Source: an optimization exercise on an open RTL-to-GDS flow (aim: small area, a short achievable clock period and few clock cycles). Production flows keep margins and buffers that such runs may drop.
Function was checked by simulation only, so behaviour that the tests miss may differ from the original.
Some runs may be left out. An edit can pass the tests and still lose a function that they never use.

==> flow/design.v <==
`timescale 1ns / 1ps
module control_unit
#(		
		parameter REG_WIDTH = 32
	)
	(
		input [REG_WIDTH-1 : 0] control_signal,
		input [REG_WIDTH-1 : 0] message_size,
		output reg [REG_WIDTH-1 : 0] respond_signal,
		input out_finish,
		output reset,
		output start,
		output sgp_mode,
		output ps_enb,
		output reg out_sel,
		output reg [REG_WIDTH-1 : 0] pixel_size,
		output reg [REG_WIDTH-1 : 0] secret_size,
		output reg [REG_WIDTH-1 : 0] output_size
	);
	assign reset = ~control_signal[0];
	assign start = control_signal[1];
	assign sgp_mode = control_signal[2];
	assign ps_enb = control_signal[3];
	always @(*) begin
		respond_signal[REG_WIDTH-1 : 1] = {(REG_WIDTH-1){1'b0}};
		if (out_finish)
			respond_signal[0] <= 1;
		else
			respond_signal[0] <= 0;
	end
	always @(*) begin
	   case (sgp_mode)
	       1'b0: begin
	           pixel_size <= (message_size * 6);
	           secret_size <= message_size;
	           output_size <= (message_size * 6);
	           out_sel <= 1'b0;
	       end
	       1'b1: begin
	           pixel_size <= (message_size * 6);
	           secret_size <= 0;
	           output_size <= message_size;
	           out_sel <= 1'b1;
	       end
	   endcase
	end
endmodule
`timescale 1ns / 1ps
module fifo #
	(
		parameter FF_DEPTH = 16,
		parameter FF_WIDTH = 8
	)
	(
		input clk,
		input rst_n,
		input rden,
		output reg [FF_WIDTH-1 : 0] dout,
		output empty,
		input wren,
		input [FF_WIDTH-1 : 0] din,
		output full
	);
	localparam FF_ADDR_W = $clog2(FF_DEPTH);
	reg [FF_WIDTH-1 : 0] mem [FF_DEPTH-1 : 0];
	reg [FF_ADDR_W : 0] rdptr;
	reg [FF_ADDR_W : 0] wrptr;
	assign empty = (rdptr == wrptr);
	assign full = ({!rdptr[FF_ADDR_W],rdptr[FF_ADDR_W-1:0]} == wrptr);
	always @(posedge clk) begin
        if (!rst_n)
            wrptr <= {(FF_ADDR_W+1){1'b0}};
        else begin
            if (wren && !full) begin
                mem[wrptr[FF_ADDR_W-1 : 0]] <= din;
                wrptr <= wrptr + 1;
            end
        end
	end
    always @(posedge clk) begin
        if (!rst_n) begin
            rdptr <= {(FF_ADDR_W+1){1'b0}};
            dout <= {FF_WIDTH{1'b0}};
        end
        else begin
            if (rden && !empty) begin
                dout <= mem[rdptr[FF_ADDR_W-1 : 0]];
                rdptr <= rdptr + 1;
            end
        end
    end
endmodule
`timescale 1ns / 1ps
module ctrl_rd_bram #
    (
        parameter DATA_WIDTH = 32,
		parameter ADDR_WIDTH = 32,
		parameter NUM_BYTES = 4,
		parameter REG_WIDTH = 32,
		parameter FF_WIDTH = 8
    )  
    (
        input clk,
		input rst_n,
		output reg finish,
		input start,
		input [REG_WIDTH-1 : 0] data_size,
		output bram_clk,
		input [DATA_WIDTH-1 : 0] rddata,
		output reg [ADDR_WIDTH-1 : 0] addr,
		output [NUM_BYTES-1 : 0] we,
		input ff_full,
		output reg ff_wren,
		output reg [FF_WIDTH-1 : 0] ff_wr_data
    );
    reg [ADDR_WIDTH-1 : 0] addr_reg;
    reg [FF_WIDTH-1 : 0] data_reg [3 : 0];
    reg [1 : 0] wr_sel;
    reg [REG_WIDTH-1 : 0] data_cnt;
    wire start_rd;
    assign we = {NUM_BYTES{1'b0}};
    assign start_rd = (start && (data_size > 0));
    assign bram_clk = clk; 
    localparam INIT = 3'd0;
    localparam LD_ADDR = 3'd1;
    localparam RD_BRAM = 3'd2;
    localparam WAIT_BRAM = 3'd3;
    localparam WR_FF = 3'd4;
    localparam LD_FF = 3'd5;
    localparam FINISH = 3'd6;
    reg [2:0] next_state;
    wire [2:0] curr_state;
    assign curr_state = next_state;
    integer i;
    always @(posedge clk) begin
        if (!rst_n) begin
            addr <= {ADDR_WIDTH{1'b0}};
            ff_wren <= 1'b0;
            next_state <= INIT;
        end
        else begin
            case (curr_state)
            INIT: begin
                finish <= 1'b0;
                addr <= {ADDR_WIDTH{1'b0}};
                ff_wren <= 1'b0;
                ff_wr_data <= {FF_WIDTH{1'b0}};
                addr_reg <= {ADDR_WIDTH{1'b0}};
                for (i=0; i<4; i=i+1)
                    data_reg[i] <= {FF_WIDTH{1'b0}};
                wr_sel <= 2'd0;
                data_cnt <= {REG_WIDTH{1'b0}};
                if (start_rd)
                    next_state <= LD_ADDR;
                else
                    next_state <= INIT;
            end
            LD_ADDR: begin
                ff_wren <= 1'b0;
                finish <= 1'b0;
                if (data_cnt >= data_size) begin
                    next_state <= FINISH;
                end
                else begin
                    addr <= addr_reg << 2;
                    next_state <= WAIT_BRAM;
                end
            end
            WAIT_BRAM: begin
                next_state <= RD_BRAM;
            end
            RD_BRAM: begin
                addr_reg <= addr_reg + 1;
                data_reg[0] <= rddata[7:0];
                data_reg[1] <= rddata[15:8];
                data_reg[2] <= rddata[23:16];
                data_reg[3] <= rddata[31:24];
                next_state <= WR_FF;
            end
            WR_FF: begin
                if (data_cnt >= data_size) begin
                    ff_wren <= 1'b0;
                    next_state <= FINISH;
                end
                else if (ff_full) begin
                    ff_wren <= 1'b0;
                    ff_wr_data <= {FF_WIDTH{1'b0}};
                    next_state <= WR_FF;
                end
                else if (wr_sel != 2'd3) begin
                    data_cnt <= data_cnt + 1;
                    wr_sel <= wr_sel + 1;
                    ff_wren <= 1'b1;
                    ff_wr_data <= data_reg[wr_sel];
                    next_state <= LD_FF;
                end
                else begin
                    data_cnt <= data_cnt + 1;
                    wr_sel <= wr_sel + 1;
                    ff_wren <= 1'b1;
                    ff_wr_data <= data_reg[wr_sel];
                    next_state <= LD_ADDR;
                end
            end
            LD_FF: begin
                ff_wren <= 1'b0;
                next_state <= WR_FF;
            end
            FINISH: begin
                finish <= 1'b1;
                next_state <= FINISH;  
            end
            default:
                next_state <= INIT;
            endcase
        end
    end
endmodule
`timescale 1ns / 1ps
module ctrl_wr_bram #
    (
        parameter DATA_WIDTH = 32,
		parameter ADDR_WIDTH = 32,
		parameter NUM_BYTES = 4,
		parameter REG_WIDTH = 32,
		parameter FF_WIDTH = 8
    )  
    (
        input clk,
		input rst_n,
		output reg finish,
		input sel,
		input start,
		input [REG_WIDTH-1 : 0] data_size,
		output image_clk,
		output [DATA_WIDTH-1 : 0] image_wrdata,
		output [ADDR_WIDTH-1 : 0] image_addr,
		output [NUM_BYTES-1 : 0] image_we,
		output secret_clk,
		output [DATA_WIDTH-1 : 0] secret_wrdata,
		output [ADDR_WIDTH-1 : 0] secret_addr,
		output [NUM_BYTES-1 : 0] secret_we,
		input ff_empty,
		input [FF_WIDTH-1 : 0] ff_rd_data,
		output reg ff_rden
    );
    wire bram_clk;
    reg [DATA_WIDTH-1 : 0] wrdata;
    reg [ADDR_WIDTH-1 : 0] addr;
    reg [NUM_BYTES-1 : 0] we;
    reg [ADDR_WIDTH-1 : 0] addr_reg;
    reg [FF_WIDTH-1 : 0] data_reg [3 : 0];
    reg we_reg [3 : 0];
    reg [1 : 0] wr_sel;
    reg [REG_WIDTH-1 : 0] data_cnt;
    wire start_wr;
    assign start_wr = (start && (data_size > 0));
    assign image_clk = clk;
    assign secret_clk = clk;
    assign image_wrdata = wrdata;
    assign secret_wrdata = wrdata;
    assign image_addr = addr;
    assign secret_addr = addr;
    assign image_we = (sel) ? {NUM_BYTES{1'b0}} : we;
    assign secret_we = (sel) ? we : {NUM_BYTES{1'b0}};
    localparam INIT = 3'd0;
    localparam RD_FF = 3'd1;
    localparam LD_FF = 3'd2;
    localparam LD_ADDR = 3'd3;
    localparam WR_BRAM = 3'd4;
    localparam FINISH = 3'd5;
    reg [2:0] next_state;
    wire [2:0] curr_state;
    assign curr_state = next_state;
    integer i;
    always @(posedge clk) begin
        if (!rst_n) begin
            addr <= {ADDR_WIDTH{1'b0}};
            we <= {NUM_BYTES{1'b0}};
            finish <= 1'b0;
            ff_rden <= 1'b0;
            next_state <= INIT;
        end
        else begin
            case (curr_state)
                INIT: begin
                    finish <= 1'b0;
                    wrdata <= {DATA_WIDTH{1'b0}};
                    addr <= {ADDR_WIDTH{1'b0}};
                    we <= {NUM_BYTES{1'b0}};
                    ff_rden <= 1'b0;
                    addr_reg <= {ADDR_WIDTH{1'b0}};
                    wr_sel <= 2'd0;
                    data_cnt <= {REG_WIDTH{1'b0}};
                    for (i=0; i<4; i=i+1) begin
                        data_reg[i] <= {FF_WIDTH{1'b0}};
                        we_reg[i] <= 1'b0;
                    end
                    if (start_wr)
                        next_state <= RD_FF;
                    else
                        next_state <= INIT;
                end
                RD_FF: begin
                    finish <= 1'b0;
                    we <= {NUM_BYTES{1'b0}};                   
                    if (data_cnt >= data_size)
                        next_state <= FINISH;
                    else if (ff_empty)
                        next_state <= RD_FF;
                    else begin      
                        ff_rden <= 1'b1;                  
                        next_state <= LD_FF;
                    end
                end
                LD_FF: begin
                    ff_rden <= 1'b0;
                    next_state <= LD_ADDR;
                end
                LD_ADDR: begin
                    ff_rden <= 1'b0;
                    addr <= addr_reg << 2;
                    data_reg[wr_sel] <= ff_rd_data;
                    wr_sel <= wr_sel + 1;
                    next_state <= WR_BRAM;
                end
                WR_BRAM: begin
                    wrdata <= {data_reg[3],data_reg[2],data_reg[1],data_reg[0]};
                    we <= {NUM_BYTES{1'b1}};
                    data_cnt <= data_cnt + 1;
                    if (wr_sel == 2'd0) begin
                        addr_reg <= addr_reg + 1;
                        for (i=0; i<4; i=i+1)
                            data_reg[i] <= {FF_WIDTH{1'b0}};
                    end
                    next_state <= RD_FF;
                end
                FINISH: begin
                    finish <= 1'b1;
                    ff_rden <= 1'b0;
                    next_state <= FINISH; 
                end
                default:
                    next_state <= INIT;
            endcase
        end
    end
endmodule
`timescale 1ns / 1ps
module sgpp #
    (
        parameter REG_WIDTH = 32,
        parameter FF_WIDTH = 8
    )
    (
        input clk,
        input rst_n,
        input start,
        input sgp_mode,
        output [REG_WIDTH-1 : 0] debug_data,
        input ff_image_empty,
        input [FF_WIDTH-1 : 0] ff_rdimage,
        output reg ff_image_rden,
        input ff_secret_empty,
        input [FF_WIDTH-1 : 0] ff_rdsecret,
        output reg ff_secret_rden,
        input ff_out_full,
        output reg [FF_WIDTH-1 : 0] ff_out_wrdata,
        output reg ff_out_wren
    );
    integer i;
    reg [FF_WIDTH*2-1 : 0] image_data [2 : 0];
    reg [FF_WIDTH*2-1 : 0] secret_data;
    reg [FF_WIDTH*2-1 : 0] pixel [2 : 0];
    reg [FF_WIDTH*2-1 : 0] message;
    reg [FF_WIDTH-1 : 0] wrpixel [2 : 0];
    reg [FF_WIDTH-1 : 0] wrmessage;
    reg imagevld;
    reg secretvld;
    reg rdimage;
    reg rdsecret;
    reg sgpvalid;
    reg rdsgp;
    localparam INIT = 3'd0;
    localparam RD_FF = 3'd1;
    localparam LD_FF = 3'd2;
    localparam WR_DATA = 3'd3;
    localparam VALID = 3'd4;
    reg [1:0] image_sel;
    reg [2:0] image_next;
    wire [2:0] image_state;
    assign image_state = image_next;
    always @(posedge clk) begin
        if (!rst_n) begin
            ff_image_rden <= 1'b0;
            image_next <= INIT;
        end
        else begin
            case (image_state)
            INIT: begin
                ff_image_rden <= 1'b0;
                image_sel <= 2'd0;
                for (i=0; i<3; i=i+1)
                    image_data[i] <= {(FF_WIDTH*2){1'b0}};
                imagevld <= 1'b0;
                if (start)
                    image_next <= RD_FF;
                else
                    image_next <= INIT;
            end
            RD_FF: begin
                imagevld <= 1'b0;
                if (ff_image_empty)
                    image_next <= RD_FF;
                else begin
                    ff_image_rden <= 1'b1;
                    image_next <= LD_FF;
                end
            end
            LD_FF: begin
                ff_image_rden <= 1'b0;
                image_next <= WR_DATA;
            end
            WR_DATA: begin
                image_data[image_sel][FF_WIDTH-1 : 0] <= ff_rdimage;
                image_sel <= image_sel + 1;
                if (image_sel == 2'd2)
                    image_next <= VALID;
                else
                    image_next <= RD_FF;
            end
            VALID: begin
                image_sel <= 2'd0;
                imagevld <= 1'b1;
                if (rdimage)
                    image_next <= RD_FF;
                else
                    image_next <= VALID;
            end
            default:
                image_next <= INIT;
            endcase
        end
    end
    reg [2:0] secret_next;
    wire [2:0] secret_state;
    assign secret_state = secret_next;
    always @(posedge clk) begin
        if (!rst_n) begin
            ff_secret_rden <= 1'b0;
            secret_next <= INIT;
        end
        else begin
            case (secret_state)
            INIT: begin
                ff_secret_rden <= 1'b0;
                secret_data <= {(FF_WIDTH*2){1'b0}};
                secretvld <= 1'b0;
                if (start & !sgp_mode)
                    secret_next <= RD_FF;
                else
                    secret_next <= INIT;
            end
            RD_FF: begin
                secretvld <= 1'b0;
                if (ff_secret_empty)
                    secret_next <= RD_FF;
                else begin
                    ff_secret_rden <= 1'b1;
                    secret_next <= LD_FF;
                end
            end
            LD_FF: begin
                ff_secret_rden <= 1'b0;
                secret_next <= WR_DATA;
            end
            WR_DATA: begin
                secret_data[FF_WIDTH-1 : 0] <= ff_rdsecret;
                secret_next <= VALID;
            end
            VALID: begin
                secretvld <= 1'b1;
                if (rdsecret)
                    secret_next <= RD_FF;
                else
                    secret_next <= VALID;
            end
            default:
                secret_next <= INIT;
            endcase
        end
    end
    localparam INITIAL = 4'd0;
    localparam WAIT = 4'd1;
    localparam LOAD = 4'd2;
    localparam PRE_PROCESS = 4'd3;
    localparam EXTRACT_FUNCTION = 4'd4;
    localparam DECISION = 4'd5;
    localparam F4_1 = 4'd6;
    localparam F4_2 = 4'd7;
    localparam EMBED = 4'd8;
    localparam DATA_OUT = 4'd9;
    localparam READY = 4'd10;
    reg [FF_WIDTH*2-1 : 0] secret;
    reg [FF_WIDTH*2-1 : 0] image [2 : 0];
    reg [FF_WIDTH*2-1 : 0] res_f;
    reg [FF_WIDTH*2-1 : 0] res_s;
    reg [FF_WIDTH*2-1 : 0] res_secret;
    reg [FF_WIDTH*2-1 : 0] res_f4 [2 : 0];
    reg sgp_run;
    reg [3:0] sgp_next;
    wire [3:0] sgp_state;
    assign sgp_state = sgp_next;
    assign debug_data[3:0] = sgp_state;
    assign debug_data[4] = imagevld;
    assign debug_data[5] = secretvld;
    assign debug_data[6] = sgp_mode & imagevld;
    assign debug_data[7] = sgp_mode && imagevld;
    assign debug_data[8] = sgp_mode;
    always @(posedge clk) begin
        if (!rst_n)
            sgp_next <= INITIAL;
        else begin
            case (sgp_state)
            INITIAL: begin
                rdimage <= 1'b0;
                rdsecret <= 1'b0;
                sgpvalid <= 1'b0;
                sgp_run <= 1'b0;
                for (i=0; i<3; i=i+1) begin
                   image[i] <= {(FF_WIDTH*2){1'b0}};
                   pixel[i] <= {(FF_WIDTH*2){1'b0}};
                end
                secret <= {(FF_WIDTH*2){1'b0}};
                res_secret <= {(FF_WIDTH*2){1'b0}};
                res_f <= {(FF_WIDTH*2){1'b0}};
                message <= {(FF_WIDTH*2){1'b0}};
                if (start)
                    sgp_next <= WAIT;
                else
                    sgp_next <= INITIAL;
            end
            WAIT: begin
                sgpvalid <= 1'b0;
                if (!sgp_mode && imagevld && secretvld && !sgp_run)
                    sgp_next <= LOAD;
                else if (!sgp_mode && imagevld && sgp_run)
                    sgp_next <= LOAD;
                else if (sgp_mode && imagevld)
                    sgp_next <= LOAD;
                else
                    sgp_next <= WAIT;
            end
            LOAD: begin
                rdimage <= 1'b1;
                if (!sgp_mode && !sgp_run) begin
                    secret <= secret_data;
                    rdsecret <= 1'b1;
                end
                else
                    rdsecret <= 1'b0;
                for (i=0; i<3; i=i+1)
                   image[i] <= image_data[i];
                if (sgp_mode)
                    sgp_next <= EXTRACT_FUNCTION;
                else
                    sgp_next <= PRE_PROCESS;
            end
            PRE_PROCESS: begin
                rdimage <= 1'b0;
                rdsecret <= 1'b0;
                if (sgp_run)
                    res_secret[3:0] <= secret[3:0];
                else
                    res_secret[3:0] <= secret[7:4];
                for (i=0; i<3; i=i+1) begin
                    if (image[i] == 255)
                        image[i] <= 254;
                    else if (image[i] == 0)
                        image[i] <= 1;
                    else
                        image[i] <= image[i];
                end
                sgp_next <= EXTRACT_FUNCTION;
            end
            EXTRACT_FUNCTION: begin
                rdimage <= 1'b0;
                rdsecret <= 1'b0;
                res_f <= (image[0] + image[1] * 3 + image[2] * 9) % 27;
                if (sgp_mode) 
                    sgp_next <= DATA_OUT;
                else
                    sgp_next <= DECISION;
            end
            DECISION: begin
                if (res_f == res_secret)
                    sgp_next <= DATA_OUT;
                else begin
                    res_s <= ((res_secret - res_f) + 27) % 27;
                    sgp_next <= F4_1;
                end
            end
            F4_1: begin
                res_f4[0] <= (res_s - 1);
                res_f4[1] <= (res_s - 2) / 3;
                res_f4[2] <= (res_s - 5) / 9;
                sgp_next <= F4_2;
            end
            F4_2: begin
                for (i=0; i<3; i=i+1)
                    res_f4[i] <= res_f4[i] % 3;
                sgp_next <= EMBED;
            end
            EMBED: begin
                for (i=0; i<3; i=i+1) begin
                    if (res_f4[i] == 0 && res_s > (3**i - 1) / 2)
                        image[i] <= image[i] + 1;
                    else if (res_f4[i] == 1 && res_s > (3**i - 1) / 2)
                        image[i] <= image[i] - 1;
                    else
                        image[i] <= image[i];
                end
                sgp_next <= DATA_OUT;
            end
            DATA_OUT: begin
                if (sgp_mode && !sgp_run) begin
                    message[7:4] <= res_f[3:0];
                    sgp_run <= 1'b1;
                    sgp_next <= WAIT;
                end
                else if (sgp_mode && sgp_run) begin
                    message[3:0] <= res_f[3:0];
                    sgp_run <= 1'b0;
                    sgp_next <= READY;
                end    
                else if (!sgp_run) begin
                    sgp_run <= 1'b1;
                    for (i=0; i<3; i=i+1)
                        pixel[i] <= image[i];
                    sgp_next <= READY;
               end
               else begin
                    sgp_run <= 1'b0;
                    for (i=0; i<3; i=i+1)
                        pixel[i] <= image[i];
                    sgp_next <= READY;
               end
            end
            READY: begin
                sgpvalid <= 1'b1;
                if (rdsgp)
                    sgp_next <= WAIT;
                else
                    sgp_next <= READY; 
            end
            default:
                sgp_next <= INITIAL;
            endcase
        end
    end
    localparam RD_DATA = 3'd1;
    localparam LD_DATA = 3'd2;
    localparam WR_FF = 3'd3;
    localparam CK_FF = 3'd4;
    reg [1:0] out_sel;
    reg [2:0] out_next;
    wire [2:0] out_state;
    assign out_state = out_next;
    always @(posedge clk) begin
        if (!rst_n) begin
            ff_out_wren <= 1'b0;
            out_next <= INIT;
        end
        else begin
            case (out_state)
            INIT: begin
                ff_out_wren <= 1'b0;
                rdsgp <= 1'b0;
                out_sel <= 2'd0;
                ff_out_wrdata <= {(FF_WIDTH){1'b0}};
                wrmessage <= {(FF_WIDTH){1'b0}};
                for (i=0; i<3; i=i+1)
                    wrpixel[i] <= {(FF_WIDTH){1'b0}};
                if (start)
                    out_next <= RD_DATA;
                else
                    out_next <= INIT;
            end
            RD_DATA: begin
                out_sel <= 2'd0;
                if (sgpvalid)
                    out_next <= LD_DATA;
                else
                    out_next <= RD_DATA;
            end
            LD_DATA: begin
                rdsgp <= 1'b1;
                if (sgp_mode)
                    wrmessage <= message[FF_WIDTH-1 : 0];
                else
                    for (i=0; i<3; i=i+1)
                        wrpixel[i] <= pixel[i][FF_WIDTH-1 : 0];
                out_next <= WR_FF;
            end
            WR_FF: begin
                rdsgp <= 1'b0;
                if (ff_out_full)
                    out_next <= WR_FF;
                else if (sgp_mode) begin
                    ff_out_wren <= 1'b1;
                    ff_out_wrdata <= wrmessage;
                    out_sel <= 2'd3;
                    out_next <= CK_FF;
                end
                else begin
                    ff_out_wren <= 1'b1;
                    ff_out_wrdata <= wrpixel[out_sel];
                    out_sel <= out_sel + 1;
                    out_next <= CK_FF;
                end
            end
            CK_FF: begin
                ff_out_wren <= 1'b0;
                if (out_sel == 2'd3)
                    out_next <= RD_DATA;
                else
                    out_next <= WR_FF;
            end
            endcase
        end    
    end
endmodule
`timescale 1ns / 1ps
module steganography #
    (
        parameter DATA_WIDTH = 32,
        parameter ADDR_WIDTH = 32,
        parameter NUM_BYTES = 4,
        parameter REG_WIDTH = 32,
        parameter FF_WIDTH = 8
    )
    (        
        input sys_clk,
        input reset,
        input start,
        input mode,
        input [REG_WIDTH-1 : 0] message_size,
        output done,
        output [ADDR_WIDTH-1 : 0] image_addra,
        input [DATA_WIDTH-1 : 0] image_rddataa,
        output [ADDR_WIDTH-1 : 0] secret_addra,
        input [DATA_WIDTH-1 : 0] secret_rddataa,
        output [DATA_WIDTH-1 : 0] image_wrdatab,
        output [NUM_BYTES-1 : 0] image_web,
        output [ADDR_WIDTH-1 : 0] image_addrb,
        output [DATA_WIDTH-1 : 0] secret_wrdatab,
        output [NUM_BYTES-1 : 0] secret_web,
        output [ADDR_WIDTH-1 : 0] secret_addrb
    );
    wire out_finish;
    wire rst_n;
    wire out_sel;
    wire [REG_WIDTH-1 : 0] image_size;
    wire [REG_WIDTH-1 : 0] secret_size;
    wire [REG_WIDTH-1 : 0] output_size;
    wire ff_image_full;
    wire ff_image_empty;
    wire ff_image_wren;
    wire ff_image_rden;
    wire [FF_WIDTH-1 : 0] ff_image_wrdata;
    wire [FF_WIDTH-1 : 0] ff_image_rddata;
    wire ff_secret_full;
    wire ff_secret_empty;
    wire ff_secret_wren;
    wire ff_secret_rden;
    wire [FF_WIDTH-1 : 0] ff_secret_wrdata;
    wire [FF_WIDTH-1 : 0] ff_secret_rddata;
    wire ff_out_full;
    wire ff_out_empty;
    wire ff_out_wren;
    wire ff_out_rden;
    wire [FF_WIDTH-1 : 0] ff_out_wrdata;
    wire [FF_WIDTH-1 : 0] ff_out_rddata;
    wire [REG_WIDTH-1 : 0] control_signal;
    wire [REG_WIDTH-1 : 0] respond_signal;
    assign control_signal = {{(REG_WIDTH-3){1'b0}}, mode, start, reset};
    assign done = respond_signal[0];
    control_unit control_unit  
        (.control_signal(control_signal),
        .message_size(message_size),
        .respond_signal(respond_signal),
        .out_finish(out_finish),
        .reset(rst_n),
        .start(),
        .sgp_mode(),
        .ps_enb(),
        .out_sel(out_sel),
        .pixel_size(image_size),
        .secret_size(secret_size),
        .output_size(output_size)
        );
    ctrl_rd_bram rd_bram_image
        (.clk(sys_clk),
		.rst_n(rst_n),
		.finish(),
		.start(start),
		.data_size(image_size),
		.bram_clk(),
		.rddata(image_rddataa),
		.addr(image_addra),
		.we(),
		.ff_full(ff_image_full),
		.ff_wren(ff_image_wren),
		.ff_wr_data(ff_image_wrdata)
        );
    ctrl_rd_bram rd_bram_secret
        (.clk(sys_clk),
		.rst_n(rst_n),
		.finish(),
		.start(start),
		.data_size(secret_size),
		.bram_clk(),
		.rddata(secret_rddataa),
		.addr(secret_addra),
		.we(),
		.ff_full(ff_secret_full),
		.ff_wren(ff_secret_wren),
		.ff_wr_data(ff_secret_wrdata)
        );
    fifo ff_image
        (.clk(sys_clk),
		.rst_n(rst_n),
		.rden(ff_image_rden),
		.dout(ff_image_rddata),
		.empty(ff_image_empty),
		.wren(ff_image_wren),
		.din(ff_image_wrdata),
		.full(ff_image_full)
        );
    fifo ff_secret
        (.clk(sys_clk),
		.rst_n(rst_n),
		.rden(ff_secret_rden),
		.dout(ff_secret_rddata),
		.empty(ff_secret_empty),
		.wren(ff_secret_wren),
		.din(ff_secret_wrdata),
		.full(ff_secret_full)
        );
    sgpp sgpp_1
        (.clk(sys_clk),
        .rst_n(rst_n),
        .start(start),
        .sgp_mode(mode),
        .debug_data(),
        .ff_image_empty(ff_image_empty),
        .ff_rdimage(ff_image_rddata),
        .ff_image_rden(ff_image_rden),
        .ff_secret_empty(ff_secret_empty),
        .ff_rdsecret(ff_secret_rddata),
        .ff_secret_rden(ff_secret_rden),
        .ff_out_full(ff_out_full),
        .ff_out_wrdata(ff_out_wrdata),
        .ff_out_wren(ff_out_wren)
        );
    fifo ff_out
        (.clk(sys_clk),
		.rst_n(rst_n),
		.rden(ff_out_rden),
		.dout(ff_out_rddata),
		.empty(ff_out_empty),
		.wren(ff_out_wren),
		.din(ff_out_wrdata),
		.full(ff_out_full)
        );
    ctrl_wr_bram wr_bram_1
        (.clk(sys_clk),
		.rst_n(rst_n),
		.finish(out_finish),
		.sel(out_sel),
		.start(start),
		.data_size(output_size),
		.image_clk(),
		.image_wrdata(image_wrdatab),
		.image_addr(image_addrb),
		.image_we(image_web),
		.secret_clk(),
		.secret_wrdata(secret_wrdatab),
		.secret_addr(secret_addrb),
		.secret_we(secret_web),
		.ff_empty(ff_out_empty),
		.ff_rd_data(ff_out_rddata),
		.ff_rden(ff_out_rden)
        );
endmodule
==> flow/run.sh <==
#!/bin/bash
# synth_recipe.tcl (not shown) runs the flow's synth.tcl, then flattens the netlist and writes it again
# the make line also repeats each setting of config.mk as NAME=value (left out here)
make -C /OpenROAD-flow-scripts/flow DESIGN_CONFIG=/design/flow/config.mk WORK_HOME=/design/flow/orfs CLKGATE_MAP_FILE= SYNTH_SCRIPT=/design/flow/synth_recipe.tcl finish
==> flow/config.mk <==
export PLATFORM = sky130hd
export DESIGN_NAME = steganography
export DESIGN_NICKNAME = steganography
export VERILOG_FILES = /design/flow/design.v
export SDC_FILE = /design/flow/constraint.sdc
export NUM_CORES = 4
export LEC_CHECK = 0
export CAP_MARGIN = 20
export CORE_MARGIN = 2
export CORE_UTILIZATION = 40
export SLEW_MARGIN = 20
==> flow/constraint.sdc <==
create_clock -name core_clock -period 16.0 [get_ports {sys_clk}]
set_input_delay 3.2000 -clock core_clock [delete_from_list [all_inputs] [get_ports {sys_clk}]]
set_output_delay 3.2000 -clock core_clock [all_outputs]
set_load 0.01 [all_outputs]
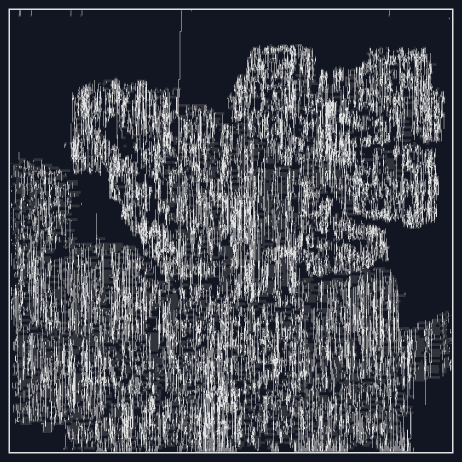
(run_1/m2.png)
Scale: 1 px per um.
The wires run mostly vertical. 7075 nets have wire on it. The layer carries 88.9 mm of wire. The longest straight run is 89.4 um. The layer holds 46% of the routed length.

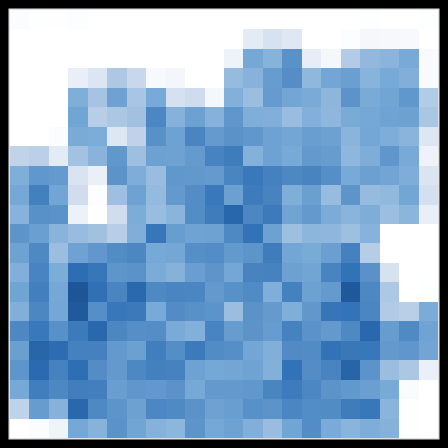
(run_1/util_map.png)
The die is cut into 22 by 22 equal tiles; white is low, dark blue is high, 0 to 100% covered.
2.7% of the tiles are over 75% full. The mean over all tiles is 43%. The emptiest ninth of the die: top left. 17% of the tiles are nearly empty. The fullest tile reaches 85%.

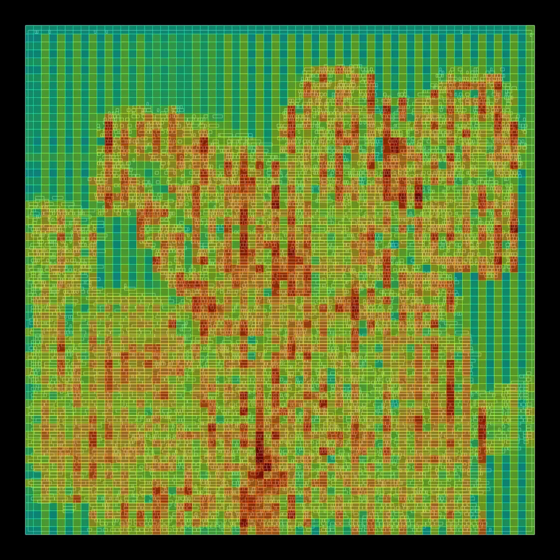
(run_1/congestion_map.png)
DR WL/cell: 18.1 um
Top Usage Layer GRT: met2

run 1: routing by layer:
layer	wire length, um	part of all wire	GRT usage
met3	8600	0.045	0.0223
met1	91400	0.47	0.271
met2	88900	0.46	0.306
met4	4120	0.021	0.0425
met5	0	0	0
run 1: repair_timing:
item                       4_1_cts  5_1_grt
buffers inserted                 0       15
gates resized for setup          4       84
pin swaps                        0       18
gates cloned                     0        1
setup endpoints to repair        8       15
run 1: placed cells by master, fill, tap and decap left out, types with 171 or more instances in the layout:
master and instances:
o21ai_0 293, a21oi_1 580, nand3_1 251, inv_1 235, xor2_1 285, and3_1 217, nand2_1 659, ha_1 314
buf_4 173, nor2_1 872, edfxtp_1 975, dfxtp_1 171, clkdlybuf4s50_1 290, xnor2_1 346
run 1: cells by family after synthesis:
logic type / after synthesis / synth area share
mux: 228 / 0.0501
xor+xnor: 642 / 0.0744
other cells: 2 / 0.0000978
buf+inv: 671 / 0.0372
simple gates: 2990 / 0.191
flops: 1149 / 0.427
compound gates: 1839 / 0.161
fa+ha+maj: 349 / 0.0588
run 1: worst max-delay path: cells and delay by family, from the launching register on:
kind,cells,cell delay (ns)
AO/OA/AOI/OAI,33,7.87
XOR/XNOR,5,1.06
adder cells (fa/ha/maj),5,1.66
buffers and inverters,4,0.57
flip-flops,1,0.50
multiplexers,1,0.16
AND/OR/NAND/NOR,16,3.10
run 1: synthesized netlist by cell type, drive strengths merged (21+ instances only):
library cell,instances
nor3,183
fa,23
ha,316
and2,141
or2,53
xnor2,351
nor2,881
nor4,69
a31oi,75
or3,84
and3,218
or4,21
nand2b,112
nor3b,21
mux2,35
a21oi,602
a211o,27
o21ai,329
o22ai,30
xor2,287
inv,235
o31ai,47
o21a,63
nand2,664
nand3b,21
nand4,111
mux4,121
and4,26
clkbuf,302
mux2i,72
o311ai,23
a22oi,25
a22o,36
o211ai,62
a21o,68
dfxtp,174
buf,129
nand3,252
edfxtp,975
nor2b,89
a211oi,71
o21bai,75
o221ai,24
run 1: final timing paths:
| path | to | slack (ns) | cells after the start |
|---|---|---|---|
| max | sgpp_1.res_f[0] | 0.74 | 64 |
| min | ff_secret.dout[5] | 0.45 | 2 |
| max reg2reg | sgpp_1.res_f[0] | 0.74 | 64 |
| min reg2reg | ff_secret.dout[5] | 0.45 | 2 |
run 1: final cells by class:
type,instances,share of cell area
Inverter,240,0.0104
Tap cell,2511,0.0361
Multi-Input combinational cell,6061,0.481
Sequential cell,1149,0.377
Timing Repair Buffer,465,0.0485
Clock buffer,146,0.0360
Clock inverter,77,0.0106
run 1: per-stage QoR:
step,setup slack (ns),setup TNS (ns),hold WS (ns),util,instance area [um^2]
finish,0.739,0,0.451,0.457,86900
global route,-0.0556,-0.0983,0.471,0.457,86900
CTS,0.0263,0,0.457,0.453,86300
detailed placement,-0.0798,-0.0910,0.446,0.432,82300
global placement,0.0987,0,0.441,0.432,82300
floorplan,1.06,0,0.432,-,76800
==> results.tsv, run 1 <==
metric	value	unit
Critical Path Start	sgpp_1.image[1][1]	
Total Routed Length	193	mm
highest-delay cell along the critical path	fa_2	
routed vias	60120	
number of distinct library cells after synthesis	139	
first-pass GRT wire length	309	mm
final-report hold violation count	0	
Mapped Area	0.0768	mm^2
CTS Sinks	1149	
Post-synth EDFFs	975	
Avg Cell Area, Syn	9.76	um^2
port buffer count	292	
DRT antenna net count	0	
routability cong.	0.867	
share of layout cells above drive strength 1	0.0935	
CTS tree	done	
post-synthesis sequential area ratio	0.427	
Finished Layout Cells	10649	
ys async rst share	0	
Clock Skew	0.0734	ns
vias in the first global route	56636	
crit-path max cell delay	0.65	ns
Diodes inserted	0	
largest net degree at the start of global routing	86	
cts bufs inserted	121	
worst hold start	ff_secret.dout[5]	
Initial Util	0.403	
Core Box Area	0.190	mm^2
status	timing/DRC/antenna clean	
WS Path Type	reg2reg	
setup violators final	0	
clk slew on worst S/H paths	0.06	ns
hold crit path type	reg2reg	
gr ovfl total	0	
Post-Syn Instances	7870	
Layout fillers	17718	
Testbench counts for the RTL of run 1, summed over its fixed seeds: cycles 155,633.
==> run_1/port_trees.png <==
Scale: 1 px per um.
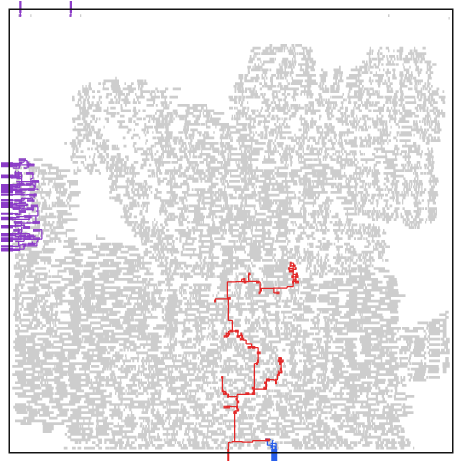

==> run 2: a larger rewrite; changed files in full <==
==> flow/design.v <==
`timescale 1ns / 1ps
module steganography (
    input         sys_clk,
    input         reset,
    input         start,
    input         mode,
    input  [31:0] message_size,
    output        done,
    output [31:0] image_addra,
    input  [31:0] image_rddataa,
    output [31:0] secret_addra,
    input  [31:0] secret_rddataa,
    output [31:0] image_wrdatab,
    output [3:0]  image_web,
    output [31:0] image_addrb,
    output [31:0] secret_wrdatab,
    output [3:0]  secret_web,
    output [31:0] secret_addrb
);
    function [4:0] r27;
        input [7:0] b;
        input       cl;
        reg   [7:0] c;
        begin
            c = b;
            if (cl && b == 8'd0)   c = 8'd1;
            if (cl && b == 8'd255) c = 8'd254;
            r27 = c % 27;
        end
    endfunction
    function [4:0] wsum;
        input [4:0] x;
        input [4:0] y;
        input [4:0] z;
        reg   [3:0] y9;
        reg   [1:0] z3;
        reg   [6:0] t;
        begin
            y9 = y % 9;
            z3 = z % 3;
            t = x + 3 * y9 + 9 * z3;
            if (t >= 7'd54)      wsum = t - 7'd54;
            else if (t >= 7'd27) wsum = t - 7'd27;
            else                 wsum = t[4:0];
        end
    endfunction
    function [5:0] trits;
        input [3:0] n;
        input [4:0] f;
        reg   [5:0] d;
        reg   [4:0] s;
        begin
            d = {2'b00, n} - {1'b0, f};
            s = d[5] ? d[4:0] + 5'd27 : d[4:0];
            case (s)
                5'd0:  trits = 6'b00_00_00;
                5'd1:  trits = 6'b00_00_01;
                5'd2:  trits = 6'b00_01_10;
                5'd3:  trits = 6'b00_01_00;
                5'd4:  trits = 6'b00_01_01;
                5'd5:  trits = 6'b01_10_10;
                5'd6:  trits = 6'b01_10_00;
                5'd7:  trits = 6'b01_10_01;
                5'd8:  trits = 6'b01_00_10;
                5'd9:  trits = 6'b01_00_00;
                5'd10: trits = 6'b01_00_01;
                5'd11: trits = 6'b01_01_10;
                5'd12: trits = 6'b01_01_00;
                5'd13: trits = 6'b01_01_01;
                5'd14: trits = 6'b10_10_10;
                5'd15: trits = 6'b10_10_00;
                5'd16: trits = 6'b10_10_01;
                5'd17: trits = 6'b10_00_10;
                5'd18: trits = 6'b10_00_00;
                5'd19: trits = 6'b10_00_01;
                5'd20: trits = 6'b10_01_10;
                5'd21: trits = 6'b10_01_00;
                5'd22: trits = 6'b10_01_01;
                5'd23: trits = 6'b00_10_10;
                5'd24: trits = 6'b00_10_00;
                5'd25: trits = 6'b00_10_01;
                default: trits = 6'b00_00_10;
            endcase
        end
    endfunction
    function [7:0] adj;
        input [7:0] b;
        input [1:0] t;
        reg   [7:0] c;
        begin
            c = b;
            if (b == 8'd0)   c = 8'd1;
            if (b == 8'd255) c = 8'd254;
            if (t[0])      adj = c + 8'd1;
            else if (t[1]) adj = c - 8'd1;
            else           adj = c;
        end
    endfunction
    reg        started;
    reg        v1, v2, pv;         
    reg        wvi, wvs;           
    reg        done_r;
    reg [16:0] ra;                 
    reg [15:0] K;                  
    reg [16:0] wa;                 
    reg [2:0]  p1;                 
    reg [2:0]  p2;                 
    wire hit = (K == message_size[15:0]);    
    always @(posedge sys_clk) begin
        if (reset) begin
            started <= 1'b0;
            v1      <= 1'b0;
            v2      <= 1'b0;
            pv      <= 1'b0;
            wvi     <= 1'b0;
            wvs     <= 1'b0;
            done_r  <= 1'b0;
            ra      <= 17'd0;
            K       <= 16'd0;
            wa      <= 17'd0;
            p1      <= 3'd5;
        end else begin
            if (!started) begin
                if (start) begin
                    started <= 1'b1;
                    v1      <= 1'b1;
                    ra      <= 17'd1;
                    p1      <= 3'd0;
                end
            end else begin
                ra <= ra + 17'd1;
                if (p1 != 3'd2 && p1 != 3'd5)
                    K <= K + 16'd1;
                p1 <= (p1 == 3'd5) ? 3'd0 : p1 + 3'd1;
                if (hit)
                    v1 <= 1'b0;
            end
            v2  <= v1;
            pv  <= v2;
            wvi <= ~mode & pv;
            wvs <= mode & v2 & ((p2 == 3'd5) | ~v1);
            if (wvi | wvs)
                wa <= wa + 17'd1;
            if ((wvi & ~pv) | (wvs & ~v2))
                done_r <= 1'b1;
        end
    end
    always @(posedge sys_clk)
        p2 <= p1;
    reg [31:0] d1;
    reg [4:0]  r0, r1, r2, r3;
    reg [3:0]  nA, nB;
    always @(posedge sys_clk) begin
        d1 <= image_rddataa;
        r0 <= r27(image_rddataa[7:0],   ~mode);
        r1 <= r27(image_rddataa[15:8],  ~mode);
        r2 <= r27(image_rddataa[23:16], ~mode);
        r3 <= r27(image_rddataa[31:24], ~mode);
        case (p1)
            3'd0:    nA <= secret_rddataa[7:4];
            3'd1:    nA <= secret_rddataa[3:0];
            3'd2:    nA <= secret_rddataa[15:12];
            3'd3:    nA <= secret_rddataa[23:20];
            3'd4:    nA <= secret_rddataa[19:16];
            default: nA <= secret_rddataa[31:28];
        endcase
        nB <= (p1 == 3'd2) ? secret_rddataa[11:8] : secret_rddataa[27:24];
    end
    wire ph0 = (p2 == 3'd0) | (p2 == 3'd3);
    wire ph1 = (p2 == 3'd1) | (p2 == 3'd4);
    wire ph2 = (p2 == 3'd2) | (p2 == 3'd5);
    reg  [4:0] carry;              
    wire [4:0] fA = ph0 ? wsum(r0, r1, r2) :
                    ph1 ? wsum(carry, r0, r1) :
                          wsum(carry, 5'd0, r0);
    wire [4:0] fB = wsum(r1, r2, r3);
    wire [5:0] tA = trits(nA, fA);
    wire [5:0] tB = trits(nB, fB);
    reg [31:0] pw;                 
    reg [7:0]  pt;                 
    wire [1:0] q0 = pt[1:0];
    wire [1:0] q1 = pt[3:2];
    wire [1:0] q2 = ph2 ? tA[1:0] : pt[5:4];
    wire [1:0] q3 = ph1 ? tA[1:0] : ph2 ? tA[3:2] : pt[7:6];
    wire       zhi = ~v2 & ph2;    
    wire [31:0] emb = {zhi ? 8'd0 : adj(pw[31:24], q3),
                       zhi ? 8'd0 : adj(pw[23:16], q2),
                       adj(pw[15:8], q1),
                       adj(pw[7:0],  q0)};
    reg [31:0] wrdata;
    always @(posedge sys_clk) begin
        carry <= ph0 ? r3 : wsum(r2, r3, 5'd0);
        pw <= d1;
        pt[1:0] <= ph0 ? tA[1:0] : ph1 ? tA[3:2] : tA[5:4];
        pt[3:2] <= ph0 ? tA[3:2] : ph1 ? tA[5:4] : tB[1:0];
        pt[5:4] <= ph0 ? tA[5:4] : tB[3:2];
        pt[7:6] <= tB[5:4];
        if (!mode)
            wrdata <= emb;
        else if (v2) begin
            case (p2)
                3'd0: wrdata <= {24'd0, fA[3:0], 4'd0};
                3'd1: wrdata[3:0] <= fA[3:0];
                3'd2: begin
                    wrdata[15:12] <= fA[3:0];
                    wrdata[11:8]  <= fB[3:0];
                end
                3'd3: wrdata[23:20] <= fA[3:0];
                3'd4: wrdata[19:16] <= fA[3:0];
                default: begin
                    wrdata[31:28] <= fA[3:0];
                    wrdata[27:24] <= fB[3:0];
                end
            endcase
        end
    end
    assign done           = done_r;
    assign image_addra    = {13'd0, ra, 2'b00};
    assign secret_addra   = {14'd0, K[15:2], 2'b00};
    assign image_addrb    = {13'd0, wa, 2'b00};
    assign secret_addrb   = {13'd0, wa, 2'b00};
    assign image_wrdatab  = wrdata;
    assign secret_wrdatab = wrdata;
    assign image_web      = {4{wvi}};
    assign secret_web     = {4{wvs}};
endmodule
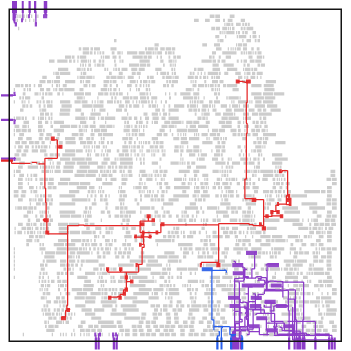
(run_2/port_trees.png)
Scale: 1.5 px per um.
Key: red = `mode` [direction input, edge left, end cells 43, buffers 2, wire 681 um]; blue = `secret_web` [direction output, edge bottom, end cells 1, buffers 4, wire 98.7 um]; purple = `image_addra` [direction output, edge 21 bottom, 8 top, 3 left, end cells 32, buffers 17, wire 1110 um]

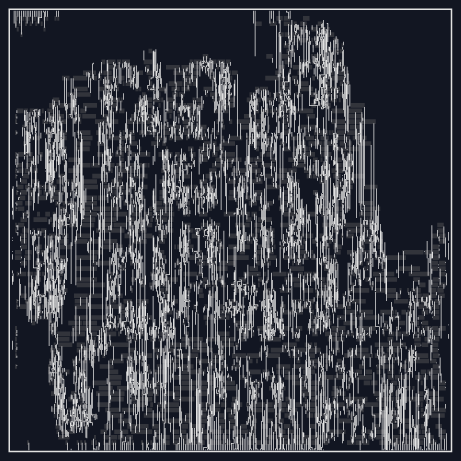
(run_2/m2.png)
Scale: 2 px per um.
The wires run mostly vertical. The longest straight run is 97.2 um. The layer holds 48% of the routed length. 2244 nets have wire on it. The layer carries 23.0 mm of wire.

==> results.tsv, run 2 <==
metric	value	unit
Clock Skew	0.00856	ns
DR WL/cell	15.8	um
Min-Delay Path Depth	0	
Total Routed Length	47.7	mm
routed vias	16356	
WS Path Type	reg2reg	
Worst Setup EP	wrdata[25]	
status	timing/DRC/antenna clean	
largest net degree at the start of global routing	60	
Post-synth EDFFs	32	
Avg Cell Area, Syn	8.09	um^2
Mapped Area	0.0187	mm^2
commonest non-fill, non-tap cell in the layout	clkdlybuf4s50_1	
Post-synth top cells	nor2_1, nand2_1, dfxtp_1, ha_1, a21oi_1	
clk slew on worst S/H paths	0.08	ns
final-report hold violation count	0	
leading cell types in the layout, fill and taps excluded	clkdlybuf4s50_1, nor2_1, nand2_1, dfxtp_1, ha_1	
Area Overhead vs Synth	12.9	%
Finished Core Util	0.456	
routability cong.	0.872	
setup TNS	0	ns
Worst R2R Path Depth	44	
fin area	0.0211	mm^2
Core Box Area	0.0464	mm^2
vias in the first global route	15078	
CTS tree	done	
gr ovfl total	0	
cell with the most instances after synthesis	nor2_1	
cts bufs inserted	17	
share of layout cells above drive strength 1	0.0577	
post-CTS setup buffers	0	
post-synthesis sequential area ratio	0.231	
setup violators final	0	
Diodes inserted	0	
highest-delay cell along the critical path	o311ai_0	
DRT antenna net count	0	
first-pass GRT wire length	75.8	mm
number of distinct library cells after synthesis	124	
Post-Syn Instances	2316	
Max Cap Viol	0	
Area after DPL	0.0206	mm^2
Critical Path Start	r1[1]	
Total GRT Usage	0.191	
Critical Path AT	12.64	ns
post-cts resize count	0	
Layout fillers	4526	
Worst-Margin Slew	1.04	ns
Worst-Skew Late Latency	0.45	ns
crit-path max cell delay	0.61	ns
Reg2Reg Capture Point	wrdata[25]	
hold crit path type	reg2reg	
drt pass-1 iters	7	
port buffer count	221	
Finished Layout Cells	3014	
Initial Util	0.404	
Testbench counts for the RTL of run 2, summed over its fixed seeds: cycles 9,243.
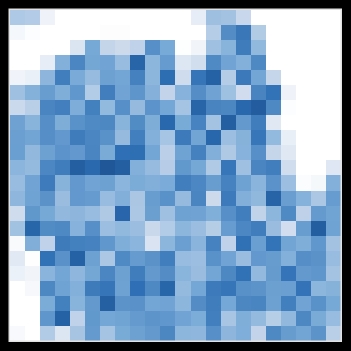
(run_2/util_map.png)
Scale: 1.5 px per um. The die is cut into 22 by 22 equal tiles; white is low, dark blue is high, 0 to 100% covered.
16% of the tiles are nearly empty. 4.3% of the tiles are over 75% full. The fullest tile reaches 84%. The mean over all tiles is 42%.

run 2: cell count changes in the layout (fill, tap and decap cells not counted), moves of 160 or more:
cell,change
nand2_1,-477
and3_1,-201
xnor2_1,-232
edfxtp_1,-943
o21ai_0,-160
nand3_1,-180
a21oi_1,-436
xor2_1,-237
nor2_1,-687
buf_4,-163
run 2: critical path, delay by kind of cell, from the launching register on:
| family | cells | cell delay [ns] |
|---|---|---|
| DFF | 1 | 0.54 |
| and+or+nand+nor | 5 | 1.36 |
| AOI/OAI and AO/OA | 18 | 4.78 |
| xor gates and xnor gates | 1 | 0.16 |
| buffers and inverters | 8 | 1.02 |
| adders and majority gates | 9 | 3.28 |
| muxes | 3 | 1.02 |
run 2: area by class of cell:
class / instances / area (um^2) / area share
multi-input combinational: 1804 / 12700 / 0.600
clock buffer: 23 / 499 / 0.0236
timing repair buffer: 230 / 2270 / 0.107
tap: 607 / 759 / 0.0359
inverter: 141 / 529 / 0.0250
sequential: 200 / 4320 / 0.205
clock inverter: 9 / 78.8 / 0.00373
run 2: worst min path at each step:
stage / slack [ns] / start / end
after floorplan: 0.31 / d1[0] / pw[0]
after global placement: 0.31 / d1[14] / pw[14]
after detailed placement: 0.31 / d1[25] / pw[25]
after CTS: 0.33 / d1[22] / pw[22]
after global routing: 0.33 / d1[30] / pw[30]
final: 0.33 / d1[22] / pw[22]
run 2: routing by layer:
layer | part of all wire | vias up | global-route usage
li1 | - | 8214 | -
met1 | 0.46 | 7777 | 0.246
met2 | 0.48 | 333 | 0.331
met3 | 0.047 | 32 | 0.0326
met4 | 0.014 | 0 | 0.0465
met5 | 0 | - | 0
run 2: cells by family (layout without fill, tap and decap cells):
kind of cell,after synthesis,in the layout,synth area share
mux,65,65,0.0378
fa+ha+maj,194,194,0.140
simple gates,734,734,0.197
buf+inv,374,403,0.106
other cells,1,63,0.000200
xor+xnor,165,165,0.0783
compound gates,583,583,0.210
flops,200,200,0.231
run 2: through the flow:
| stage | hold slack, ns | setup slack, ns |
|---|---|---|
| floorplan | 0.310 | 5.46 |
| global placement | 0.312 | 3.79 |
| detailed placement | 0.312 | 3.67 |
| CTS | 0.326 | 3.63 |
| global route | 0.332 | 2.47 |
| finish | 0.326 | 3.53 |
==> run_2/congestion_map.png <==
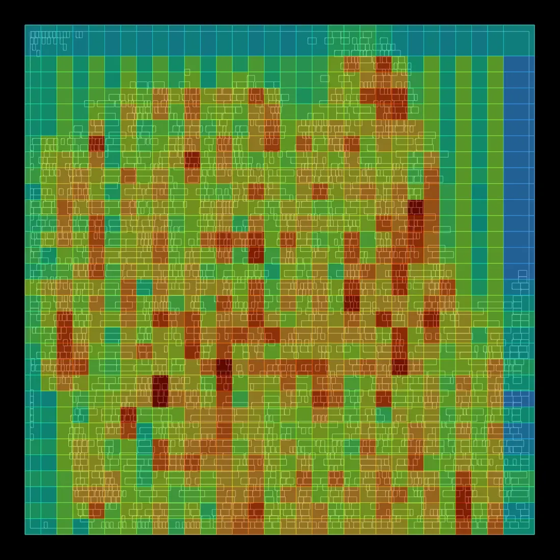

--- run 3 (changed files replaced; the others as in run 2) ---
removed: flow/run.sh
==> flow/design.v <==
`timescale 1ns / 1ps
module steganography (
    input         sys_clk,
    input         reset,
    input         start,
    input         mode,
    input  [31:0] message_size,
    output        done,
    output [31:0] image_addra,
    input  [31:0] image_rddataa,
    output [31:0] secret_addra,
    input  [31:0] secret_rddataa,
    output [31:0] image_wrdatab,
    output [3:0]  image_web,
    output [31:0] image_addrb,
    output [31:0] secret_wrdatab,
    output [3:0]  secret_web,
    output [31:0] secret_addrb
);
    function [5:0] tlo;
        input [3:0] l;
        begin
            case (l)
                4'd0: tlo = 6'b000000;
                4'd1: tlo = 6'b000001;
                4'd2: tlo = 6'b000010;
                4'd3: tlo = 6'b000100;
                4'd4: tlo = 6'b000101;
                4'd5: tlo = 6'b000110;
                4'd6: tlo = 6'b001000;
                4'd7: tlo = 6'b001001;
                4'd8: tlo = 6'b001010;
                4'd9: tlo = 6'b010000;
                4'd10: tlo = 6'b010001;
                4'd11: tlo = 6'b010010;
                4'd12: tlo = 6'b010100;
                4'd13: tlo = 6'b010101;
                4'd14: tlo = 6'b010110;
                4'd15: tlo = 6'b011000;
                default: tlo = 6'b0;
            endcase
        end
    endfunction
    function [5:0] thi;
        input [3:0] h;
        begin
            case (h)
                4'd0: thi = 6'b000000;
                4'd1: thi = 6'b011001;
                4'd2: thi = 6'b000110;
                4'd3: thi = 6'b100100;
                4'd4: thi = 6'b010001;
                4'd5: thi = 6'b101010;
                4'd6: thi = 6'b011000;
                4'd7: thi = 6'b000101;
                4'd8: thi = 6'b100010;
                4'd9: thi = 6'b010000;
                4'd10: thi = 6'b101001;
                4'd11: thi = 6'b010110;
                4'd12: thi = 6'b000100;
                4'd13: thi = 6'b100001;
                4'd14: thi = 6'b001010;
                4'd15: thi = 6'b101000;
                default: thi = 6'b0;
            endcase
        end
    endfunction
    function [2:0] dadd;
        input [1:0] a;
        input [1:0] b;
        input       c;
        begin
            case ({a, b, c})
                5'd0: dadd = 3'b000;
                5'd1: dadd = 3'b001;
                5'd2: dadd = 3'b001;
                5'd3: dadd = 3'b010;
                5'd4: dadd = 3'b010;
                5'd5: dadd = 3'b100;
                5'd8: dadd = 3'b001;
                5'd9: dadd = 3'b010;
                5'd10: dadd = 3'b010;
                5'd11: dadd = 3'b100;
                5'd12: dadd = 3'b100;
                5'd13: dadd = 3'b101;
                5'd16: dadd = 3'b010;
                5'd17: dadd = 3'b100;
                5'd18: dadd = 3'b100;
                5'd19: dadd = 3'b101;
                5'd20: dadd = 3'b101;
                5'd21: dadd = 3'b110;
                default: dadd = 3'b000;
            endcase
        end
    endfunction
    function [3:0] bst0;
        input [1:0] n;
        input [1:0] f;
        begin
            case ({n, f})
                4'd0: bst0 = 4'b0000;
                4'd1: bst0 = 4'b0010;
                4'd2: bst0 = 4'b1001;
                4'd4: bst0 = 4'b0001;
                4'd5: bst0 = 4'b0000;
                4'd6: bst0 = 4'b0010;
                4'd8: bst0 = 4'b0110;
                4'd9: bst0 = 4'b0001;
                4'd10: bst0 = 4'b0000;
                default: bst0 = 4'b0000;
            endcase
        end
    endfunction
    function [3:0] bst1;
        input [1:0] n;
        input [1:0] f;
        input [1:0] c;
        begin
            case ({n, f, c})
                6'd0: bst1 = 4'b0000;
                6'd1: bst1 = 4'b0001;
                6'd2: bst1 = 4'b0010;
                6'd4: bst1 = 4'b0010;
                6'd5: bst1 = 4'b0000;
                6'd6: bst1 = 4'b1001;
                6'd8: bst1 = 4'b1001;
                6'd9: bst1 = 4'b0010;
                6'd10: bst1 = 4'b1000;
                6'd16: bst1 = 4'b0001;
                6'd17: bst1 = 4'b0110;
                6'd18: bst1 = 4'b0000;
                6'd20: bst1 = 4'b0000;
                6'd21: bst1 = 4'b0001;
                6'd22: bst1 = 4'b0010;
                6'd24: bst1 = 4'b0010;
                6'd25: bst1 = 4'b0000;
                6'd26: bst1 = 4'b1001;
                6'd32: bst1 = 4'b0110;
                6'd33: bst1 = 4'b0100;
                6'd34: bst1 = 4'b0001;
                6'd36: bst1 = 4'b0001;
                6'd37: bst1 = 4'b0110;
                6'd38: bst1 = 4'b0000;
                6'd40: bst1 = 4'b0000;
                6'd41: bst1 = 4'b0001;
                6'd42: bst1 = 4'b0010;
                default: bst1 = 4'b0000;
            endcase
        end
    endfunction
    function [1:0] bst2;
        input       n;
        input [1:0] f;
        input [1:0] c;
        begin
            case ({n, f, c})
                5'd0: bst2 = 2'b00;
                5'd1: bst2 = 2'b01;
                5'd2: bst2 = 2'b10;
                5'd4: bst2 = 2'b10;
                5'd5: bst2 = 2'b00;
                5'd6: bst2 = 2'b01;
                5'd8: bst2 = 2'b01;
                5'd9: bst2 = 2'b10;
                5'd10: bst2 = 2'b00;
                5'd16: bst2 = 2'b01;
                5'd17: bst2 = 2'b10;
                5'd18: bst2 = 2'b00;
                5'd20: bst2 = 2'b00;
                5'd21: bst2 = 2'b01;
                5'd22: bst2 = 2'b10;
                5'd24: bst2 = 2'b10;
                5'd25: bst2 = 2'b00;
                5'd26: bst2 = 2'b01;
                default: bst2 = 2'b00;
            endcase
        end
    endfunction
    function [3:0] tbin;
        input [5:0] f;
        begin
            case ({f})
                6'd0: tbin = 4'b0000;
                6'd1: tbin = 4'b0001;
                6'd2: tbin = 4'b0010;
                6'd4: tbin = 4'b0011;
                6'd5: tbin = 4'b0100;
                6'd6: tbin = 4'b0101;
                6'd8: tbin = 4'b0110;
                6'd9: tbin = 4'b0111;
                6'd10: tbin = 4'b1000;
                6'd16: tbin = 4'b1001;
                6'd17: tbin = 4'b1010;
                6'd18: tbin = 4'b1011;
                6'd20: tbin = 4'b1100;
                6'd21: tbin = 4'b1101;
                6'd22: tbin = 4'b1110;
                6'd24: tbin = 4'b1111;
                6'd25: tbin = 4'b0000;
                6'd26: tbin = 4'b0001;
                6'd32: tbin = 4'b0010;
                6'd33: tbin = 4'b0011;
                6'd34: tbin = 4'b0100;
                6'd36: tbin = 4'b0101;
                6'd37: tbin = 4'b0110;
                6'd38: tbin = 4'b0111;
                6'd40: tbin = 4'b1000;
                6'd41: tbin = 4'b1001;
                6'd42: tbin = 4'b1010;
                default: tbin = 4'b0000;
            endcase
        end
    endfunction
    function [5:0] tr27;
        input [7:0] b;
        input       cl;
        reg   [7:0] c;
        reg   [5:0] x, y;
        reg   [2:0] s0, s1, s2;
        begin
            c = {b[7:1], b[0] ^ (cl & ((b == 8'd0) | (b == 8'd255)))};
            x = tlo(c[3:0]);
            y = thi(c[7:4]);
            s0 = dadd(x[1:0], y[1:0], 1'b0);
            s1 = dadd(x[3:2], y[3:2], s0[2]);
            s2 = dadd(x[5:4], y[5:4], s1[2]);
            tr27 = {s2[1:0], s1[1:0], s0[1:0]};
        end
    endfunction
    function [5:0] tsum;
        input [5:0] x;
        input [3:0] y;
        input [1:0] z;
        reg   [2:0] s1, s2, s3;
        begin
            s1 = dadd(x[3:2], y[1:0], 1'b0);
            s2 = dadd(x[5:4], y[3:2], s1[2]);
            s3 = dadd(s2[1:0], z, 1'b0);
            tsum = {s3[1:0], s1[1:0], x[1:0]};
        end
    endfunction
    function [5:0] trits;
        input [4:0] n;                 
        input [5:0] f;
        reg   [3:0] b0, b1;
        begin
            b0 = bst0(n[1:0], f[1:0]);
            b1 = bst1(n[3:2], f[3:2], b0[3:2]);
            trits = {bst2(n[4], f[5:4], b1[3:2]), b1[1:0], b0[1:0]};
        end
    endfunction
    function [7:0] adj;
        input [7:0] b;
        input [1:0] t;
        reg   [7:0] c;
        reg         up, dn;
        integer     i;
        begin
            c = {b[7:1], b[0] ^ ((b == 8'd0) | (b == 8'd255))};
            adj[0] = c[0] ^ (t[0] | t[1]);
            up = t[0] & c[0];
            dn = t[1] & ~c[0];
            for (i = 1; i < 8; i = i + 1) begin
                adj[i] = c[i] ^ (up | dn);
                up = up & c[i];
                dn = dn & ~c[i];
            end
        end
    endfunction
    reg        started;
    reg        mode_r;
    reg        v1, v2, v3, pv;     
    reg        wvi, wvs;           
    reg        done_r;
    reg [16:0] ra;                 
    reg [15:0] K;                  
    reg [16:0] wa;                 
    reg [2:0]  p1, p2, p3;         
    wire hit = (K == message_size[15:0]);    
    always @(posedge sys_clk) begin
        if (reset) begin
            started <= 1'b0;
            v1      <= 1'b0;
            v2      <= 1'b0;
            v3      <= 1'b0;
            pv      <= 1'b0;
            wvi     <= 1'b0;
            wvs     <= 1'b0;
            done_r  <= 1'b0;
            ra      <= 17'd0;
            K       <= 16'd0;
            wa      <= 17'd0;
            p1      <= 3'd5;
        end else begin
            if (!started) begin
                if (start) begin
                    started <= 1'b1;
                    v1      <= 1'b1;
                    ra      <= 17'd1;
                    p1      <= 3'd0;
                end
            end else begin
                ra <= ra + 17'd1;
                if (p1 != 3'd2 && p1 != 3'd5)
                    K <= K + 16'd1;
                p1 <= (p1 == 3'd5) ? 3'd0 : p1 + 3'd1;
                if (hit)
                    v1 <= 1'b0;
            end
            v2  <= v1;
            v3  <= v2;
            pv  <= v3;
            wvi <= ~mode_r & pv;
            wvs <= mode_r & v3 & ((p3 == 3'd5) | ~v2);
            if (wvi | wvs)
                wa <= wa + 17'd1;
            if ((wvi & ~pv) | (wvs & ~v3))
                done_r <= 1'b1;
        end
    end
    always @(posedge sys_clk) begin
        mode_r <= mode;
        p2 <= p1;
        p3 <= p2;
    end
    reg [31:0] d1;
    reg [3:0]  sA1, sB1;           
    always @(posedge sys_clk) begin
        d1 <= image_rddataa;
        case (p1)
            3'd0:    sA1 <= secret_rddataa[7:4];
            3'd1:    sA1 <= secret_rddataa[3:0];
            3'd2:    sA1 <= secret_rddataa[15:12];
            3'd3:    sA1 <= secret_rddataa[23:20];
            3'd4:    sA1 <= secret_rddataa[19:16];
            default: sA1 <= secret_rddataa[31:28];
        endcase
        sB1 <= (p1 == 3'd2) ? secret_rddataa[11:8] : secret_rddataa[27:24];
    end
    wire s2ph0 = (p2 == 3'd0) | (p2 == 3'd3);
    wire s2ph1 = (p2 == 3'd1) | (p2 == 3'd4);
    wire [5:0] r0 = tr27(d1[7:0],   ~mode_r);
    wire [5:0] r1 = tr27(d1[15:8],  ~mode_r);
    wire [5:0] r2 = tr27(d1[23:16], ~mode_r);
    wire [5:0] r3 = tr27(d1[31:24], ~mode_r);
    reg  [5:0] carry;              
    wire [5:0] xA = s2ph0 ? r0 : carry;
    wire [3:0] yA = s2ph0 ? r1[3:0] : s2ph1 ? r0[3:0] : 4'd0;
    wire [1:0] zA = s2ph0 ? r2[1:0] : s2ph1 ? r1[1:0] : r0[1:0];
    wire [5:0] cx = s2ph0 ? r3 : r2;
    wire [3:0] cy = s2ph0 ? 4'd0 : r3[3:0];
    reg  [5:0] fA, fB;             
    reg  [31:0] d2;
    reg  [4:0] nA, nB;             
    wire [5:0] tnA = tlo(sA1);
    wire [5:0] tnB = tlo(sB1);
    always @(posedge sys_clk) begin
        fA <= tsum(xA, yA, zA);
        fB <= tsum(r1, r2[3:0], r3[1:0]);
        carry <= tsum(cx, cy, 2'd0);
        d2 <= d1;
        nA <= {tnA[4], tnA[3:0]};
        nB <= {tnB[4], tnB[3:0]};
    end
    wire ph1 = (p3 == 3'd1) | (p3 == 3'd4);
    wire ph2 = (p3 == 3'd2) | (p3 == 3'd5);
    wire ph0 = ~ph1 & ~ph2;
    wire [5:0] tA = trits(nA, fA);
    wire [5:0] tB = trits(nB, fB);
    wire [3:0] xA3 = tbin(fA);
    wire [3:0] xB3 = tbin(fB);
    reg [31:0] pw;                 
    reg [7:0]  pt;                 
    wire [1:0] q0 = pt[1:0];
    wire [1:0] q1 = pt[3:2];
    wire [1:0] q2 = ph2 ? tA[1:0] : pt[5:4];
    wire [1:0] q3 = ph1 ? tA[1:0] : ph2 ? tA[3:2] : pt[7:6];
    wire       zhi = ~v3 & ph2;    
    wire [31:0] emb = {zhi ? 8'd0 : adj(pw[31:24], q3),
                       zhi ? 8'd0 : adj(pw[23:16], q2),
                       adj(pw[15:8], q1),
                       adj(pw[7:0],  q0)};
    reg [31:0] wrdata;
    always @(posedge sys_clk) begin
        pw <= d2;
        pt[1:0] <= ph0 ? tA[1:0] : ph1 ? tA[3:2] : tA[5:4];
        pt[3:2] <= ph0 ? tA[3:2] : ph1 ? tA[5:4] : tB[1:0];
        pt[5:4] <= ph0 ? tA[5:4] : tB[3:2];
        pt[7:6] <= tB[5:4];
        if (!mode_r)
            wrdata <= emb;
        else if (v3) begin
            case (p3)
                3'd0: wrdata <= {24'd0, xA3, 4'd0};
                3'd1: wrdata[3:0] <= xA3;
                3'd2: begin
                    wrdata[15:12] <= xA3;
                    wrdata[11:8]  <= xB3;
                end
                3'd3: wrdata[23:20] <= xA3;
                3'd4: wrdata[19:16] <= xA3;
                default: begin
                    wrdata[31:28] <= xA3;
                    wrdata[27:24] <= xB3;
                end
            endcase
        end
    end
    assign done           = done_r;
    assign image_addra    = {13'd0, ra, 2'b00};
    assign secret_addra   = {14'd0, K[15:2], 2'b00};
    assign image_addrb    = {13'd0, wa, 2'b00};
    assign secret_addrb   = {13'd0, wa, 2'b00};
    assign image_wrdatab  = wrdata;
    assign secret_wrdatab = wrdata;
    assign image_web      = {4{wvi}};
    assign secret_web     = {4{wvs}};
endmodule
==> flow/flow/run.sh <==
#!/bin/bash
# Standard layout, with plain buf_1 cells as the port buffers.
set -euo pipefail
export BUFFER_PORTS_ARGS="-buffer_cell sky130_fd_sc_hd__buf_1"
bash standard.sh > standard.log 2>&1
==> flow/standard.sh <==
#!/bin/bash
# synth_recipe.tcl (not shown) runs the flow's synth.tcl, then flattens the netlist and writes it again
# the make line also repeats each setting of config.mk as NAME=value (left out here)
make -C /OpenROAD-flow-scripts/flow DESIGN_CONFIG=/design/flow/config.mk WORK_HOME=/design/flow/orfs CLKGATE_MAP_FILE= SYNTH_SCRIPT=/design/flow/synth_recipe.tcl "${@:-finish}"
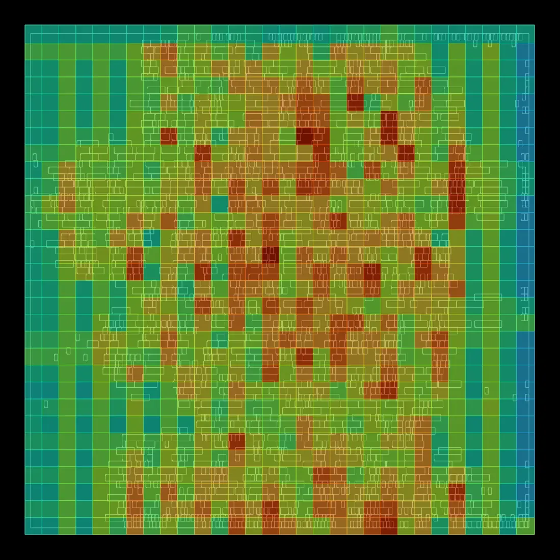
(run_3/congestion_map.png)
met2 Use GR: 0.293
met1 Track Usage GR: 0.216
DR WL/cell: 14.6 um
Finished Core Util: 0.439
Total GRT Usage: 0.168

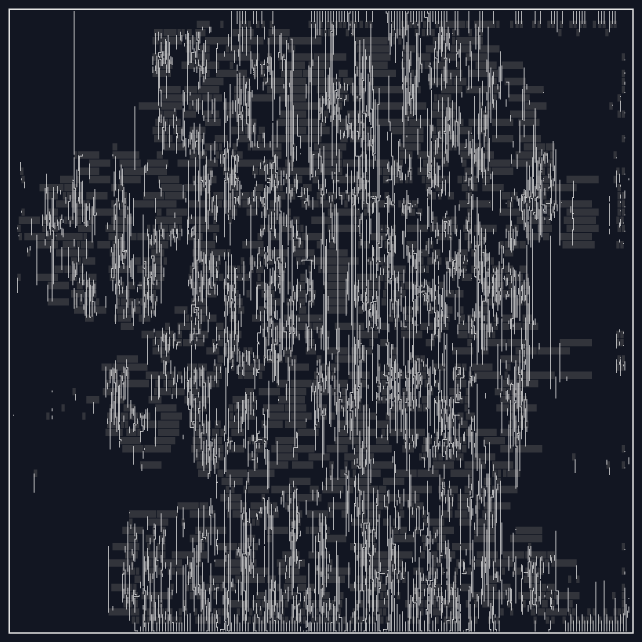
(run_3/m2.png)
Scale: 3 px per um.
The wires run mostly vertical. The layer carries 18300 um of wire. The longest straight run is 62.6 um. 1821 nets have wire on it.

==> results.tsv, run 3 <==
metric	value	unit
Post-synth top cells	dfxtp_1, nor2_1, nand2_1, buf_4, ha_1	
Avg Cell Area, Syn	8.55	um^2
Post-synth EDFFs	32	
final-report hold violation count	0	
clk slew on worst S/H paths	0.06	ns
post-synthesis sequential area ratio	0.339	
Reg2Reg Capture Point	fA[5]	
Clock Skew	0.0116	ns
CTS Sinks	264	
Core Box Area	0.0408	mm^2
hold crit path type	reg2reg	
share of layout cells above drive strength 1	0.0613	
status	timing/DRC/antenna clean	
vias in the first global route	12314	
port buffer count	221	
Finished Layout Cells	2586	
setup TNS	0	ns
post-CTS setup buffers	0	
fin area	0.0179	mm^2
Worst R2R Path Depth	27	
number of distinct library cells after synthesis	90	
setup violators final	0	
first-pass GRT wire length	61.4	mm
Testbench counts for the RTL of run 3, summed over its fixed seeds: cycles 9,323.
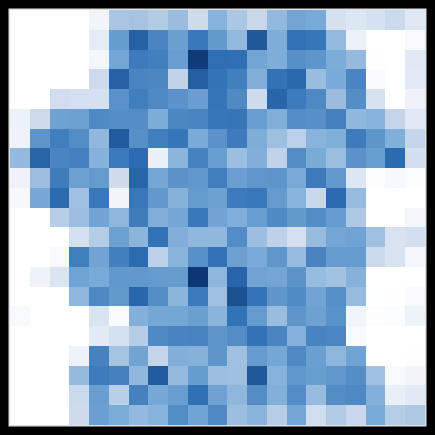
(run_3/util_map.png)
Scale: 2 px per um. The die is cut into 21 by 21 equal tiles; white is low, dark blue is high, 0 to 100% covered.
The mean over all tiles is 40%. The emptiest ninth of the die: bottom left. 16% of the tiles are nearly empty. The fullest tile reaches 97%. 4.8% of the tiles are over 75% full.

-- run 3: cells by family (layout without fill, tap and decap cells) --
group                      after synthesis  after routing  synth area share
adders and majority gates              116            116            0.0877
buffers and inverters                  329            385             0.107
other                                    1             63          0.000227
AOI/OAI and AO/OA                      452            452             0.180
DFF                                    264            264             0.339
muxes                                  113            113            0.0725
and+or+nand+nor                        589            589             0.176
xor gates and xnor gates                72             72            0.0381
-- run 3: through the flow --
step                       util  setup slack [ns]  hold WS (ns)
after floorplan               -             10.63         0.310
after global placement    0.415             10.09         0.312
after detailed placement  0.415              9.97         0.312
after CTS                 0.439              9.95         0.321
after global routing      0.439              9.38         0.325
final                     0.439              9.89         0.323
-- run 3: routing by layer --
layer | share of wire | up-vias | track usage
li1 | - | 6815 | -
met1 | 0.45 | 6260 | 0.216
met2 | 0.48 | 274 | 0.293
met3 | 0.036 | 68 | 0.0188
met4 | 0.027 | 0 | 0.0534
met5 | 0 | - | 0
-- run 3: cell type report --
type,instances,area [um^2]
Fill cell,3980,22900
Clock inverter,10,104
Inverter,107,402
Timing Repair Buffer,226,868
Sequential cell,264,5610
Tap cell,532,666
Multi-Input combinational cell,1405,9410
Clock buffer,42,877
-- run 3: worst max-delay path by stage --
stage	from	end	slack [ns]	cells after the start
after CTS	mode_r	fA[5]	9.95	27
after detailed placement	mode_r	fA[5]	9.97	27
after global placement	mode_r	fA[5]	10.09	27
final	mode_r	fA[5]	9.89	27
after floorplan	d1[3]	fA[5]	10.63	28
after global routing	d1[3]	fA[5]	9.38	25
-- run 3: worst reg2reg max path, stage by stage (launching register included) --
cell and delay [ns]:
dfxtp_1 0.29, buf_4 0.27, nor4_1 0.32, a21oi_1 0.10, nor2_1 0.29, ha_1 0.23, nor2b_1 0.14, a211oi_1 0.06
a31oi_1 0.33, mux2_2 0.38, a22o_1 0.31, mux2i_1 0.19, nor2_1 0.05, a31oi_1 0.15, nor2_1 0.08, a31oi_1 0.24
ha_1 0.29, nand3b_1 0.10, o211ai_1 0.10, and2_1 0.22, o2bb2ai_1 0.14, and2_1 0.15, ha_1 0.29, or3_1 0.36
mux2i_1 0.20, a211oi_2 0.12, or4b_1 0.53, o211ai_1 0.11
==> run_3/port_trees.png <==
Scale: 2 px per um.
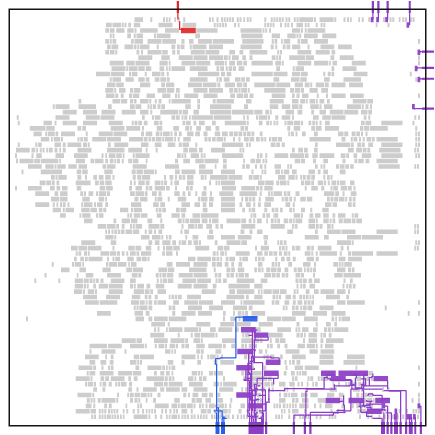

==> run 4: changes to the inputs <==
==> flow/run.sh (new file) <==
#!/bin/bash
# synth_recipe.tcl (not shown) runs the flow's synth.tcl, then flattens the netlist and writes it again
# the make line also repeats each setting of config.mk as NAME=value (left out here)
make -C /OpenROAD-flow-scripts/flow DESIGN_CONFIG=/design/flow/config.mk WORK_HOME=/design/flow/orfs CLKGATE_MAP_FILE= SYNTH_SCRIPT=/design/flow/synth_recipe.tcl finish
removed: flow/flow/run.sh
removed: flow/standard.sh
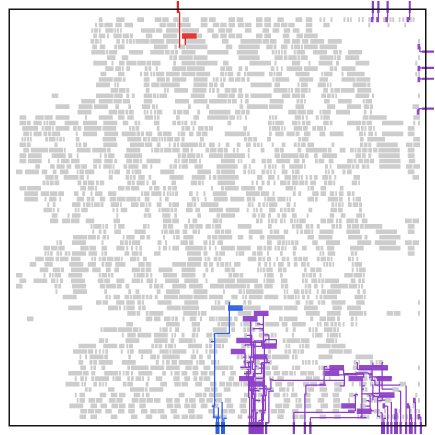
(run_4/port_trees.png)
Scale: 2 px per um.
Key: purple = `image_addra` [direction output, edge 24 bottom, 4 top, 4 right, end cells 32, buffers 17, wire 997 um]; red = `mode` [direction input, edge top, end cells 1, buffers 1, wire 23.7 um]; blue = `secret_web` [direction output, edge bottom, end cells 1, buffers 4, wire 107 um]

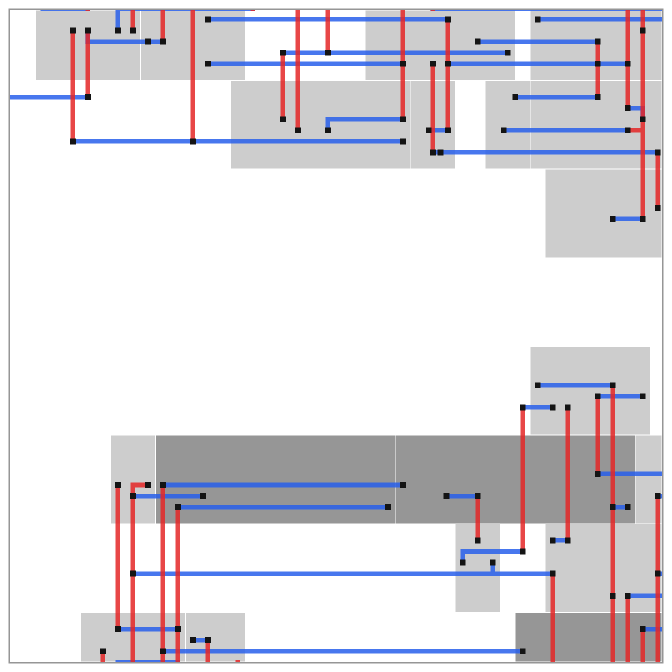
(run_4/closeup.png)
Window x 42 to 62, y 42 to 62 um. Cells in grey, sequential cells in the stronger grey; small squares are vias.
Key: blue = M1; red = M2
Netlist names of flops here include `wa` (3). 18 logic cells have their middle in the window. Most frequent: ha_1 (5), dfxtp_1 (3). Sequential cells in the window: 3.

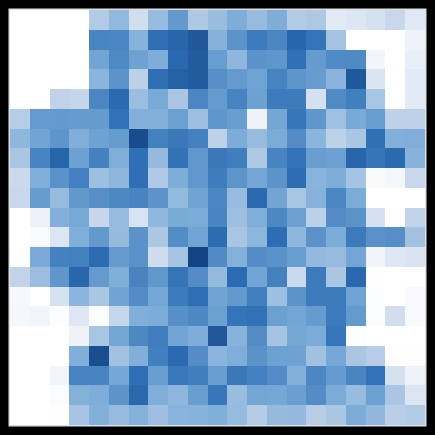
(run_4/util_map.png)
Scale: 2 px per um. The die is cut into 21 by 21 equal tiles; white is low, dark blue is high, 0 to 100% covered.
14% of the tiles are nearly empty. The emptiest ninth of the die: bottom left. 6.1% of the tiles are over 75% full.

==> results.tsv, run 4 <==
metric	value	unit
Max Cap Viol	0	
routed vias	13469	
CTS tree	done	
cell with the most instances after synthesis	dfxtp_1	
Avg Cell Area, Syn	8.55	um^2
DP Worst Slack	9.93	ns
main combinational cell family by area after synthesis	compound AO/OA/AOI/OAI gates	
status	timing/DRC/antenna clean	
port buffer count	221	
Clock Skew	0.0113	ns
drt pass-1 iters	6	
DRT antenna net count	0	
Total Routed Length	39.3	mm
largest net degree at the start of global routing	61	
fin area	0.0193	mm^2
CTS Sinks	264	
Diodes inserted	0	
Initial Util	0.405	
ys async rst share	0	
worst hold start	d2[8]	
post-cts resize count	0	
Compound-Gate Fraction of Synth Area	0.180	
DR WL/cell	15.2	um
Area Overhead vs Synth	16.3	%
Layout fillers	3868	
final-report hold violation count	0	
share of layout cells above drive strength 1	0.0609	
post-CTS setup buffers	0	
Post-synth top cells	dfxtp_1, nor2_1, nand2_1, buf_4, ha_1	
Post-Syn Instances	1936	
setup TNS	0	ns
Core Box Area	0.0408	mm^2
Worst-Margin Slew	1.05	ns
Post-synth EDFFs	32	
Reg2Reg Capture Point	fA[5]	
Fin Hold WS	0.324	ns
Mapped Area	0.0166	mm^2
leading cell types in the layout, fill and taps excluded	dfxtp_1, clkdlybuf4s50_1, nor2_1, nand2_1, ha_1	
Final WS setup	9.88	ns
Worst-Skew Late Latency	0.55	ns
XOR/XNOR Fraction of Synth Area	0.0381	
Worst R2R Path Depth	27	
commonest non-fill, non-tap cell in the layout	dfxtp_1	
clk slew on worst S/H paths	0.06	ns
WS Path Type	reg2reg	
gr ovfl total	0	
post-synthesis sequential area ratio	0.339	
## run 4: cell counts after synthesis
Identical to the previous run, type by type.
## run 4: final cells by class
cell class | count | area, um^2 | area share
multi-input combinational | 1405 | 9410 | 0.489
sequential | 264 | 5610 | 0.291
timing repair buffer | 225 | 2240 | 0.116
clock buffer | 39 | 845 | 0.0439
tap | 532 | 666 | 0.0346
inverter | 107 | 402 | 0.0209
clock inverter | 13 | 83.8 | 0.00435
## run 4: kinds of logic (layout without fill, tap and decap cells)
kind of cell    count (synthesis)  in the layout
compound gates                452            452
mux                           113            113
flops                         264            264
fa+ha+maj                     116            116
simple gates                  589            589
other cells                     1             63
xor+xnor                       72             72
buf+inv                       329            384
## run 4: worst max path at each step
| stage | start | end | slack (ns) | depth (start not counted) |
|---|---|---|---|---|
| 3_5_place_dp | d1[3] | fA[5] | 9.93 | 25 |
| 5_1_grt | d1[11] | fB[4] | 9.37 | 25 |
| 4_1_cts | d1[3] | fA[5] | 9.92 | 25 |
| 2_1_floorplan | d1[3] | fA[5] | 10.63 | 28 |
| 6_report | mode_r | fA[5] | 9.88 | 27 |
| 3_3_place_gp | mode_r | fA[5] | 10.08 | 27 |
## run 4: routing by layer
metal,vias to the layer above,GRT usage,wire length (um)
li1,6796,-,-
met1,6372,0.222,17500
met2,241,0.306,19400
met3,60,0.0182,1320
met4,0,0.0589,1100
met5,-,0,0
## run 4: worst max-delay path: stages, from the launching register on
cell	delay [ns]
dfxtp_1	0.29
buf_4	0.27
nor4_1	0.31
a21oi_1	0.10
nor2_1	0.26
ha_1	0.23
nor2b_1	0.14
a211oi_1	0.06
a31oi_1	0.35
mux2_2	0.38
a22o_1	0.29
mux2i_1	0.18
nor2_1	0.06
a31oi_1	0.16
nor2_1	0.07
a31oi_1	0.24
ha_1	0.29
nand3b_1	0.09
o211ai_1	0.09
and2_1	0.21
o2bb2ai_1	0.14
and2_1	0.15
ha_1	0.29
or3_1	0.38
mux2i_1	0.21
a211oi_2	0.12
or4b_1	0.53
o211ai_1	0.12
## run 4: per-stage QoR
step | util
after floorplan | -
after global placement | 0.449
after detailed placement | 0.449
after CTS | 0.472
after global routing | 0.472
final | 0.472
==> run_4/congestion_map.png <==
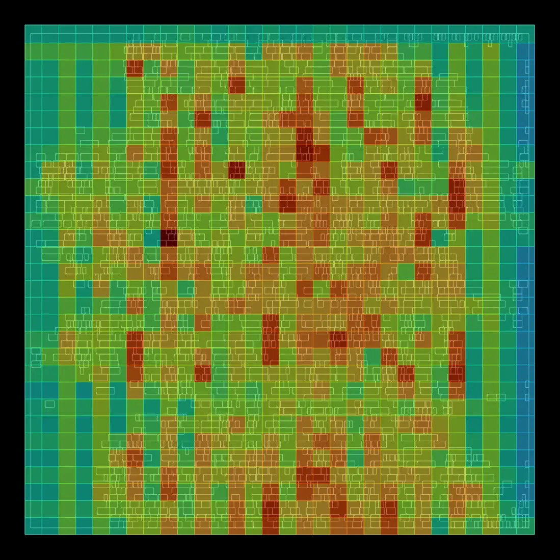

==> run 5: changes to the inputs <==
--- a/flow/design.v
+++ b/flow/design.v
@@ -214,12 +214,9 @@
     function [5:0] tr27;
         input [7:0] b;
-        input       cl;
-        reg   [7:0] c;
         reg   [5:0] x, y;
         reg   [2:0] s0, s1, s2;
         begin
-            c = {b[7:1], b[0] ^ (cl & ((b == 8'd0) | (b == 8'd255)))};
-            x = tlo(c[3:0]);
-            y = thi(c[7:4]);
+            x = tlo(b[3:0]);
+            y = thi(b[7:4]);
             s0 = dadd(x[1:0], y[1:0], 1'b0);
             s1 = dadd(x[3:2], y[3:2], s0[2]);
@@ -250,12 +247,16 @@
         end
     endfunction
-    function [7:0] adj;
+    function [7:0] clamp;
         input [7:0] b;
+        begin
+            clamp = {b[7:1], b[0] ^ ((b == 8'd0) | (b == 8'd255))};
+        end
+    endfunction
+    function [7:0] adj;
+        input [7:0] c;
         input [1:0] t;
-        reg   [7:0] c;
         reg         up, dn;
         integer     i;
         begin
-            c = {b[7:1], b[0] ^ ((b == 8'd0) | (b == 8'd255))};
             adj[0] = c[0] ^ (t[0] | t[1]);
             up = t[0] & c[0];
@@ -327,5 +328,9 @@
     reg [3:0]  sA1, sB1;           
     always @(posedge sys_clk) begin
-        d1 <= image_rddataa;
+        if (mode_r)
+            d1 <= image_rddataa;
+        else
+            d1 <= {clamp(image_rddataa[31:24]), clamp(image_rddataa[23:16]),
+                   clamp(image_rddataa[15:8]),  clamp(image_rddataa[7:0])};
         case (p1)
             3'd0:    sA1 <= secret_rddataa[7:4];
@@ -340,8 +345,8 @@
     wire s2ph0 = (p2 == 3'd0) | (p2 == 3'd3);
     wire s2ph1 = (p2 == 3'd1) | (p2 == 3'd4);
-    wire [5:0] r0 = tr27(d1[7:0],   ~mode_r);
-    wire [5:0] r1 = tr27(d1[15:8],  ~mode_r);
-    wire [5:0] r2 = tr27(d1[23:16], ~mode_r);
-    wire [5:0] r3 = tr27(d1[31:24], ~mode_r);
+    wire [5:0] r0 = tr27(d1[7:0]);
+    wire [5:0] r1 = tr27(d1[15:8]);
+    wire [5:0] r2 = tr27(d1[23:16]);
+    wire [5:0] r3 = tr27(d1[31:24]);
     reg  [5:0] carry;              
     wire [5:0] xA = s2ph0 ? r0 : carry;
--- a/flow/config.mk
+++ b/flow/config.mk
@@ -6,4 +6,5 @@
 export NUM_CORES = 4
 export LEC_CHECK = 0
+export ABC_AREA = 1
 export CAP_MARGIN = 20
 export CORE_MARGIN = 2
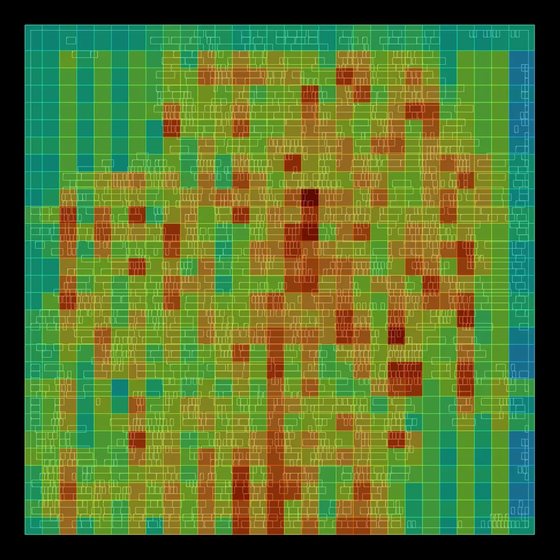
(run_5/congestion_map.png)
Finished Core Util: 0.483
GR Util met3: 0.0243
met2 Use GR: 0.327
Total GRT Usage: 0.184

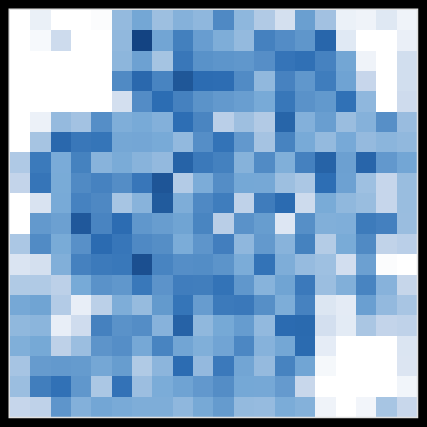
(run_5/util_map.png)
Scale: 2 px per um. The die is cut into 20 by 20 equal tiles; white is low, dark blue is high, 0 to 100% covered.
6.2% of the tiles are over 75% full. The emptiest ninth of the die: top left. The mean over all tiles is 44%. The fullest tile reaches 92%.

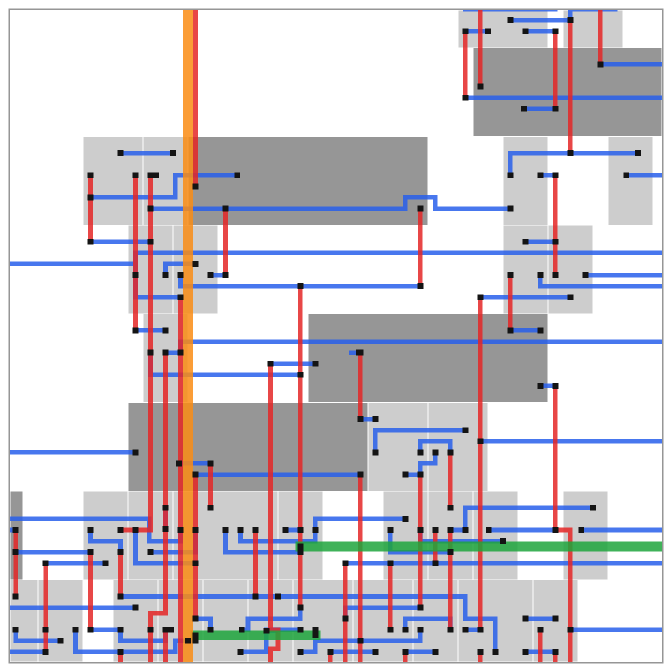
(run_5/closeup.png)
Window x 41 to 61, y 41 to 61 um. Cells in grey, sequential cells in the stronger grey; small squares are vias.
Key: red = M2; green = M3; blue = M1; orange = M4
33 logic cells have their middle in the window. Netlist names of flops here include `ra` (4). Most frequent: nand2_1 (11), inv_1 (6), nor2_1 (5). Sequential cells in the window: 4.

==> results.tsv, run 5 <==
metric	value	unit
crit-path max cell delay	0.61	ns
Mapped Area	0.0159	mm^2
Worst-Margin Slew	0.970	ns
worst hold start	d2[25]	
Reg2Reg Capture Point	carry[5]	
routed vias	13717	
CTS tree	done	
CP delay by family, top	buffers and inverters	
area of the multi-input gates	0.00773	mm^2
Critical Path AT	1.63	ns
WHS Endpoint	pw[25]	
ys async rst share	0	
Top Usage Layer GRT	met2	
Worst-Skew Late Latency	0.52	ns
routability cong.	0.888	
leading cell types in the layout, fill and taps excluded	nand2_1, inv_1, dfxtp_1, clkdlybuf4s50_1, nor2_1	
status	timing/DRC/antenna clean	
Total Routed Length	38.7	mm
Layout fillers	3733	
drt pass-1 iters	8	
DR WL/cell	13.7	um
fin area	0.0190	mm^2
Post-synth top cells	nand2_1, inv_1, dfxtp_1, nor2_1, o21ai_0	
cell with the most instances after synthesis	nand2_1	
WP buf/inv	1	
met1 Track Usage GR	0.234	
port buffer count	221	
setup violators final	0	
DRT antenna net count	0	
Area Overhead vs Synth	19.7	%
Avg Cell Area, Syn	7.54	um^2
simple-gate share of the synthesized area	0.201	
Max Cap Viol	0	
mux cell area share after synthesis	0.00189	
cts bufs inserted	34	
Initial Util	0.403	
Min-Delay Path Depth	0	
commonest non-fill, non-tap cell in the layout	nand2_1	
Clock Skew	0.0162	ns
hold crit path type	reg2reg	
vias in the first global route	12861	
Area after DPL	0.0179	mm^2
Testbench counts for the RTL of run 5, summed over its fixed seeds: cycles 9,323.
[run 5: changes by cell type in the layout (fill, tap and decap cells not counted), moves of 32 or more]
cell | previous run | this run
inv_1 | 107 | 321
o21ai_0 | 113 | 164
mux2i_1 | 84 | 3
nand2_1 | 143 | 383
nand3_1 | 54 | 86
[run 5: cell families (layout without fill, tap and decap cells)]
logic type,Yosys count,count (layout)
fa+ha+maj,120,120
simple gates,740,740
other cells,1,63
buf+inv,501,624
xor+xnor,16,16
compound gates,445,445
mux,3,3
flops,284,284
[run 5: routing by layer]
| metal | vias up | part of all wire | routed length, um |
|---|---|---|---|
| met2 | 355 | 0.48 | 18700 |
| li1 | 7057 | - | - |
| met5 | - | 0 | 0 |
| met1 | 6257 | 0.45 | 17400 |
| met4 | 0 | 0.020 | 777 |
| met3 | 48 | 0.048 | 1870 |
[run 5: how the worst max path moves through the flow]
stage	start	end	slack [ns]	cells after the start
6_report	K[4]	secret_addra[4]	11.17	1
5_1_grt	image_rddataa[21]	flop	10.95	12
4_1_cts	K[4]	secret_addra[4]	11.15	1
3_5_place_dp	image_rddataa[21]	flop	10.64	10
3_3_place_gp	image_rddataa[21]	flop	10.70	10
2_1_floorplan	image_rddataa[20]	flop	11.43	9
[run 5: layout make-up]
type	count	area share
inverter	336	0.0665
sequential	284	0.315
tap	525	0.0345
clock inverter	19	0.0111
clock buffer	43	0.0485
timing repair buffer	226	0.118
multi-input combinational	1387	0.406
[run 5: stage by stage]
stage / utilization / hold WS (ns) / worst slack (ns) / cells
after detailed placement: 0.454 / 0.312 / 10.64 / 2758
final: 0.483 / 0.321 / 11.17 / 2820
after global placement: 0.454 / 0.310 / 10.70 / 2758
after CTS: 0.483 / 0.322 / 11.15 / 2820
after global routing: 0.483 / 0.324 / 10.95 / 2820
after floorplan: - / 0.310 / 11.43 / 2172
[run 5: worst reg2reg max path, cell delays in order, from the launching register on]
cell and delay (ns):
dfxtp_1 0.33, inv_1 0.06, ha_1 0.27, inv_1 0.03, o22ai_1 0.23, ha_1 0.29, nor2_1 0.16, a21oi_1 0.08
o21ai_0 0.07, o21ai_0 0.28, o21ai_0 0.53, nor2_1 0.14, nand2_1 0.08, o21a_1 0.15, inv_1 0.07, ha_1 0.19
o21ai_0 0.28, o21ai_0 0.17, and3_1 0.19
==> run_5/port_trees.png <==
Scale: 2 px per um.
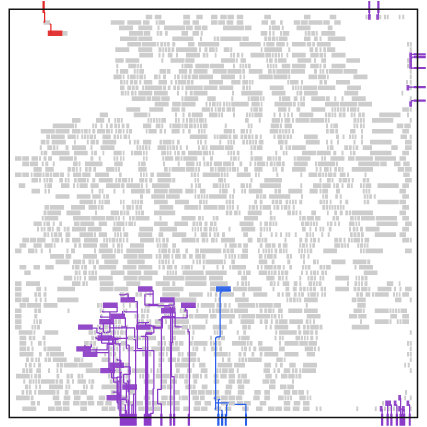

==> run 6: changes to the inputs <==
==> flow/flow/run.sh (new file) <==
#!/bin/bash
# Own flow: the standard synthesis; then the synthesized logic (not the
# registers, which keep their names and cells) is mapped again with ABC for
# area; then the standard layout, with buf_1 cells as the port buffers.
# Each tool's output goes to a log file here.
set -euo pipefail
W=$(pwd)
F=$W/flow
R=$W/orfs/results/$FLOW_PLATFORM/steganography/base
LIB=$FLOW_HOME/platforms/sky130hd/lib/sky130_fd_sc_hd__tt_025C_1v80.lib
export BUFFER_PORTS_ARGS="-buffer_cell sky130_fd_sc_hd__buf_1"

# 1. standard synthesis
bash standard.sh synth > synth.log 2>&1
cp $R/1_2_yosys.v synth_standard.v

# 2. logic re-mapping
yosys -q -l cells.log -p "read_liberty -ignore_miss_func -ignore_miss_dir $LIB; write_verilog -noattr cells_all.v"
python3 $F/mkmap.py cells_all.v comb_map.v
DU=""
for c in $(cat $F/dont_use.txt); do DU="$DU -dont_use $c"; done
printf 'strash\n&get -n\n&deepsyn -T %s\n&put\ndch -f\nmap -a\ntopo\nstime -c\n' "${DEEPSYN_T:-120}" > remap.abc
yosys -l remap.log -p "
read_liberty -lib $LIB
read_verilog synth_standard.v
hierarchy -top $FLOW_TOP
techmap -map comb_map.v
techmap
opt -fast
abc -script $W/remap.abc -liberty $LIB $DU
opt_clean -purge
hilomap -singleton -hicell sky130_fd_sc_hd__conb_1 HI -locell sky130_fd_sc_hd__conb_1 LO
insbuf -buf sky130_fd_sc_hd__buf_4 A X
write_verilog -noattr -noexpr -nohex -nodec $W/remapped.v
stat -liberty $LIB
" > /dev/null
cp remapped.v $R/1_2_yosys.v

# 3. standard layout from the re-mapped netlist
bash standard.sh > layout.log 2>&1
==> flow/flow/dont_use.txt (new file) <==
sky130_fd_sc_hd__lpflow_bleeder_1
sky130_fd_sc_hd__lpflow_clkbufkapwr_1
sky130_fd_sc_hd__lpflow_clkbufkapwr_16
sky130_fd_sc_hd__lpflow_clkbufkapwr_2
sky130_fd_sc_hd__lpflow_clkbufkapwr_4
sky130_fd_sc_hd__lpflow_clkbufkapwr_8
sky130_fd_sc_hd__lpflow_clkinvkapwr_1
sky130_fd_sc_hd__lpflow_clkinvkapwr_16
sky130_fd_sc_hd__lpflow_clkinvkapwr_2
sky130_fd_sc_hd__lpflow_clkinvkapwr_4
sky130_fd_sc_hd__lpflow_clkinvkapwr_8
sky130_fd_sc_hd__lpflow_decapkapwr_12
sky130_fd_sc_hd__lpflow_decapkapwr_3
sky130_fd_sc_hd__lpflow_decapkapwr_4
sky130_fd_sc_hd__lpflow_decapkapwr_6
sky130_fd_sc_hd__lpflow_decapkapwr_8
sky130_fd_sc_hd__lpflow_inputiso0n_1
sky130_fd_sc_hd__lpflow_inputiso0p_1
sky130_fd_sc_hd__lpflow_inputiso1n_1
sky130_fd_sc_hd__lpflow_inputiso1p_1
sky130_fd_sc_hd__lpflow_inputisolatch_1
sky130_fd_sc_hd__lpflow_isobufsrc_1
sky130_fd_sc_hd__lpflow_isobufsrc_16
sky130_fd_sc_hd__lpflow_isobufsrc_2
sky130_fd_sc_hd__lpflow_isobufsrc_4
sky130_fd_sc_hd__lpflow_isobufsrc_8
sky130_fd_sc_hd__lpflow_isobufsrckapwr_16
sky130_fd_sc_hd__lpflow_lsbuf_lh_hl_isowell_tap_1
sky130_fd_sc_hd__lpflow_lsbuf_lh_hl_isowell_tap_2
sky130_fd_sc_hd__lpflow_lsbuf_lh_hl_isowell_tap_4
sky130_fd_sc_hd__lpflow_lsbuf_lh_isowell_4
sky130_fd_sc_hd__lpflow_lsbuf_lh_isowell_tap_1
sky130_fd_sc_hd__lpflow_lsbuf_lh_isowell_tap_2
sky130_fd_sc_hd__lpflow_lsbuf_lh_isowell_tap_4
sky130_fd_sc_hd__probe_p_8
sky130_fd_sc_hd__probec_p_8
==> flow/flow/mkmap.py (new file) <==
#!/usr/bin/env python3
# Keep the combinational cell models of a yosys-written liberty model file
# (no flip-flops, latches or tie cells): a techmap file that turns the
# synthesized netlist's logic cells back into gates.
import re, sys
s = open(sys.argv[1]).read()
out = []
for body, name in re.findall(r'(module (\S+)\(.*?endmodule\n)', s, re.S):
    if 'always' in body or ' reg ' in body or 'conb' in name or 'output' not in body:
        continue
    out.append(body)
open(sys.argv[2], 'w').write("\n".join(out))
==> flow/standard.sh (new file) <==
#!/bin/bash
# synth_recipe.tcl (not shown) runs the flow's synth.tcl, then flattens the netlist and writes it again
# the make line also repeats each setting of config.mk as NAME=value (left out here)
make -C /OpenROAD-flow-scripts/flow DESIGN_CONFIG=/design/flow/config.mk WORK_HOME=/design/flow/orfs CLKGATE_MAP_FILE= SYNTH_SCRIPT=/design/flow/synth_recipe.tcl "${@:-finish}"
--- a/flow/config.mk
+++ b/flow/config.mk
@@ -6,5 +6,4 @@
 export NUM_CORES = 4
 export LEC_CHECK = 0
-export ABC_AREA = 1
 export CAP_MARGIN = 20
 export CORE_MARGIN = 2
removed: flow/run.sh
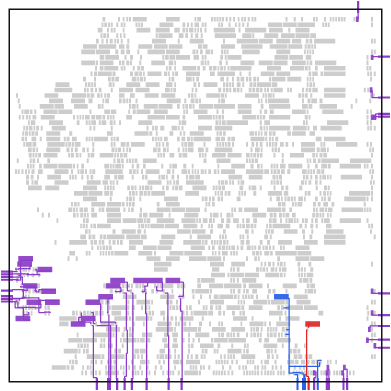
(run_6/port_trees.png)
Scale: 2 px per um.
Key: blue = `secret_web` [direction output, edge bottom, end cells 1, buffers 4, wire 92.4 um]; red = `mode` [direction input, edge bottom, end cells 1, buffers 1, wire 28.3 um]; purple = `image_addra` [direction output, edge 14 bottom, 9 right, 8 left, 1 top, end cells 32, buffers 17, wire 723 um]

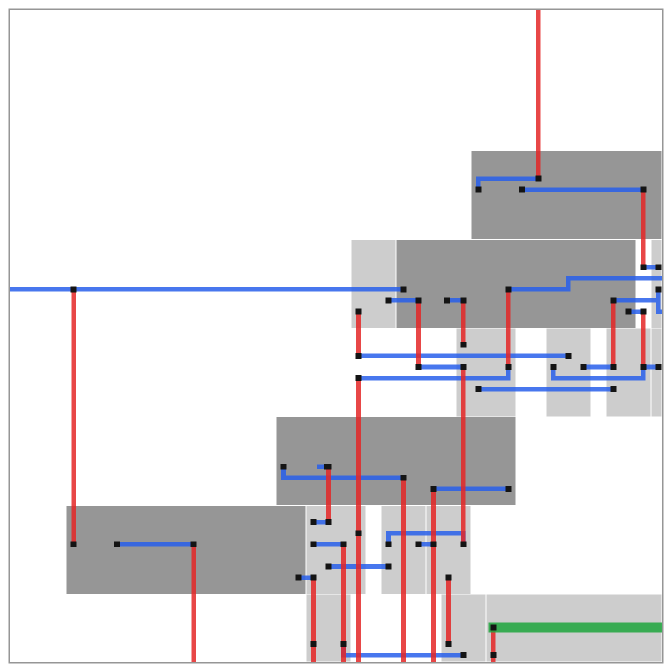
(run_6/closeup.png)
Window x 36 to 56, y 36 to 56 um. Cells in grey, sequential cells in the stronger grey; small squares are vias.
Key: red = M2; green = M3; blue = M1
Netlist names of flops here include `ra` (4). 14 logic cells have their middle in the window. Most frequent: dfxtp_1 (4), nand2_1 (3). Sequential cells in the window: 4.

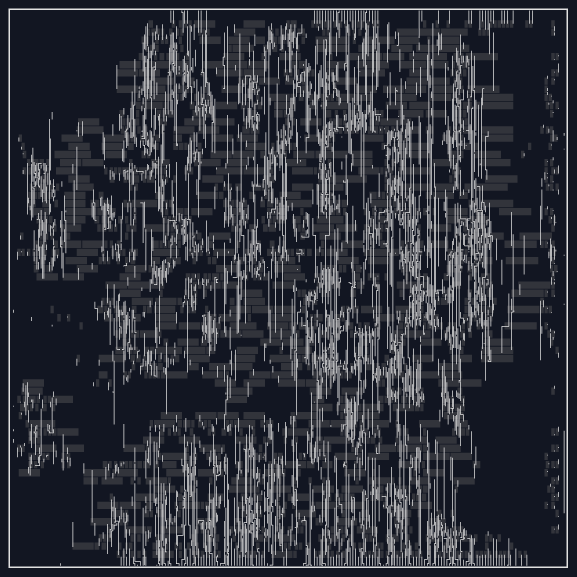
(run_6/m2.png)
Scale: 3 px per um.
The layer carries 14700 um of wire. The wires run mostly vertical. The layer holds 47% of the routed length.

==> results.tsv, run 6 <==
metric	value	unit
status	timing/DRC/antenna clean	
Total GRT Usage	0.176	
gr ovfl total	0	
Initial Util	0.406	
Worst-Margin Slew	0.778	ns
Diodes inserted	0	
crit-path max cell delay	0.81	ns
Core Box Area	0.0325	mm^2
Max Cap Viol	0	
Post-Syn Instances	1742	
setup TNS	0	ns
DP Worst Slack	10.41	ns
Worst-Skew Late Latency	0.55	ns
post-cts resize count	0	
cts bufs inserted	30	
routability cong.	0.870	
crit path cell chain	buf_1 > clkinv_1 > nand2_1 > nor3_1	
DR WL/cell	13.0	um
highest-delay cell along the critical path	clkinv_1	
Final WS setup	11.01	ns
first-pass GRT wire length	49.0	mm
CTS Sinks	284	
CTS tree	done	
placed insts	2337	
routed vias	11540	
Critical Path AT	5.39	ns
WS Path Type	in2reg	
port buffer count	221	
largest net degree at the start of global routing	36	
DRT antenna net count	0	
share of layout cells above drive strength 1	0.0369	
run 6: through the flow:
step / cell area (um^2) / util
5_1_grt: 14800 / 0.457
3_3_place_gp: 13800 / 0.426
2_1_floorplan: 13400 / -
4_1_cts: 14800 / 0.457
6_report: 14800 / 0.457
3_5_place_dp: 13800 / 0.426
run 6: final timing paths:
kind           from    endpoint  slack, ns  cells after the start
max           reset      ra[14]      11.01                      4
min          d1[12]      d2[12]       0.33                      0
max reg2reg   fA[2]  wrdata[31]      11.82                     22
min reg2reg  d1[12]      d2[12]       0.33                      0
run 6: worst max-delay path, delay by kind of cell:
family	cells	cell delay, ns
AND/OR/NAND/NOR	2	0.91
buffers and inverters	2	1.26
run 6: layout make-up:
| class | instances | area [um^2] | share of cell area |
|---|---|---|---|
| sequential | 284 | 6010 | 0.405 |
| multi-input combinational | 1096 | 5310 | 0.358 |
| inverter | 289 | 1080 | 0.0731 |
| clock buffer | 42 | 898 | 0.0606 |
| timing repair buffer | 226 | 867 | 0.0585 |
| tap | 442 | 553 | 0.0373 |
| clock inverter | 14 | 114 | 0.00768 |
run 6: per-layer routing:
layer,track usage,share of wire
met5,0,0
met4,0.0479,0.021
met3,0.0233,0.057
met2,0.304,0.47
met1,0.230,0.45
==> run_6/congestion_map.png <==
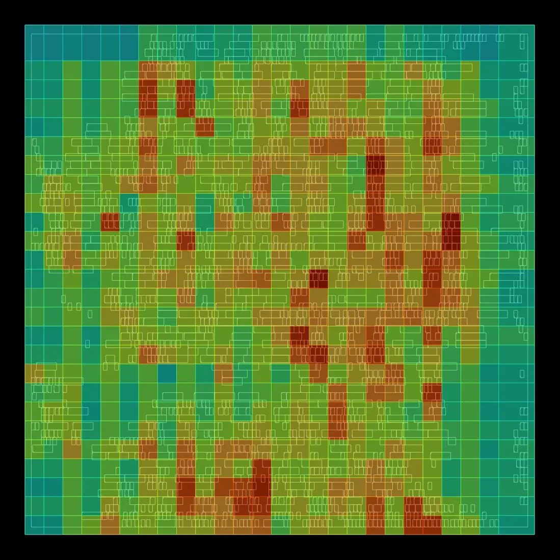

--- run 7: outline of the changes from run 6 ---
flow/design.v: 423 -> 1794 lines; modules unchanged: 0
  g_tr27: new, 176 lines
  g_s2mix: new, 439 lines
  g_s3: new, 994 lines
  steganography: edited, 422 -> 184 lines
==> module steganography as of run 7 <==
module steganography (
    input         sys_clk,
    input         reset,
    input         start,
    input         mode,
    input  [31:0] message_size,
    output        done,
    output [31:0] image_addra,
    input  [31:0] image_rddataa,
    output [31:0] secret_addra,
    input  [31:0] secret_rddataa,
    output [31:0] image_wrdatab,
    output [3:0]  image_web,
    output [31:0] image_addrb,
    output [31:0] secret_wrdatab,
    output [3:0]  secret_web,
    output [31:0] secret_addrb
);
    function [5:0] tlo;
        input [3:0] l;
        begin
            case (l)
                4'd0: tlo = 6'b000000;
                4'd1: tlo = 6'b000001;
                4'd2: tlo = 6'b000010;
                4'd3: tlo = 6'b000100;
                4'd4: tlo = 6'b000101;
                4'd5: tlo = 6'b000110;
                4'd6: tlo = 6'b001000;
                4'd7: tlo = 6'b001001;
                4'd8: tlo = 6'b001010;
                4'd9: tlo = 6'b010000;
                4'd10: tlo = 6'b010001;
                4'd11: tlo = 6'b010010;
                4'd12: tlo = 6'b010100;
                4'd13: tlo = 6'b010101;
                4'd14: tlo = 6'b010110;
                4'd15: tlo = 6'b011000;
                default: tlo = 6'b0;
            endcase
        end
    endfunction
    function [7:0] clamp;
        input [7:0] b;
        begin
            clamp = {b[7:1], b[0] ^ ((b == 8'd0) | (b == 8'd255))};
        end
    endfunction
    reg        started;
    reg        mode_r;
    reg        v1, v2, v3, pv;     
    reg        wvi, wvs;           
    reg        done_r;
    reg [16:0] ra;                 
    reg [15:0] K;                  
    reg [16:0] wa;                 
    reg [2:0]  p1, p2, p3;         
    wire hit = (K == message_size[15:0]);    
    always @(posedge sys_clk) begin
        if (reset) begin
            started <= 1'b0;
            v1      <= 1'b0;
            v2      <= 1'b0;
            v3      <= 1'b0;
            pv      <= 1'b0;
            wvi     <= 1'b0;
            wvs     <= 1'b0;
            done_r  <= 1'b0;
            ra      <= 17'd0;
            K       <= 16'd0;
            wa      <= 17'd0;
            p1      <= 3'd5;
        end else begin
            if (!started) begin
                if (start) begin
                    started <= 1'b1;
                    v1      <= 1'b1;
                    ra      <= 17'd1;
                    p1      <= 3'd0;
                end
            end else begin
                ra <= ra + 17'd1;
                if (p1 != 3'd2 && p1 != 3'd5)
                    K <= K + 16'd1;
                p1 <= (p1 == 3'd5) ? 3'd0 : p1 + 3'd1;
                if (hit)
                    v1 <= 1'b0;
            end
            v2  <= v1;
            v3  <= v2;
            pv  <= v3;
            wvi <= ~mode_r & pv;
            wvs <= mode_r & v3 & ((p3 == 3'd5) | ~v2);
            if (wvi | wvs)
                wa <= wa + 17'd1;
            if ((wvi & ~pv) | (wvs & ~v3))
                done_r <= 1'b1;
        end
    end
    always @(posedge sys_clk) begin
        mode_r <= mode;
        p2 <= p1;
        p3 <= p2;
    end
    reg [31:0] d1;
    reg [3:0]  sA1, sB1;           
    always @(posedge sys_clk) begin
        if (mode_r)
            d1 <= image_rddataa;
        else
            d1 <= {clamp(image_rddataa[31:24]), clamp(image_rddataa[23:16]),
                   clamp(image_rddataa[15:8]),  clamp(image_rddataa[7:0])};
        case (p1)
            3'd0:    sA1 <= secret_rddataa[7:4];
            3'd1:    sA1 <= secret_rddataa[3:0];
            3'd2:    sA1 <= secret_rddataa[15:12];
            3'd3:    sA1 <= secret_rddataa[23:20];
            3'd4:    sA1 <= secret_rddataa[19:16];
            default: sA1 <= secret_rddataa[31:28];
        endcase
        sB1 <= (p1 == 3'd2) ? secret_rddataa[11:8] : secret_rddataa[27:24];
    end
    wire [5:0] r0, r1, r2, r3;     
    g_tr27 u_r0 (.b(d1[7:0]),   .r(r0));
    g_tr27 u_r1 (.b(d1[15:8]),  .r(r1));
    g_tr27 u_r2 (.b(d1[23:16]), .r(r2));
    g_tr27 u_r3 (.b(d1[31:24]), .r(r3));
    reg  [5:0] carry;              
    wire [5:0] fA2, fB2, cn2;
    g_s2mix u_s2 (.r0(r0), .r1(r1), .r2(r2), .r3(r3), .carry(carry), .p(p2),
                  .fA(fA2), .fB(fB2), .cn(cn2));
    reg  [5:0] fA, fB;             
    reg  [31:0] d2;
    reg  [4:0] nA, nB;             
    wire [5:0] tnA = tlo(sA1);
    wire [5:0] tnB = tlo(sB1);
    always @(posedge sys_clk) begin
        fA <= fA2;
        fB <= fB2;
        carry <= cn2;
        d2 <= d1;
        nA <= {tnA[4], tnA[3:0]};
        nB <= {tnB[4], tnB[3:0]};
    end
    reg [31:0] pw;                 
    reg [7:0]  pt;                 
    wire [31:0] emb;               
    wire [7:0]  ptn;               
    wire [3:0]  xA3, xB3;          
    g_s3 u_s3 (.nA(nA), .nB(nB), .fA(fA), .fB(fB), .p(p3), .pw(pw), .pt(pt),
               .v3(v3), .emb(emb), .ptn(ptn), .xA(xA3), .xB(xB3));
    reg [31:0] wrdata;
    always @(posedge sys_clk) begin
        pw <= d2;
        pt <= ptn;
        if (!mode_r)
            wrdata <= emb;
        else if (v3) begin
            case (p3)
                3'd0: wrdata <= {24'd0, xA3, 4'd0};
                3'd1: wrdata[3:0] <= xA3;
                3'd2: begin
                    wrdata[15:12] <= xA3;
                    wrdata[11:8]  <= xB3;
                end
                3'd3: wrdata[23:20] <= xA3;
                3'd4: wrdata[19:16] <= xA3;
                default: begin
                    wrdata[31:28] <= xA3;
                    wrdata[27:24] <= xB3;
                end
            endcase
        end
    end
    assign done           = done_r;
    assign image_addra    = {13'd0, ra, 2'b00};
    assign secret_addra   = {14'd0, K[15:2], 2'b00};
    assign image_addrb    = {13'd0, wa, 2'b00};
    assign secret_addrb   = {13'd0, wa, 2'b00};
    assign image_wrdatab  = wrdata;
    assign secret_wrdatab = wrdata;
    assign image_web      = {4{wvi}};
    assign secret_web     = {4{wvs}};
endmodule
==> flow/run.sh (new file) <==
#!/bin/bash
# synth_recipe.tcl (not shown) runs the flow's synth.tcl, then flattens the netlist and writes it again
# the make line also repeats each setting of config.mk as NAME=value (left out here)
make -C /OpenROAD-flow-scripts/flow DESIGN_CONFIG=/design/flow/config.mk WORK_HOME=/design/flow/orfs CLKGATE_MAP_FILE= SYNTH_SCRIPT=/design/flow/synth_recipe.tcl finish
--- a/flow/config.mk
+++ b/flow/config.mk
@@ -6,4 +6,5 @@
 export NUM_CORES = 4
 export LEC_CHECK = 0
+export ABC_AREA = 1
 export CAP_MARGIN = 20
 export CORE_MARGIN = 2
removed: flow/flow/run.sh
removed: flow/flow/dont_use.txt
removed: flow/flow/mkmap.py
removed: flow/standard.sh
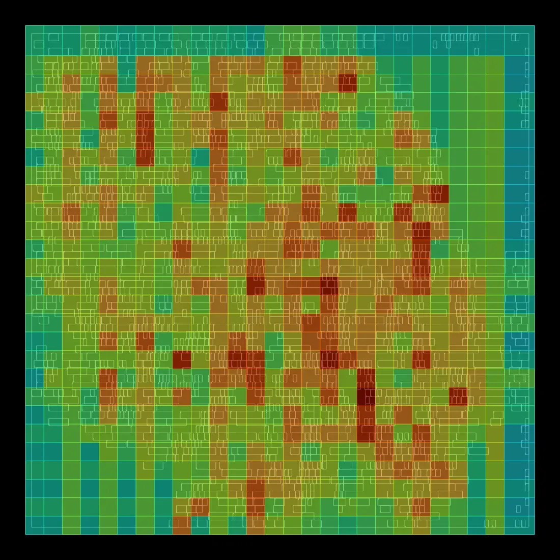
(run_7/congestion_map.png)
Total GRT Usage: 0.188
GR Util met3: 0.0307

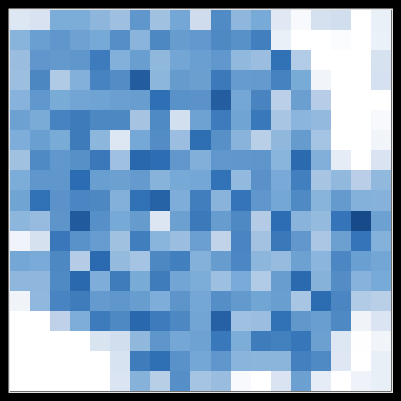
(run_7/util_map.png)
Scale: 2 px per um. The die is cut into 19 by 19 equal tiles; white is low, dark blue is high, 0 to 100% covered.
The fullest tile reaches 90%. 4.4% of the tiles are over 75% full. 11% of the tiles are nearly empty. The emptiest ninth of the die: top right. The mean over all tiles is 45%.

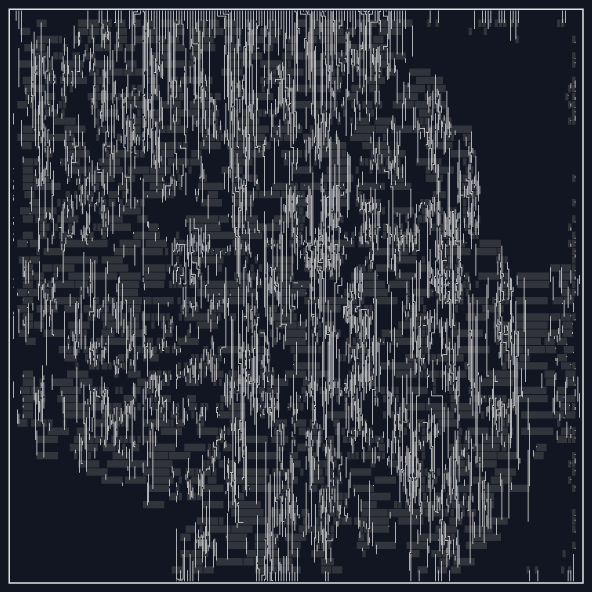
(run_7/m2.png)
Scale: 3 px per um.
1806 nets have wire on it. The longest straight run is 60.2 um. The layer carries 16200 um of wire. The wires run mostly vertical.

==> results.tsv, run 7 <==
metric	value	unit
Worst-Margin Slew	0.824	ns
share of layout cells above drive strength 1	0.0488	
number of distinct library cells after synthesis	60	
Core Box Area	0.0345	mm^2
setup violators final	0	
status	timing/DRC/antenna clean	
Layout fillers	3366	
commonest non-fill, non-tap cell in the layout	nand2_1	
Met3 Routed Length	2.02	mm
largest net degree at the start of global routing	40	
drt pass-1 iters	5	
CP delay by family, top	buffers and inverters	
cts bufs inserted	27	
Avg Cell Area, Syn	7.32	um^2
leading cell types in the layout, fill and taps excluded	nand2_1, inv_1, clkdlybuf4s50_1, dfxtp_1, nor2_1	
Post-synth EDFFs	32	
DRT antenna net count	0	
Total Routed Length	35.0	mm
Worst R2R Start	d1[18]	
Critical Path AT	1.61	ns
WP depth	1	
highest-delay cell along the critical path	clkdlybuf4s50_1	
Initial Util	0.405	
Diodes inserted	0	
post-CTS setup buffers	0	
Clock Skew	0.00778	ns
vias in the first global route	11408	
WS Path Type	reg2out	
WHS Endpoint	pw[5]	
port buffer count	221	
first-pass GRT wire length	55.6	mm
post-cts resize count	0	
Worst-Skew Late Latency	0.54	ns
ys async rst share	0	
CTS Sinks	240	
CTS tree	done	
final-report hold violation count	0	
Testbench counts for the RTL of run 7, summed over its fixed seeds: cycles 9,323.
==> run 7: cell types whose count changed in the layout (fill, tap and decap cells not counted), moves of 52 or more <==
cell and delta:
nor2_1 -68, inv_1 +318, clkinv_1 -288, nand2_1 +142
o21ai_0 -52, clkdlybuf4s50_1 +221, buf_1 -221, ha_1 +76
nand3_1 +55
==> run 7: cell families after synthesis <==
logic type	Yosys count	synth area share
compound gates	297	0.130
xor+xnor	31	0.0195
fa+ha+maj	76	0.0682
buf+inv	473	0.164
flops	240	0.367
mux	2	0.00144
other cells	1	0.000269
simple gates	785	0.250
==> run 7: how the worst max path moves through the flow <==
stage                           from              end  slack [ns]
CTS                             K[4]  secret_addra[4]       11.16
global placement               reset               v1       11.05
finish                          K[4]  secret_addra[4]       11.19
detailed placement             reset               v1       11.05
global route                    K[4]  secret_addra[4]       11.13
floorplan           message_size[13]               v1       11.99
==> run 7: area by class of cell <==
class,count,area (um^2),area share
Multi-Input combinational cell,1254,6770,0.403
Sequential cell,240,5120,0.305
Timing Repair Buffer,224,2230,0.133
Inverter,324,1220,0.0724
Clock buffer,39,772,0.0460
Tap cell,455,569,0.0339
Clock inverter,10,106,0.00633
==> run 7: through the flow <==
step | util | std cells | worst slack, ns | area (um^2)
3_5_place_dp | 0.462 | 2497 | 11.05 | 15900
3_3_place_gp | 0.462 | 2497 | 11.05 | 15900
5_1_grt | 0.487 | 2546 | 11.13 | 16800
6_report | 0.487 | 2546 | 11.19 | 16800
4_1_cts | 0.487 | 2546 | 11.16 | 16800
2_1_floorplan | - | 1967 | 11.99 | 14200
==> run 7: layer usage <==
layer / GRT usage / vias to the layer above
met5: 0 / -
met3: 0.0307 / 69
met2: 0.321 / 343
met1: 0.241 / 5487
met4: 0.0629 / 0
li1: - / 6323
==> run_7/port_trees.png <==
Scale: 2 px per um.
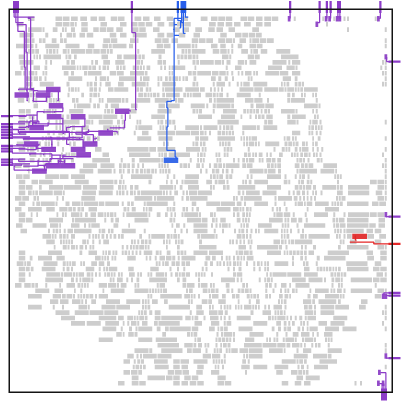

==> run 8: changes to the inputs <==
==> flow/flow/run.sh (new file) <==
#!/bin/bash
# Own flow: the standard synthesis; then the synthesized logic (not the
# registers, which keep their names and cells) is mapped again with ABC for
# area; then the standard layout, with buf_1 cells as the port buffers.
# Each tool's output goes to a log file here.
set -euo pipefail
W=$(pwd)
F=$W/flow
R=$W/orfs/results/$FLOW_PLATFORM/steganography/base
LIB=$FLOW_HOME/platforms/sky130hd/lib/sky130_fd_sc_hd__tt_025C_1v80.lib
export BUFFER_PORTS_ARGS="-buffer_cell sky130_fd_sc_hd__buf_1"

# 1. standard synthesis
bash standard.sh synth > synth.log 2>&1
cp $R/1_2_yosys.v synth_standard.v

# 2. logic re-mapping
yosys -q -l cells.log -p "read_liberty -ignore_miss_func -ignore_miss_dir $LIB; write_verilog -noattr cells_all.v"
python3 $F/mkmap.py cells_all.v comb_map.v
DU=""
for c in $(cat $F/dont_use.txt); do DU="$DU -dont_use $c"; done
printf 'strash\n&get -n\n&deepsyn -T %s\n&put\ndch -f\nmap -a\ntopo\nstime -c\n' "${DEEPSYN_T:-120}" > remap.abc
yosys -l remap.log -p "
read_liberty -lib $LIB
read_verilog synth_standard.v
hierarchy -top $FLOW_TOP
techmap -map comb_map.v
techmap
opt -fast
abc -script $W/remap.abc -liberty $LIB $DU
opt_clean -purge
hilomap -singleton -hicell sky130_fd_sc_hd__conb_1 HI -locell sky130_fd_sc_hd__conb_1 LO
insbuf -buf sky130_fd_sc_hd__buf_4 A X
write_verilog -noattr -noexpr -nohex -nodec $W/remapped.v
stat -liberty $LIB
" > /dev/null
cp remapped.v $R/1_2_yosys.v

# 3. standard layout from the re-mapped netlist
bash standard.sh > layout.log 2>&1
==> flow/flow/dont_use.txt (new file) <==
sky130_fd_sc_hd__lpflow_bleeder_1
sky130_fd_sc_hd__lpflow_clkbufkapwr_1
sky130_fd_sc_hd__lpflow_clkbufkapwr_16
sky130_fd_sc_hd__lpflow_clkbufkapwr_2
sky130_fd_sc_hd__lpflow_clkbufkapwr_4
sky130_fd_sc_hd__lpflow_clkbufkapwr_8
sky130_fd_sc_hd__lpflow_clkinvkapwr_1
sky130_fd_sc_hd__lpflow_clkinvkapwr_16
sky130_fd_sc_hd__lpflow_clkinvkapwr_2
sky130_fd_sc_hd__lpflow_clkinvkapwr_4
sky130_fd_sc_hd__lpflow_clkinvkapwr_8
sky130_fd_sc_hd__lpflow_decapkapwr_12
sky130_fd_sc_hd__lpflow_decapkapwr_3
sky130_fd_sc_hd__lpflow_decapkapwr_4
sky130_fd_sc_hd__lpflow_decapkapwr_6
sky130_fd_sc_hd__lpflow_decapkapwr_8
sky130_fd_sc_hd__lpflow_inputiso0n_1
sky130_fd_sc_hd__lpflow_inputiso0p_1
sky130_fd_sc_hd__lpflow_inputiso1n_1
sky130_fd_sc_hd__lpflow_inputiso1p_1
sky130_fd_sc_hd__lpflow_inputisolatch_1
sky130_fd_sc_hd__lpflow_isobufsrc_1
sky130_fd_sc_hd__lpflow_isobufsrc_16
sky130_fd_sc_hd__lpflow_isobufsrc_2
sky130_fd_sc_hd__lpflow_isobufsrc_4
sky130_fd_sc_hd__lpflow_isobufsrc_8
sky130_fd_sc_hd__lpflow_isobufsrckapwr_16
sky130_fd_sc_hd__lpflow_lsbuf_lh_hl_isowell_tap_1
sky130_fd_sc_hd__lpflow_lsbuf_lh_hl_isowell_tap_2
sky130_fd_sc_hd__lpflow_lsbuf_lh_hl_isowell_tap_4
sky130_fd_sc_hd__lpflow_lsbuf_lh_isowell_4
sky130_fd_sc_hd__lpflow_lsbuf_lh_isowell_tap_1
sky130_fd_sc_hd__lpflow_lsbuf_lh_isowell_tap_2
sky130_fd_sc_hd__lpflow_lsbuf_lh_isowell_tap_4
sky130_fd_sc_hd__probe_p_8
sky130_fd_sc_hd__probec_p_8
==> flow/flow/mkmap.py (new file) <==
#!/usr/bin/env python3
# Keep the combinational cell models of a yosys-written liberty model file
# (no flip-flops, latches or tie cells): a techmap file that turns the
# synthesized netlist's logic cells back into gates.
import re, sys
s = open(sys.argv[1]).read()
out = []
for body, name in re.findall(r'(module (\S+)\(.*?endmodule\n)', s, re.S):
    if 'always' in body or ' reg ' in body or 'conb' in name or 'output' not in body:
        continue
    out.append(body)
open(sys.argv[2], 'w').write("\n".join(out))
==> flow/standard.sh (new file) <==
#!/bin/bash
# synth_recipe.tcl (not shown) runs the flow's synth.tcl, then flattens the netlist and writes it again
# the make line also repeats each setting of config.mk as NAME=value (left out here)
make -C /OpenROAD-flow-scripts/flow DESIGN_CONFIG=/design/flow/config.mk WORK_HOME=/design/flow/orfs CLKGATE_MAP_FILE= SYNTH_SCRIPT=/design/flow/synth_recipe.tcl "${@:-finish}"
removed: flow/run.sh
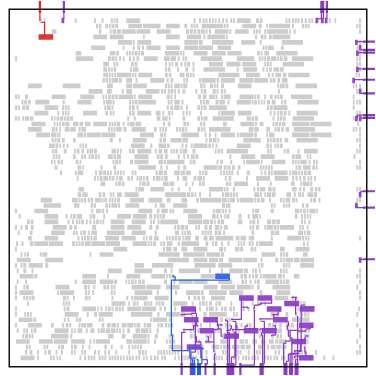
(run_8/port_trees.png)
Scale: 2 px per um.
Key: red = `mode` [direction input, edge top, end cells 1, buffers 1, wire 15.2 um]; purple = `image_addra` [direction output, edge 17 bottom, 11 right, 4 top, end cells 32, buffers 17, wire 635 um]; blue = `secret_web` [direction output, edge bottom, end cells 1, buffers 4, wire 112 um]

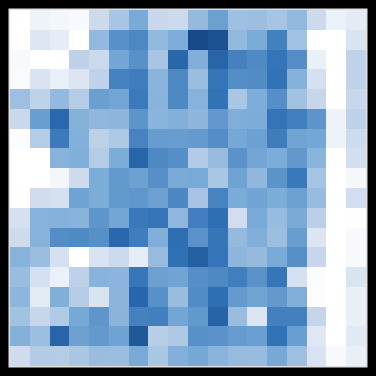
(run_8/util_map.png)
Scale: 2 px per um. The die is cut into 18 by 18 equal tiles; white is low, dark blue is high, 0 to 100% covered.
9.0% of the tiles are nearly empty. 4.3% of the tiles are over 75% full. The fullest tile reaches 90%.

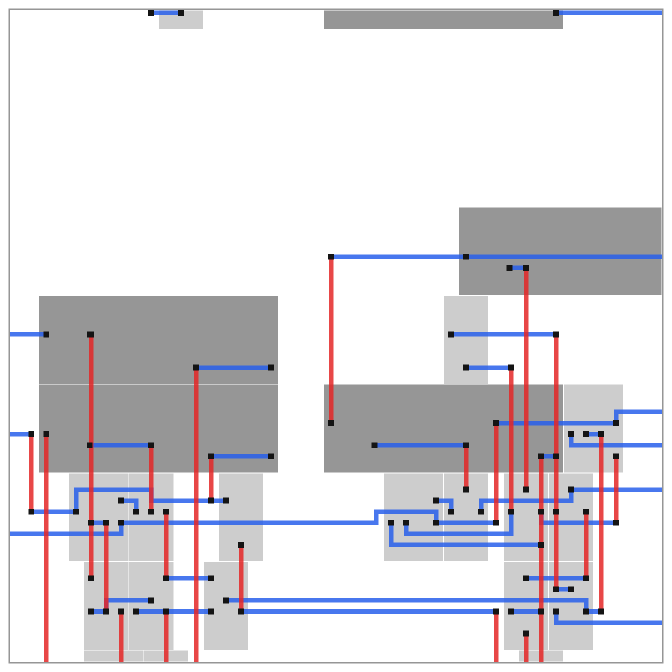
(run_8/closeup.png)
Window x 35 to 55, y 35 to 55 um. Cells in grey, sequential cells in the stronger grey; small squares are vias.
Key: red = M2; blue = M1
Sequential cells in the window: 4. Netlist names of flops here include `K` (4). Most frequent: nor2_1 (6), dfxtp_1 (4), clkinv_1 (4). 18 logic cells have their middle in the window.

==> results.tsv, run 8 <==
metric	value	unit
Area Overhead vs Synth	10.5	%
WP buf/inv	2	
Min-Delay Path Depth	0	
gr ovfl total	0	
FF+latch area	0.00512	mm^2
DR WL/cell	13.3	um
highest-delay cell along the critical path	clkinv_1	
drt pass-1 iters	6	
setup violators final	0	
Reg2Reg Capture Point	fA[5]	
Avg Cell Area, Syn	7.50	um^2
first-pass GRT wire length	45.6	mm
Max Cap Viol	0	
clk slew on worst S/H paths	0.06	ns
final-report hold violation count	0	
WS Path Type	in2reg	
status	timing/DRC/antenna clean	
Finished Layout Cells	2185	
Worst-Skew Late Latency	0.53	ns
cts bufs inserted	26	
WHS Endpoint	pw[27]	
Worst-Margin Slew	1.10	ns
port buffer count	221	
CP delay by family, top	buffers and inverters	
worst hold start	d2[27]	
Total GRT Usage	0.178	
CTS tree	done	
-- run 8: cell type report --
cell class              count  share of cell area
multi-input cells        1054               0.389
flip-flops and latches    240               0.383
inverters                 229              0.0642
repair buffers            224              0.0636
clock buffers              29              0.0525
well taps                 390              0.0364
clock inverters            19              0.0116
-- run 8: worst register-to-register path, cell delays in order, from the launching register on --
cell	delay (ns)
dfxtp_1	0.37
clkinv_1	0.10
nor2_1	0.21
clkinv_1	0.12
o21ai_0	0.11
xor2_1	0.29
clkinv_1	0.10
nand2_1	0.07
nand2_1	0.06
clkinv_1	0.07
nor2_1	0.06
a21oi_1	0.32
o21ai_0	0.20
o21ai_0	0.20
clkinv_1	0.15
nand3_1	0.08
o21ai_0	0.12
or2_2	0.29
o21ai_0	0.23
nor2_1	0.09
nand3b_1	0.27
o21ai_0	0.32
nand2_1	0.10
o21ai_0	0.32
o21ai_0	0.18
nand2_1	0.10
clkinv_1	0.07
a211oi_1	0.29
-- run 8: per-stage QoR --
stage,setup slack [ns],utilization,hold slack [ns],cell area (um^2)
finish,10.80,0.451,0.326,13400
global placement,10.23,0.422,0.310,12500
CTS,10.75,0.451,0.326,13400
floorplan,11.89,-,0.310,12300
detailed placement,10.19,0.422,0.312,12500
global route,10.38,0.451,0.333,13400
-- run 8: per-layer routing --
layer	vias to the layer above	GRT usage	routed length, um
met5	-	0	10
met4	2	0.0680	955
met3	68	0.0247	1460
met2	306	0.302	13700
met1	4879	0.228	12900
li1	5525	-	-
-- run 8: worst max path at each step --
| stage | from | to | cells after the start |
|---|---|---|---|
| global route | d1[5] | fA[5] | 27 |
| CTS | reset | ra[4] | 4 |
| global placement | reset | ra[4] | 4 |
| detailed placement | reset | ra[4] | 4 |
| finish | reset | ra[4] | 4 |
| floorplan | reset | ra[15] | 3 |

## static timing again, ports no longer ideal
How much do the figures lean on ideal ports? The routed layouts below were timed once more, with nothing changed but the port constraints.
Step 1 sets driving cells, clkbuf_16 on the clock port and buf_2 on the other inputs (assumed; they add their load-dependent delay and slew).
Step 2 moves the port delays by t, midway between the first and last clock arrival at a register: inputs arrive t later, outputs are due t later. That takes back most of the time a late clock gives input paths.
Three values: ideal, step 1, step 2; two values: the first two.
run | t, ns | setup slack, ns | pins driven straight from the clock port
run 1 | 0.828 | 0.739 / 0.739 / 0.739 | 1
run 2 | 0.498 | 3.527 / 3.527 / 3.527 | 1
run 3 | 0.597 | 9.887 / 9.887 / 9.887 | 1
run 4 | 0.596 | 9.885 / 9.885 / 9.885 | 1
run 5 | 0.568 | 11.172 / 11.119 / 10.636 | 1
run 6 | 0.592 | 11.008 / 11.019 / 10.427 | 1
run 7 | 0.587 | 11.191 / 11.139 / 11.078 | 1
run 8 | 0.573 | 10.803 / 10.824 / 10.251 | 1
After both steps setup and hold are still met in every run listed. The setup slack of run 6, which loses most, moves by +0.011 ns with the drivers and by -0.581 ns with both steps.
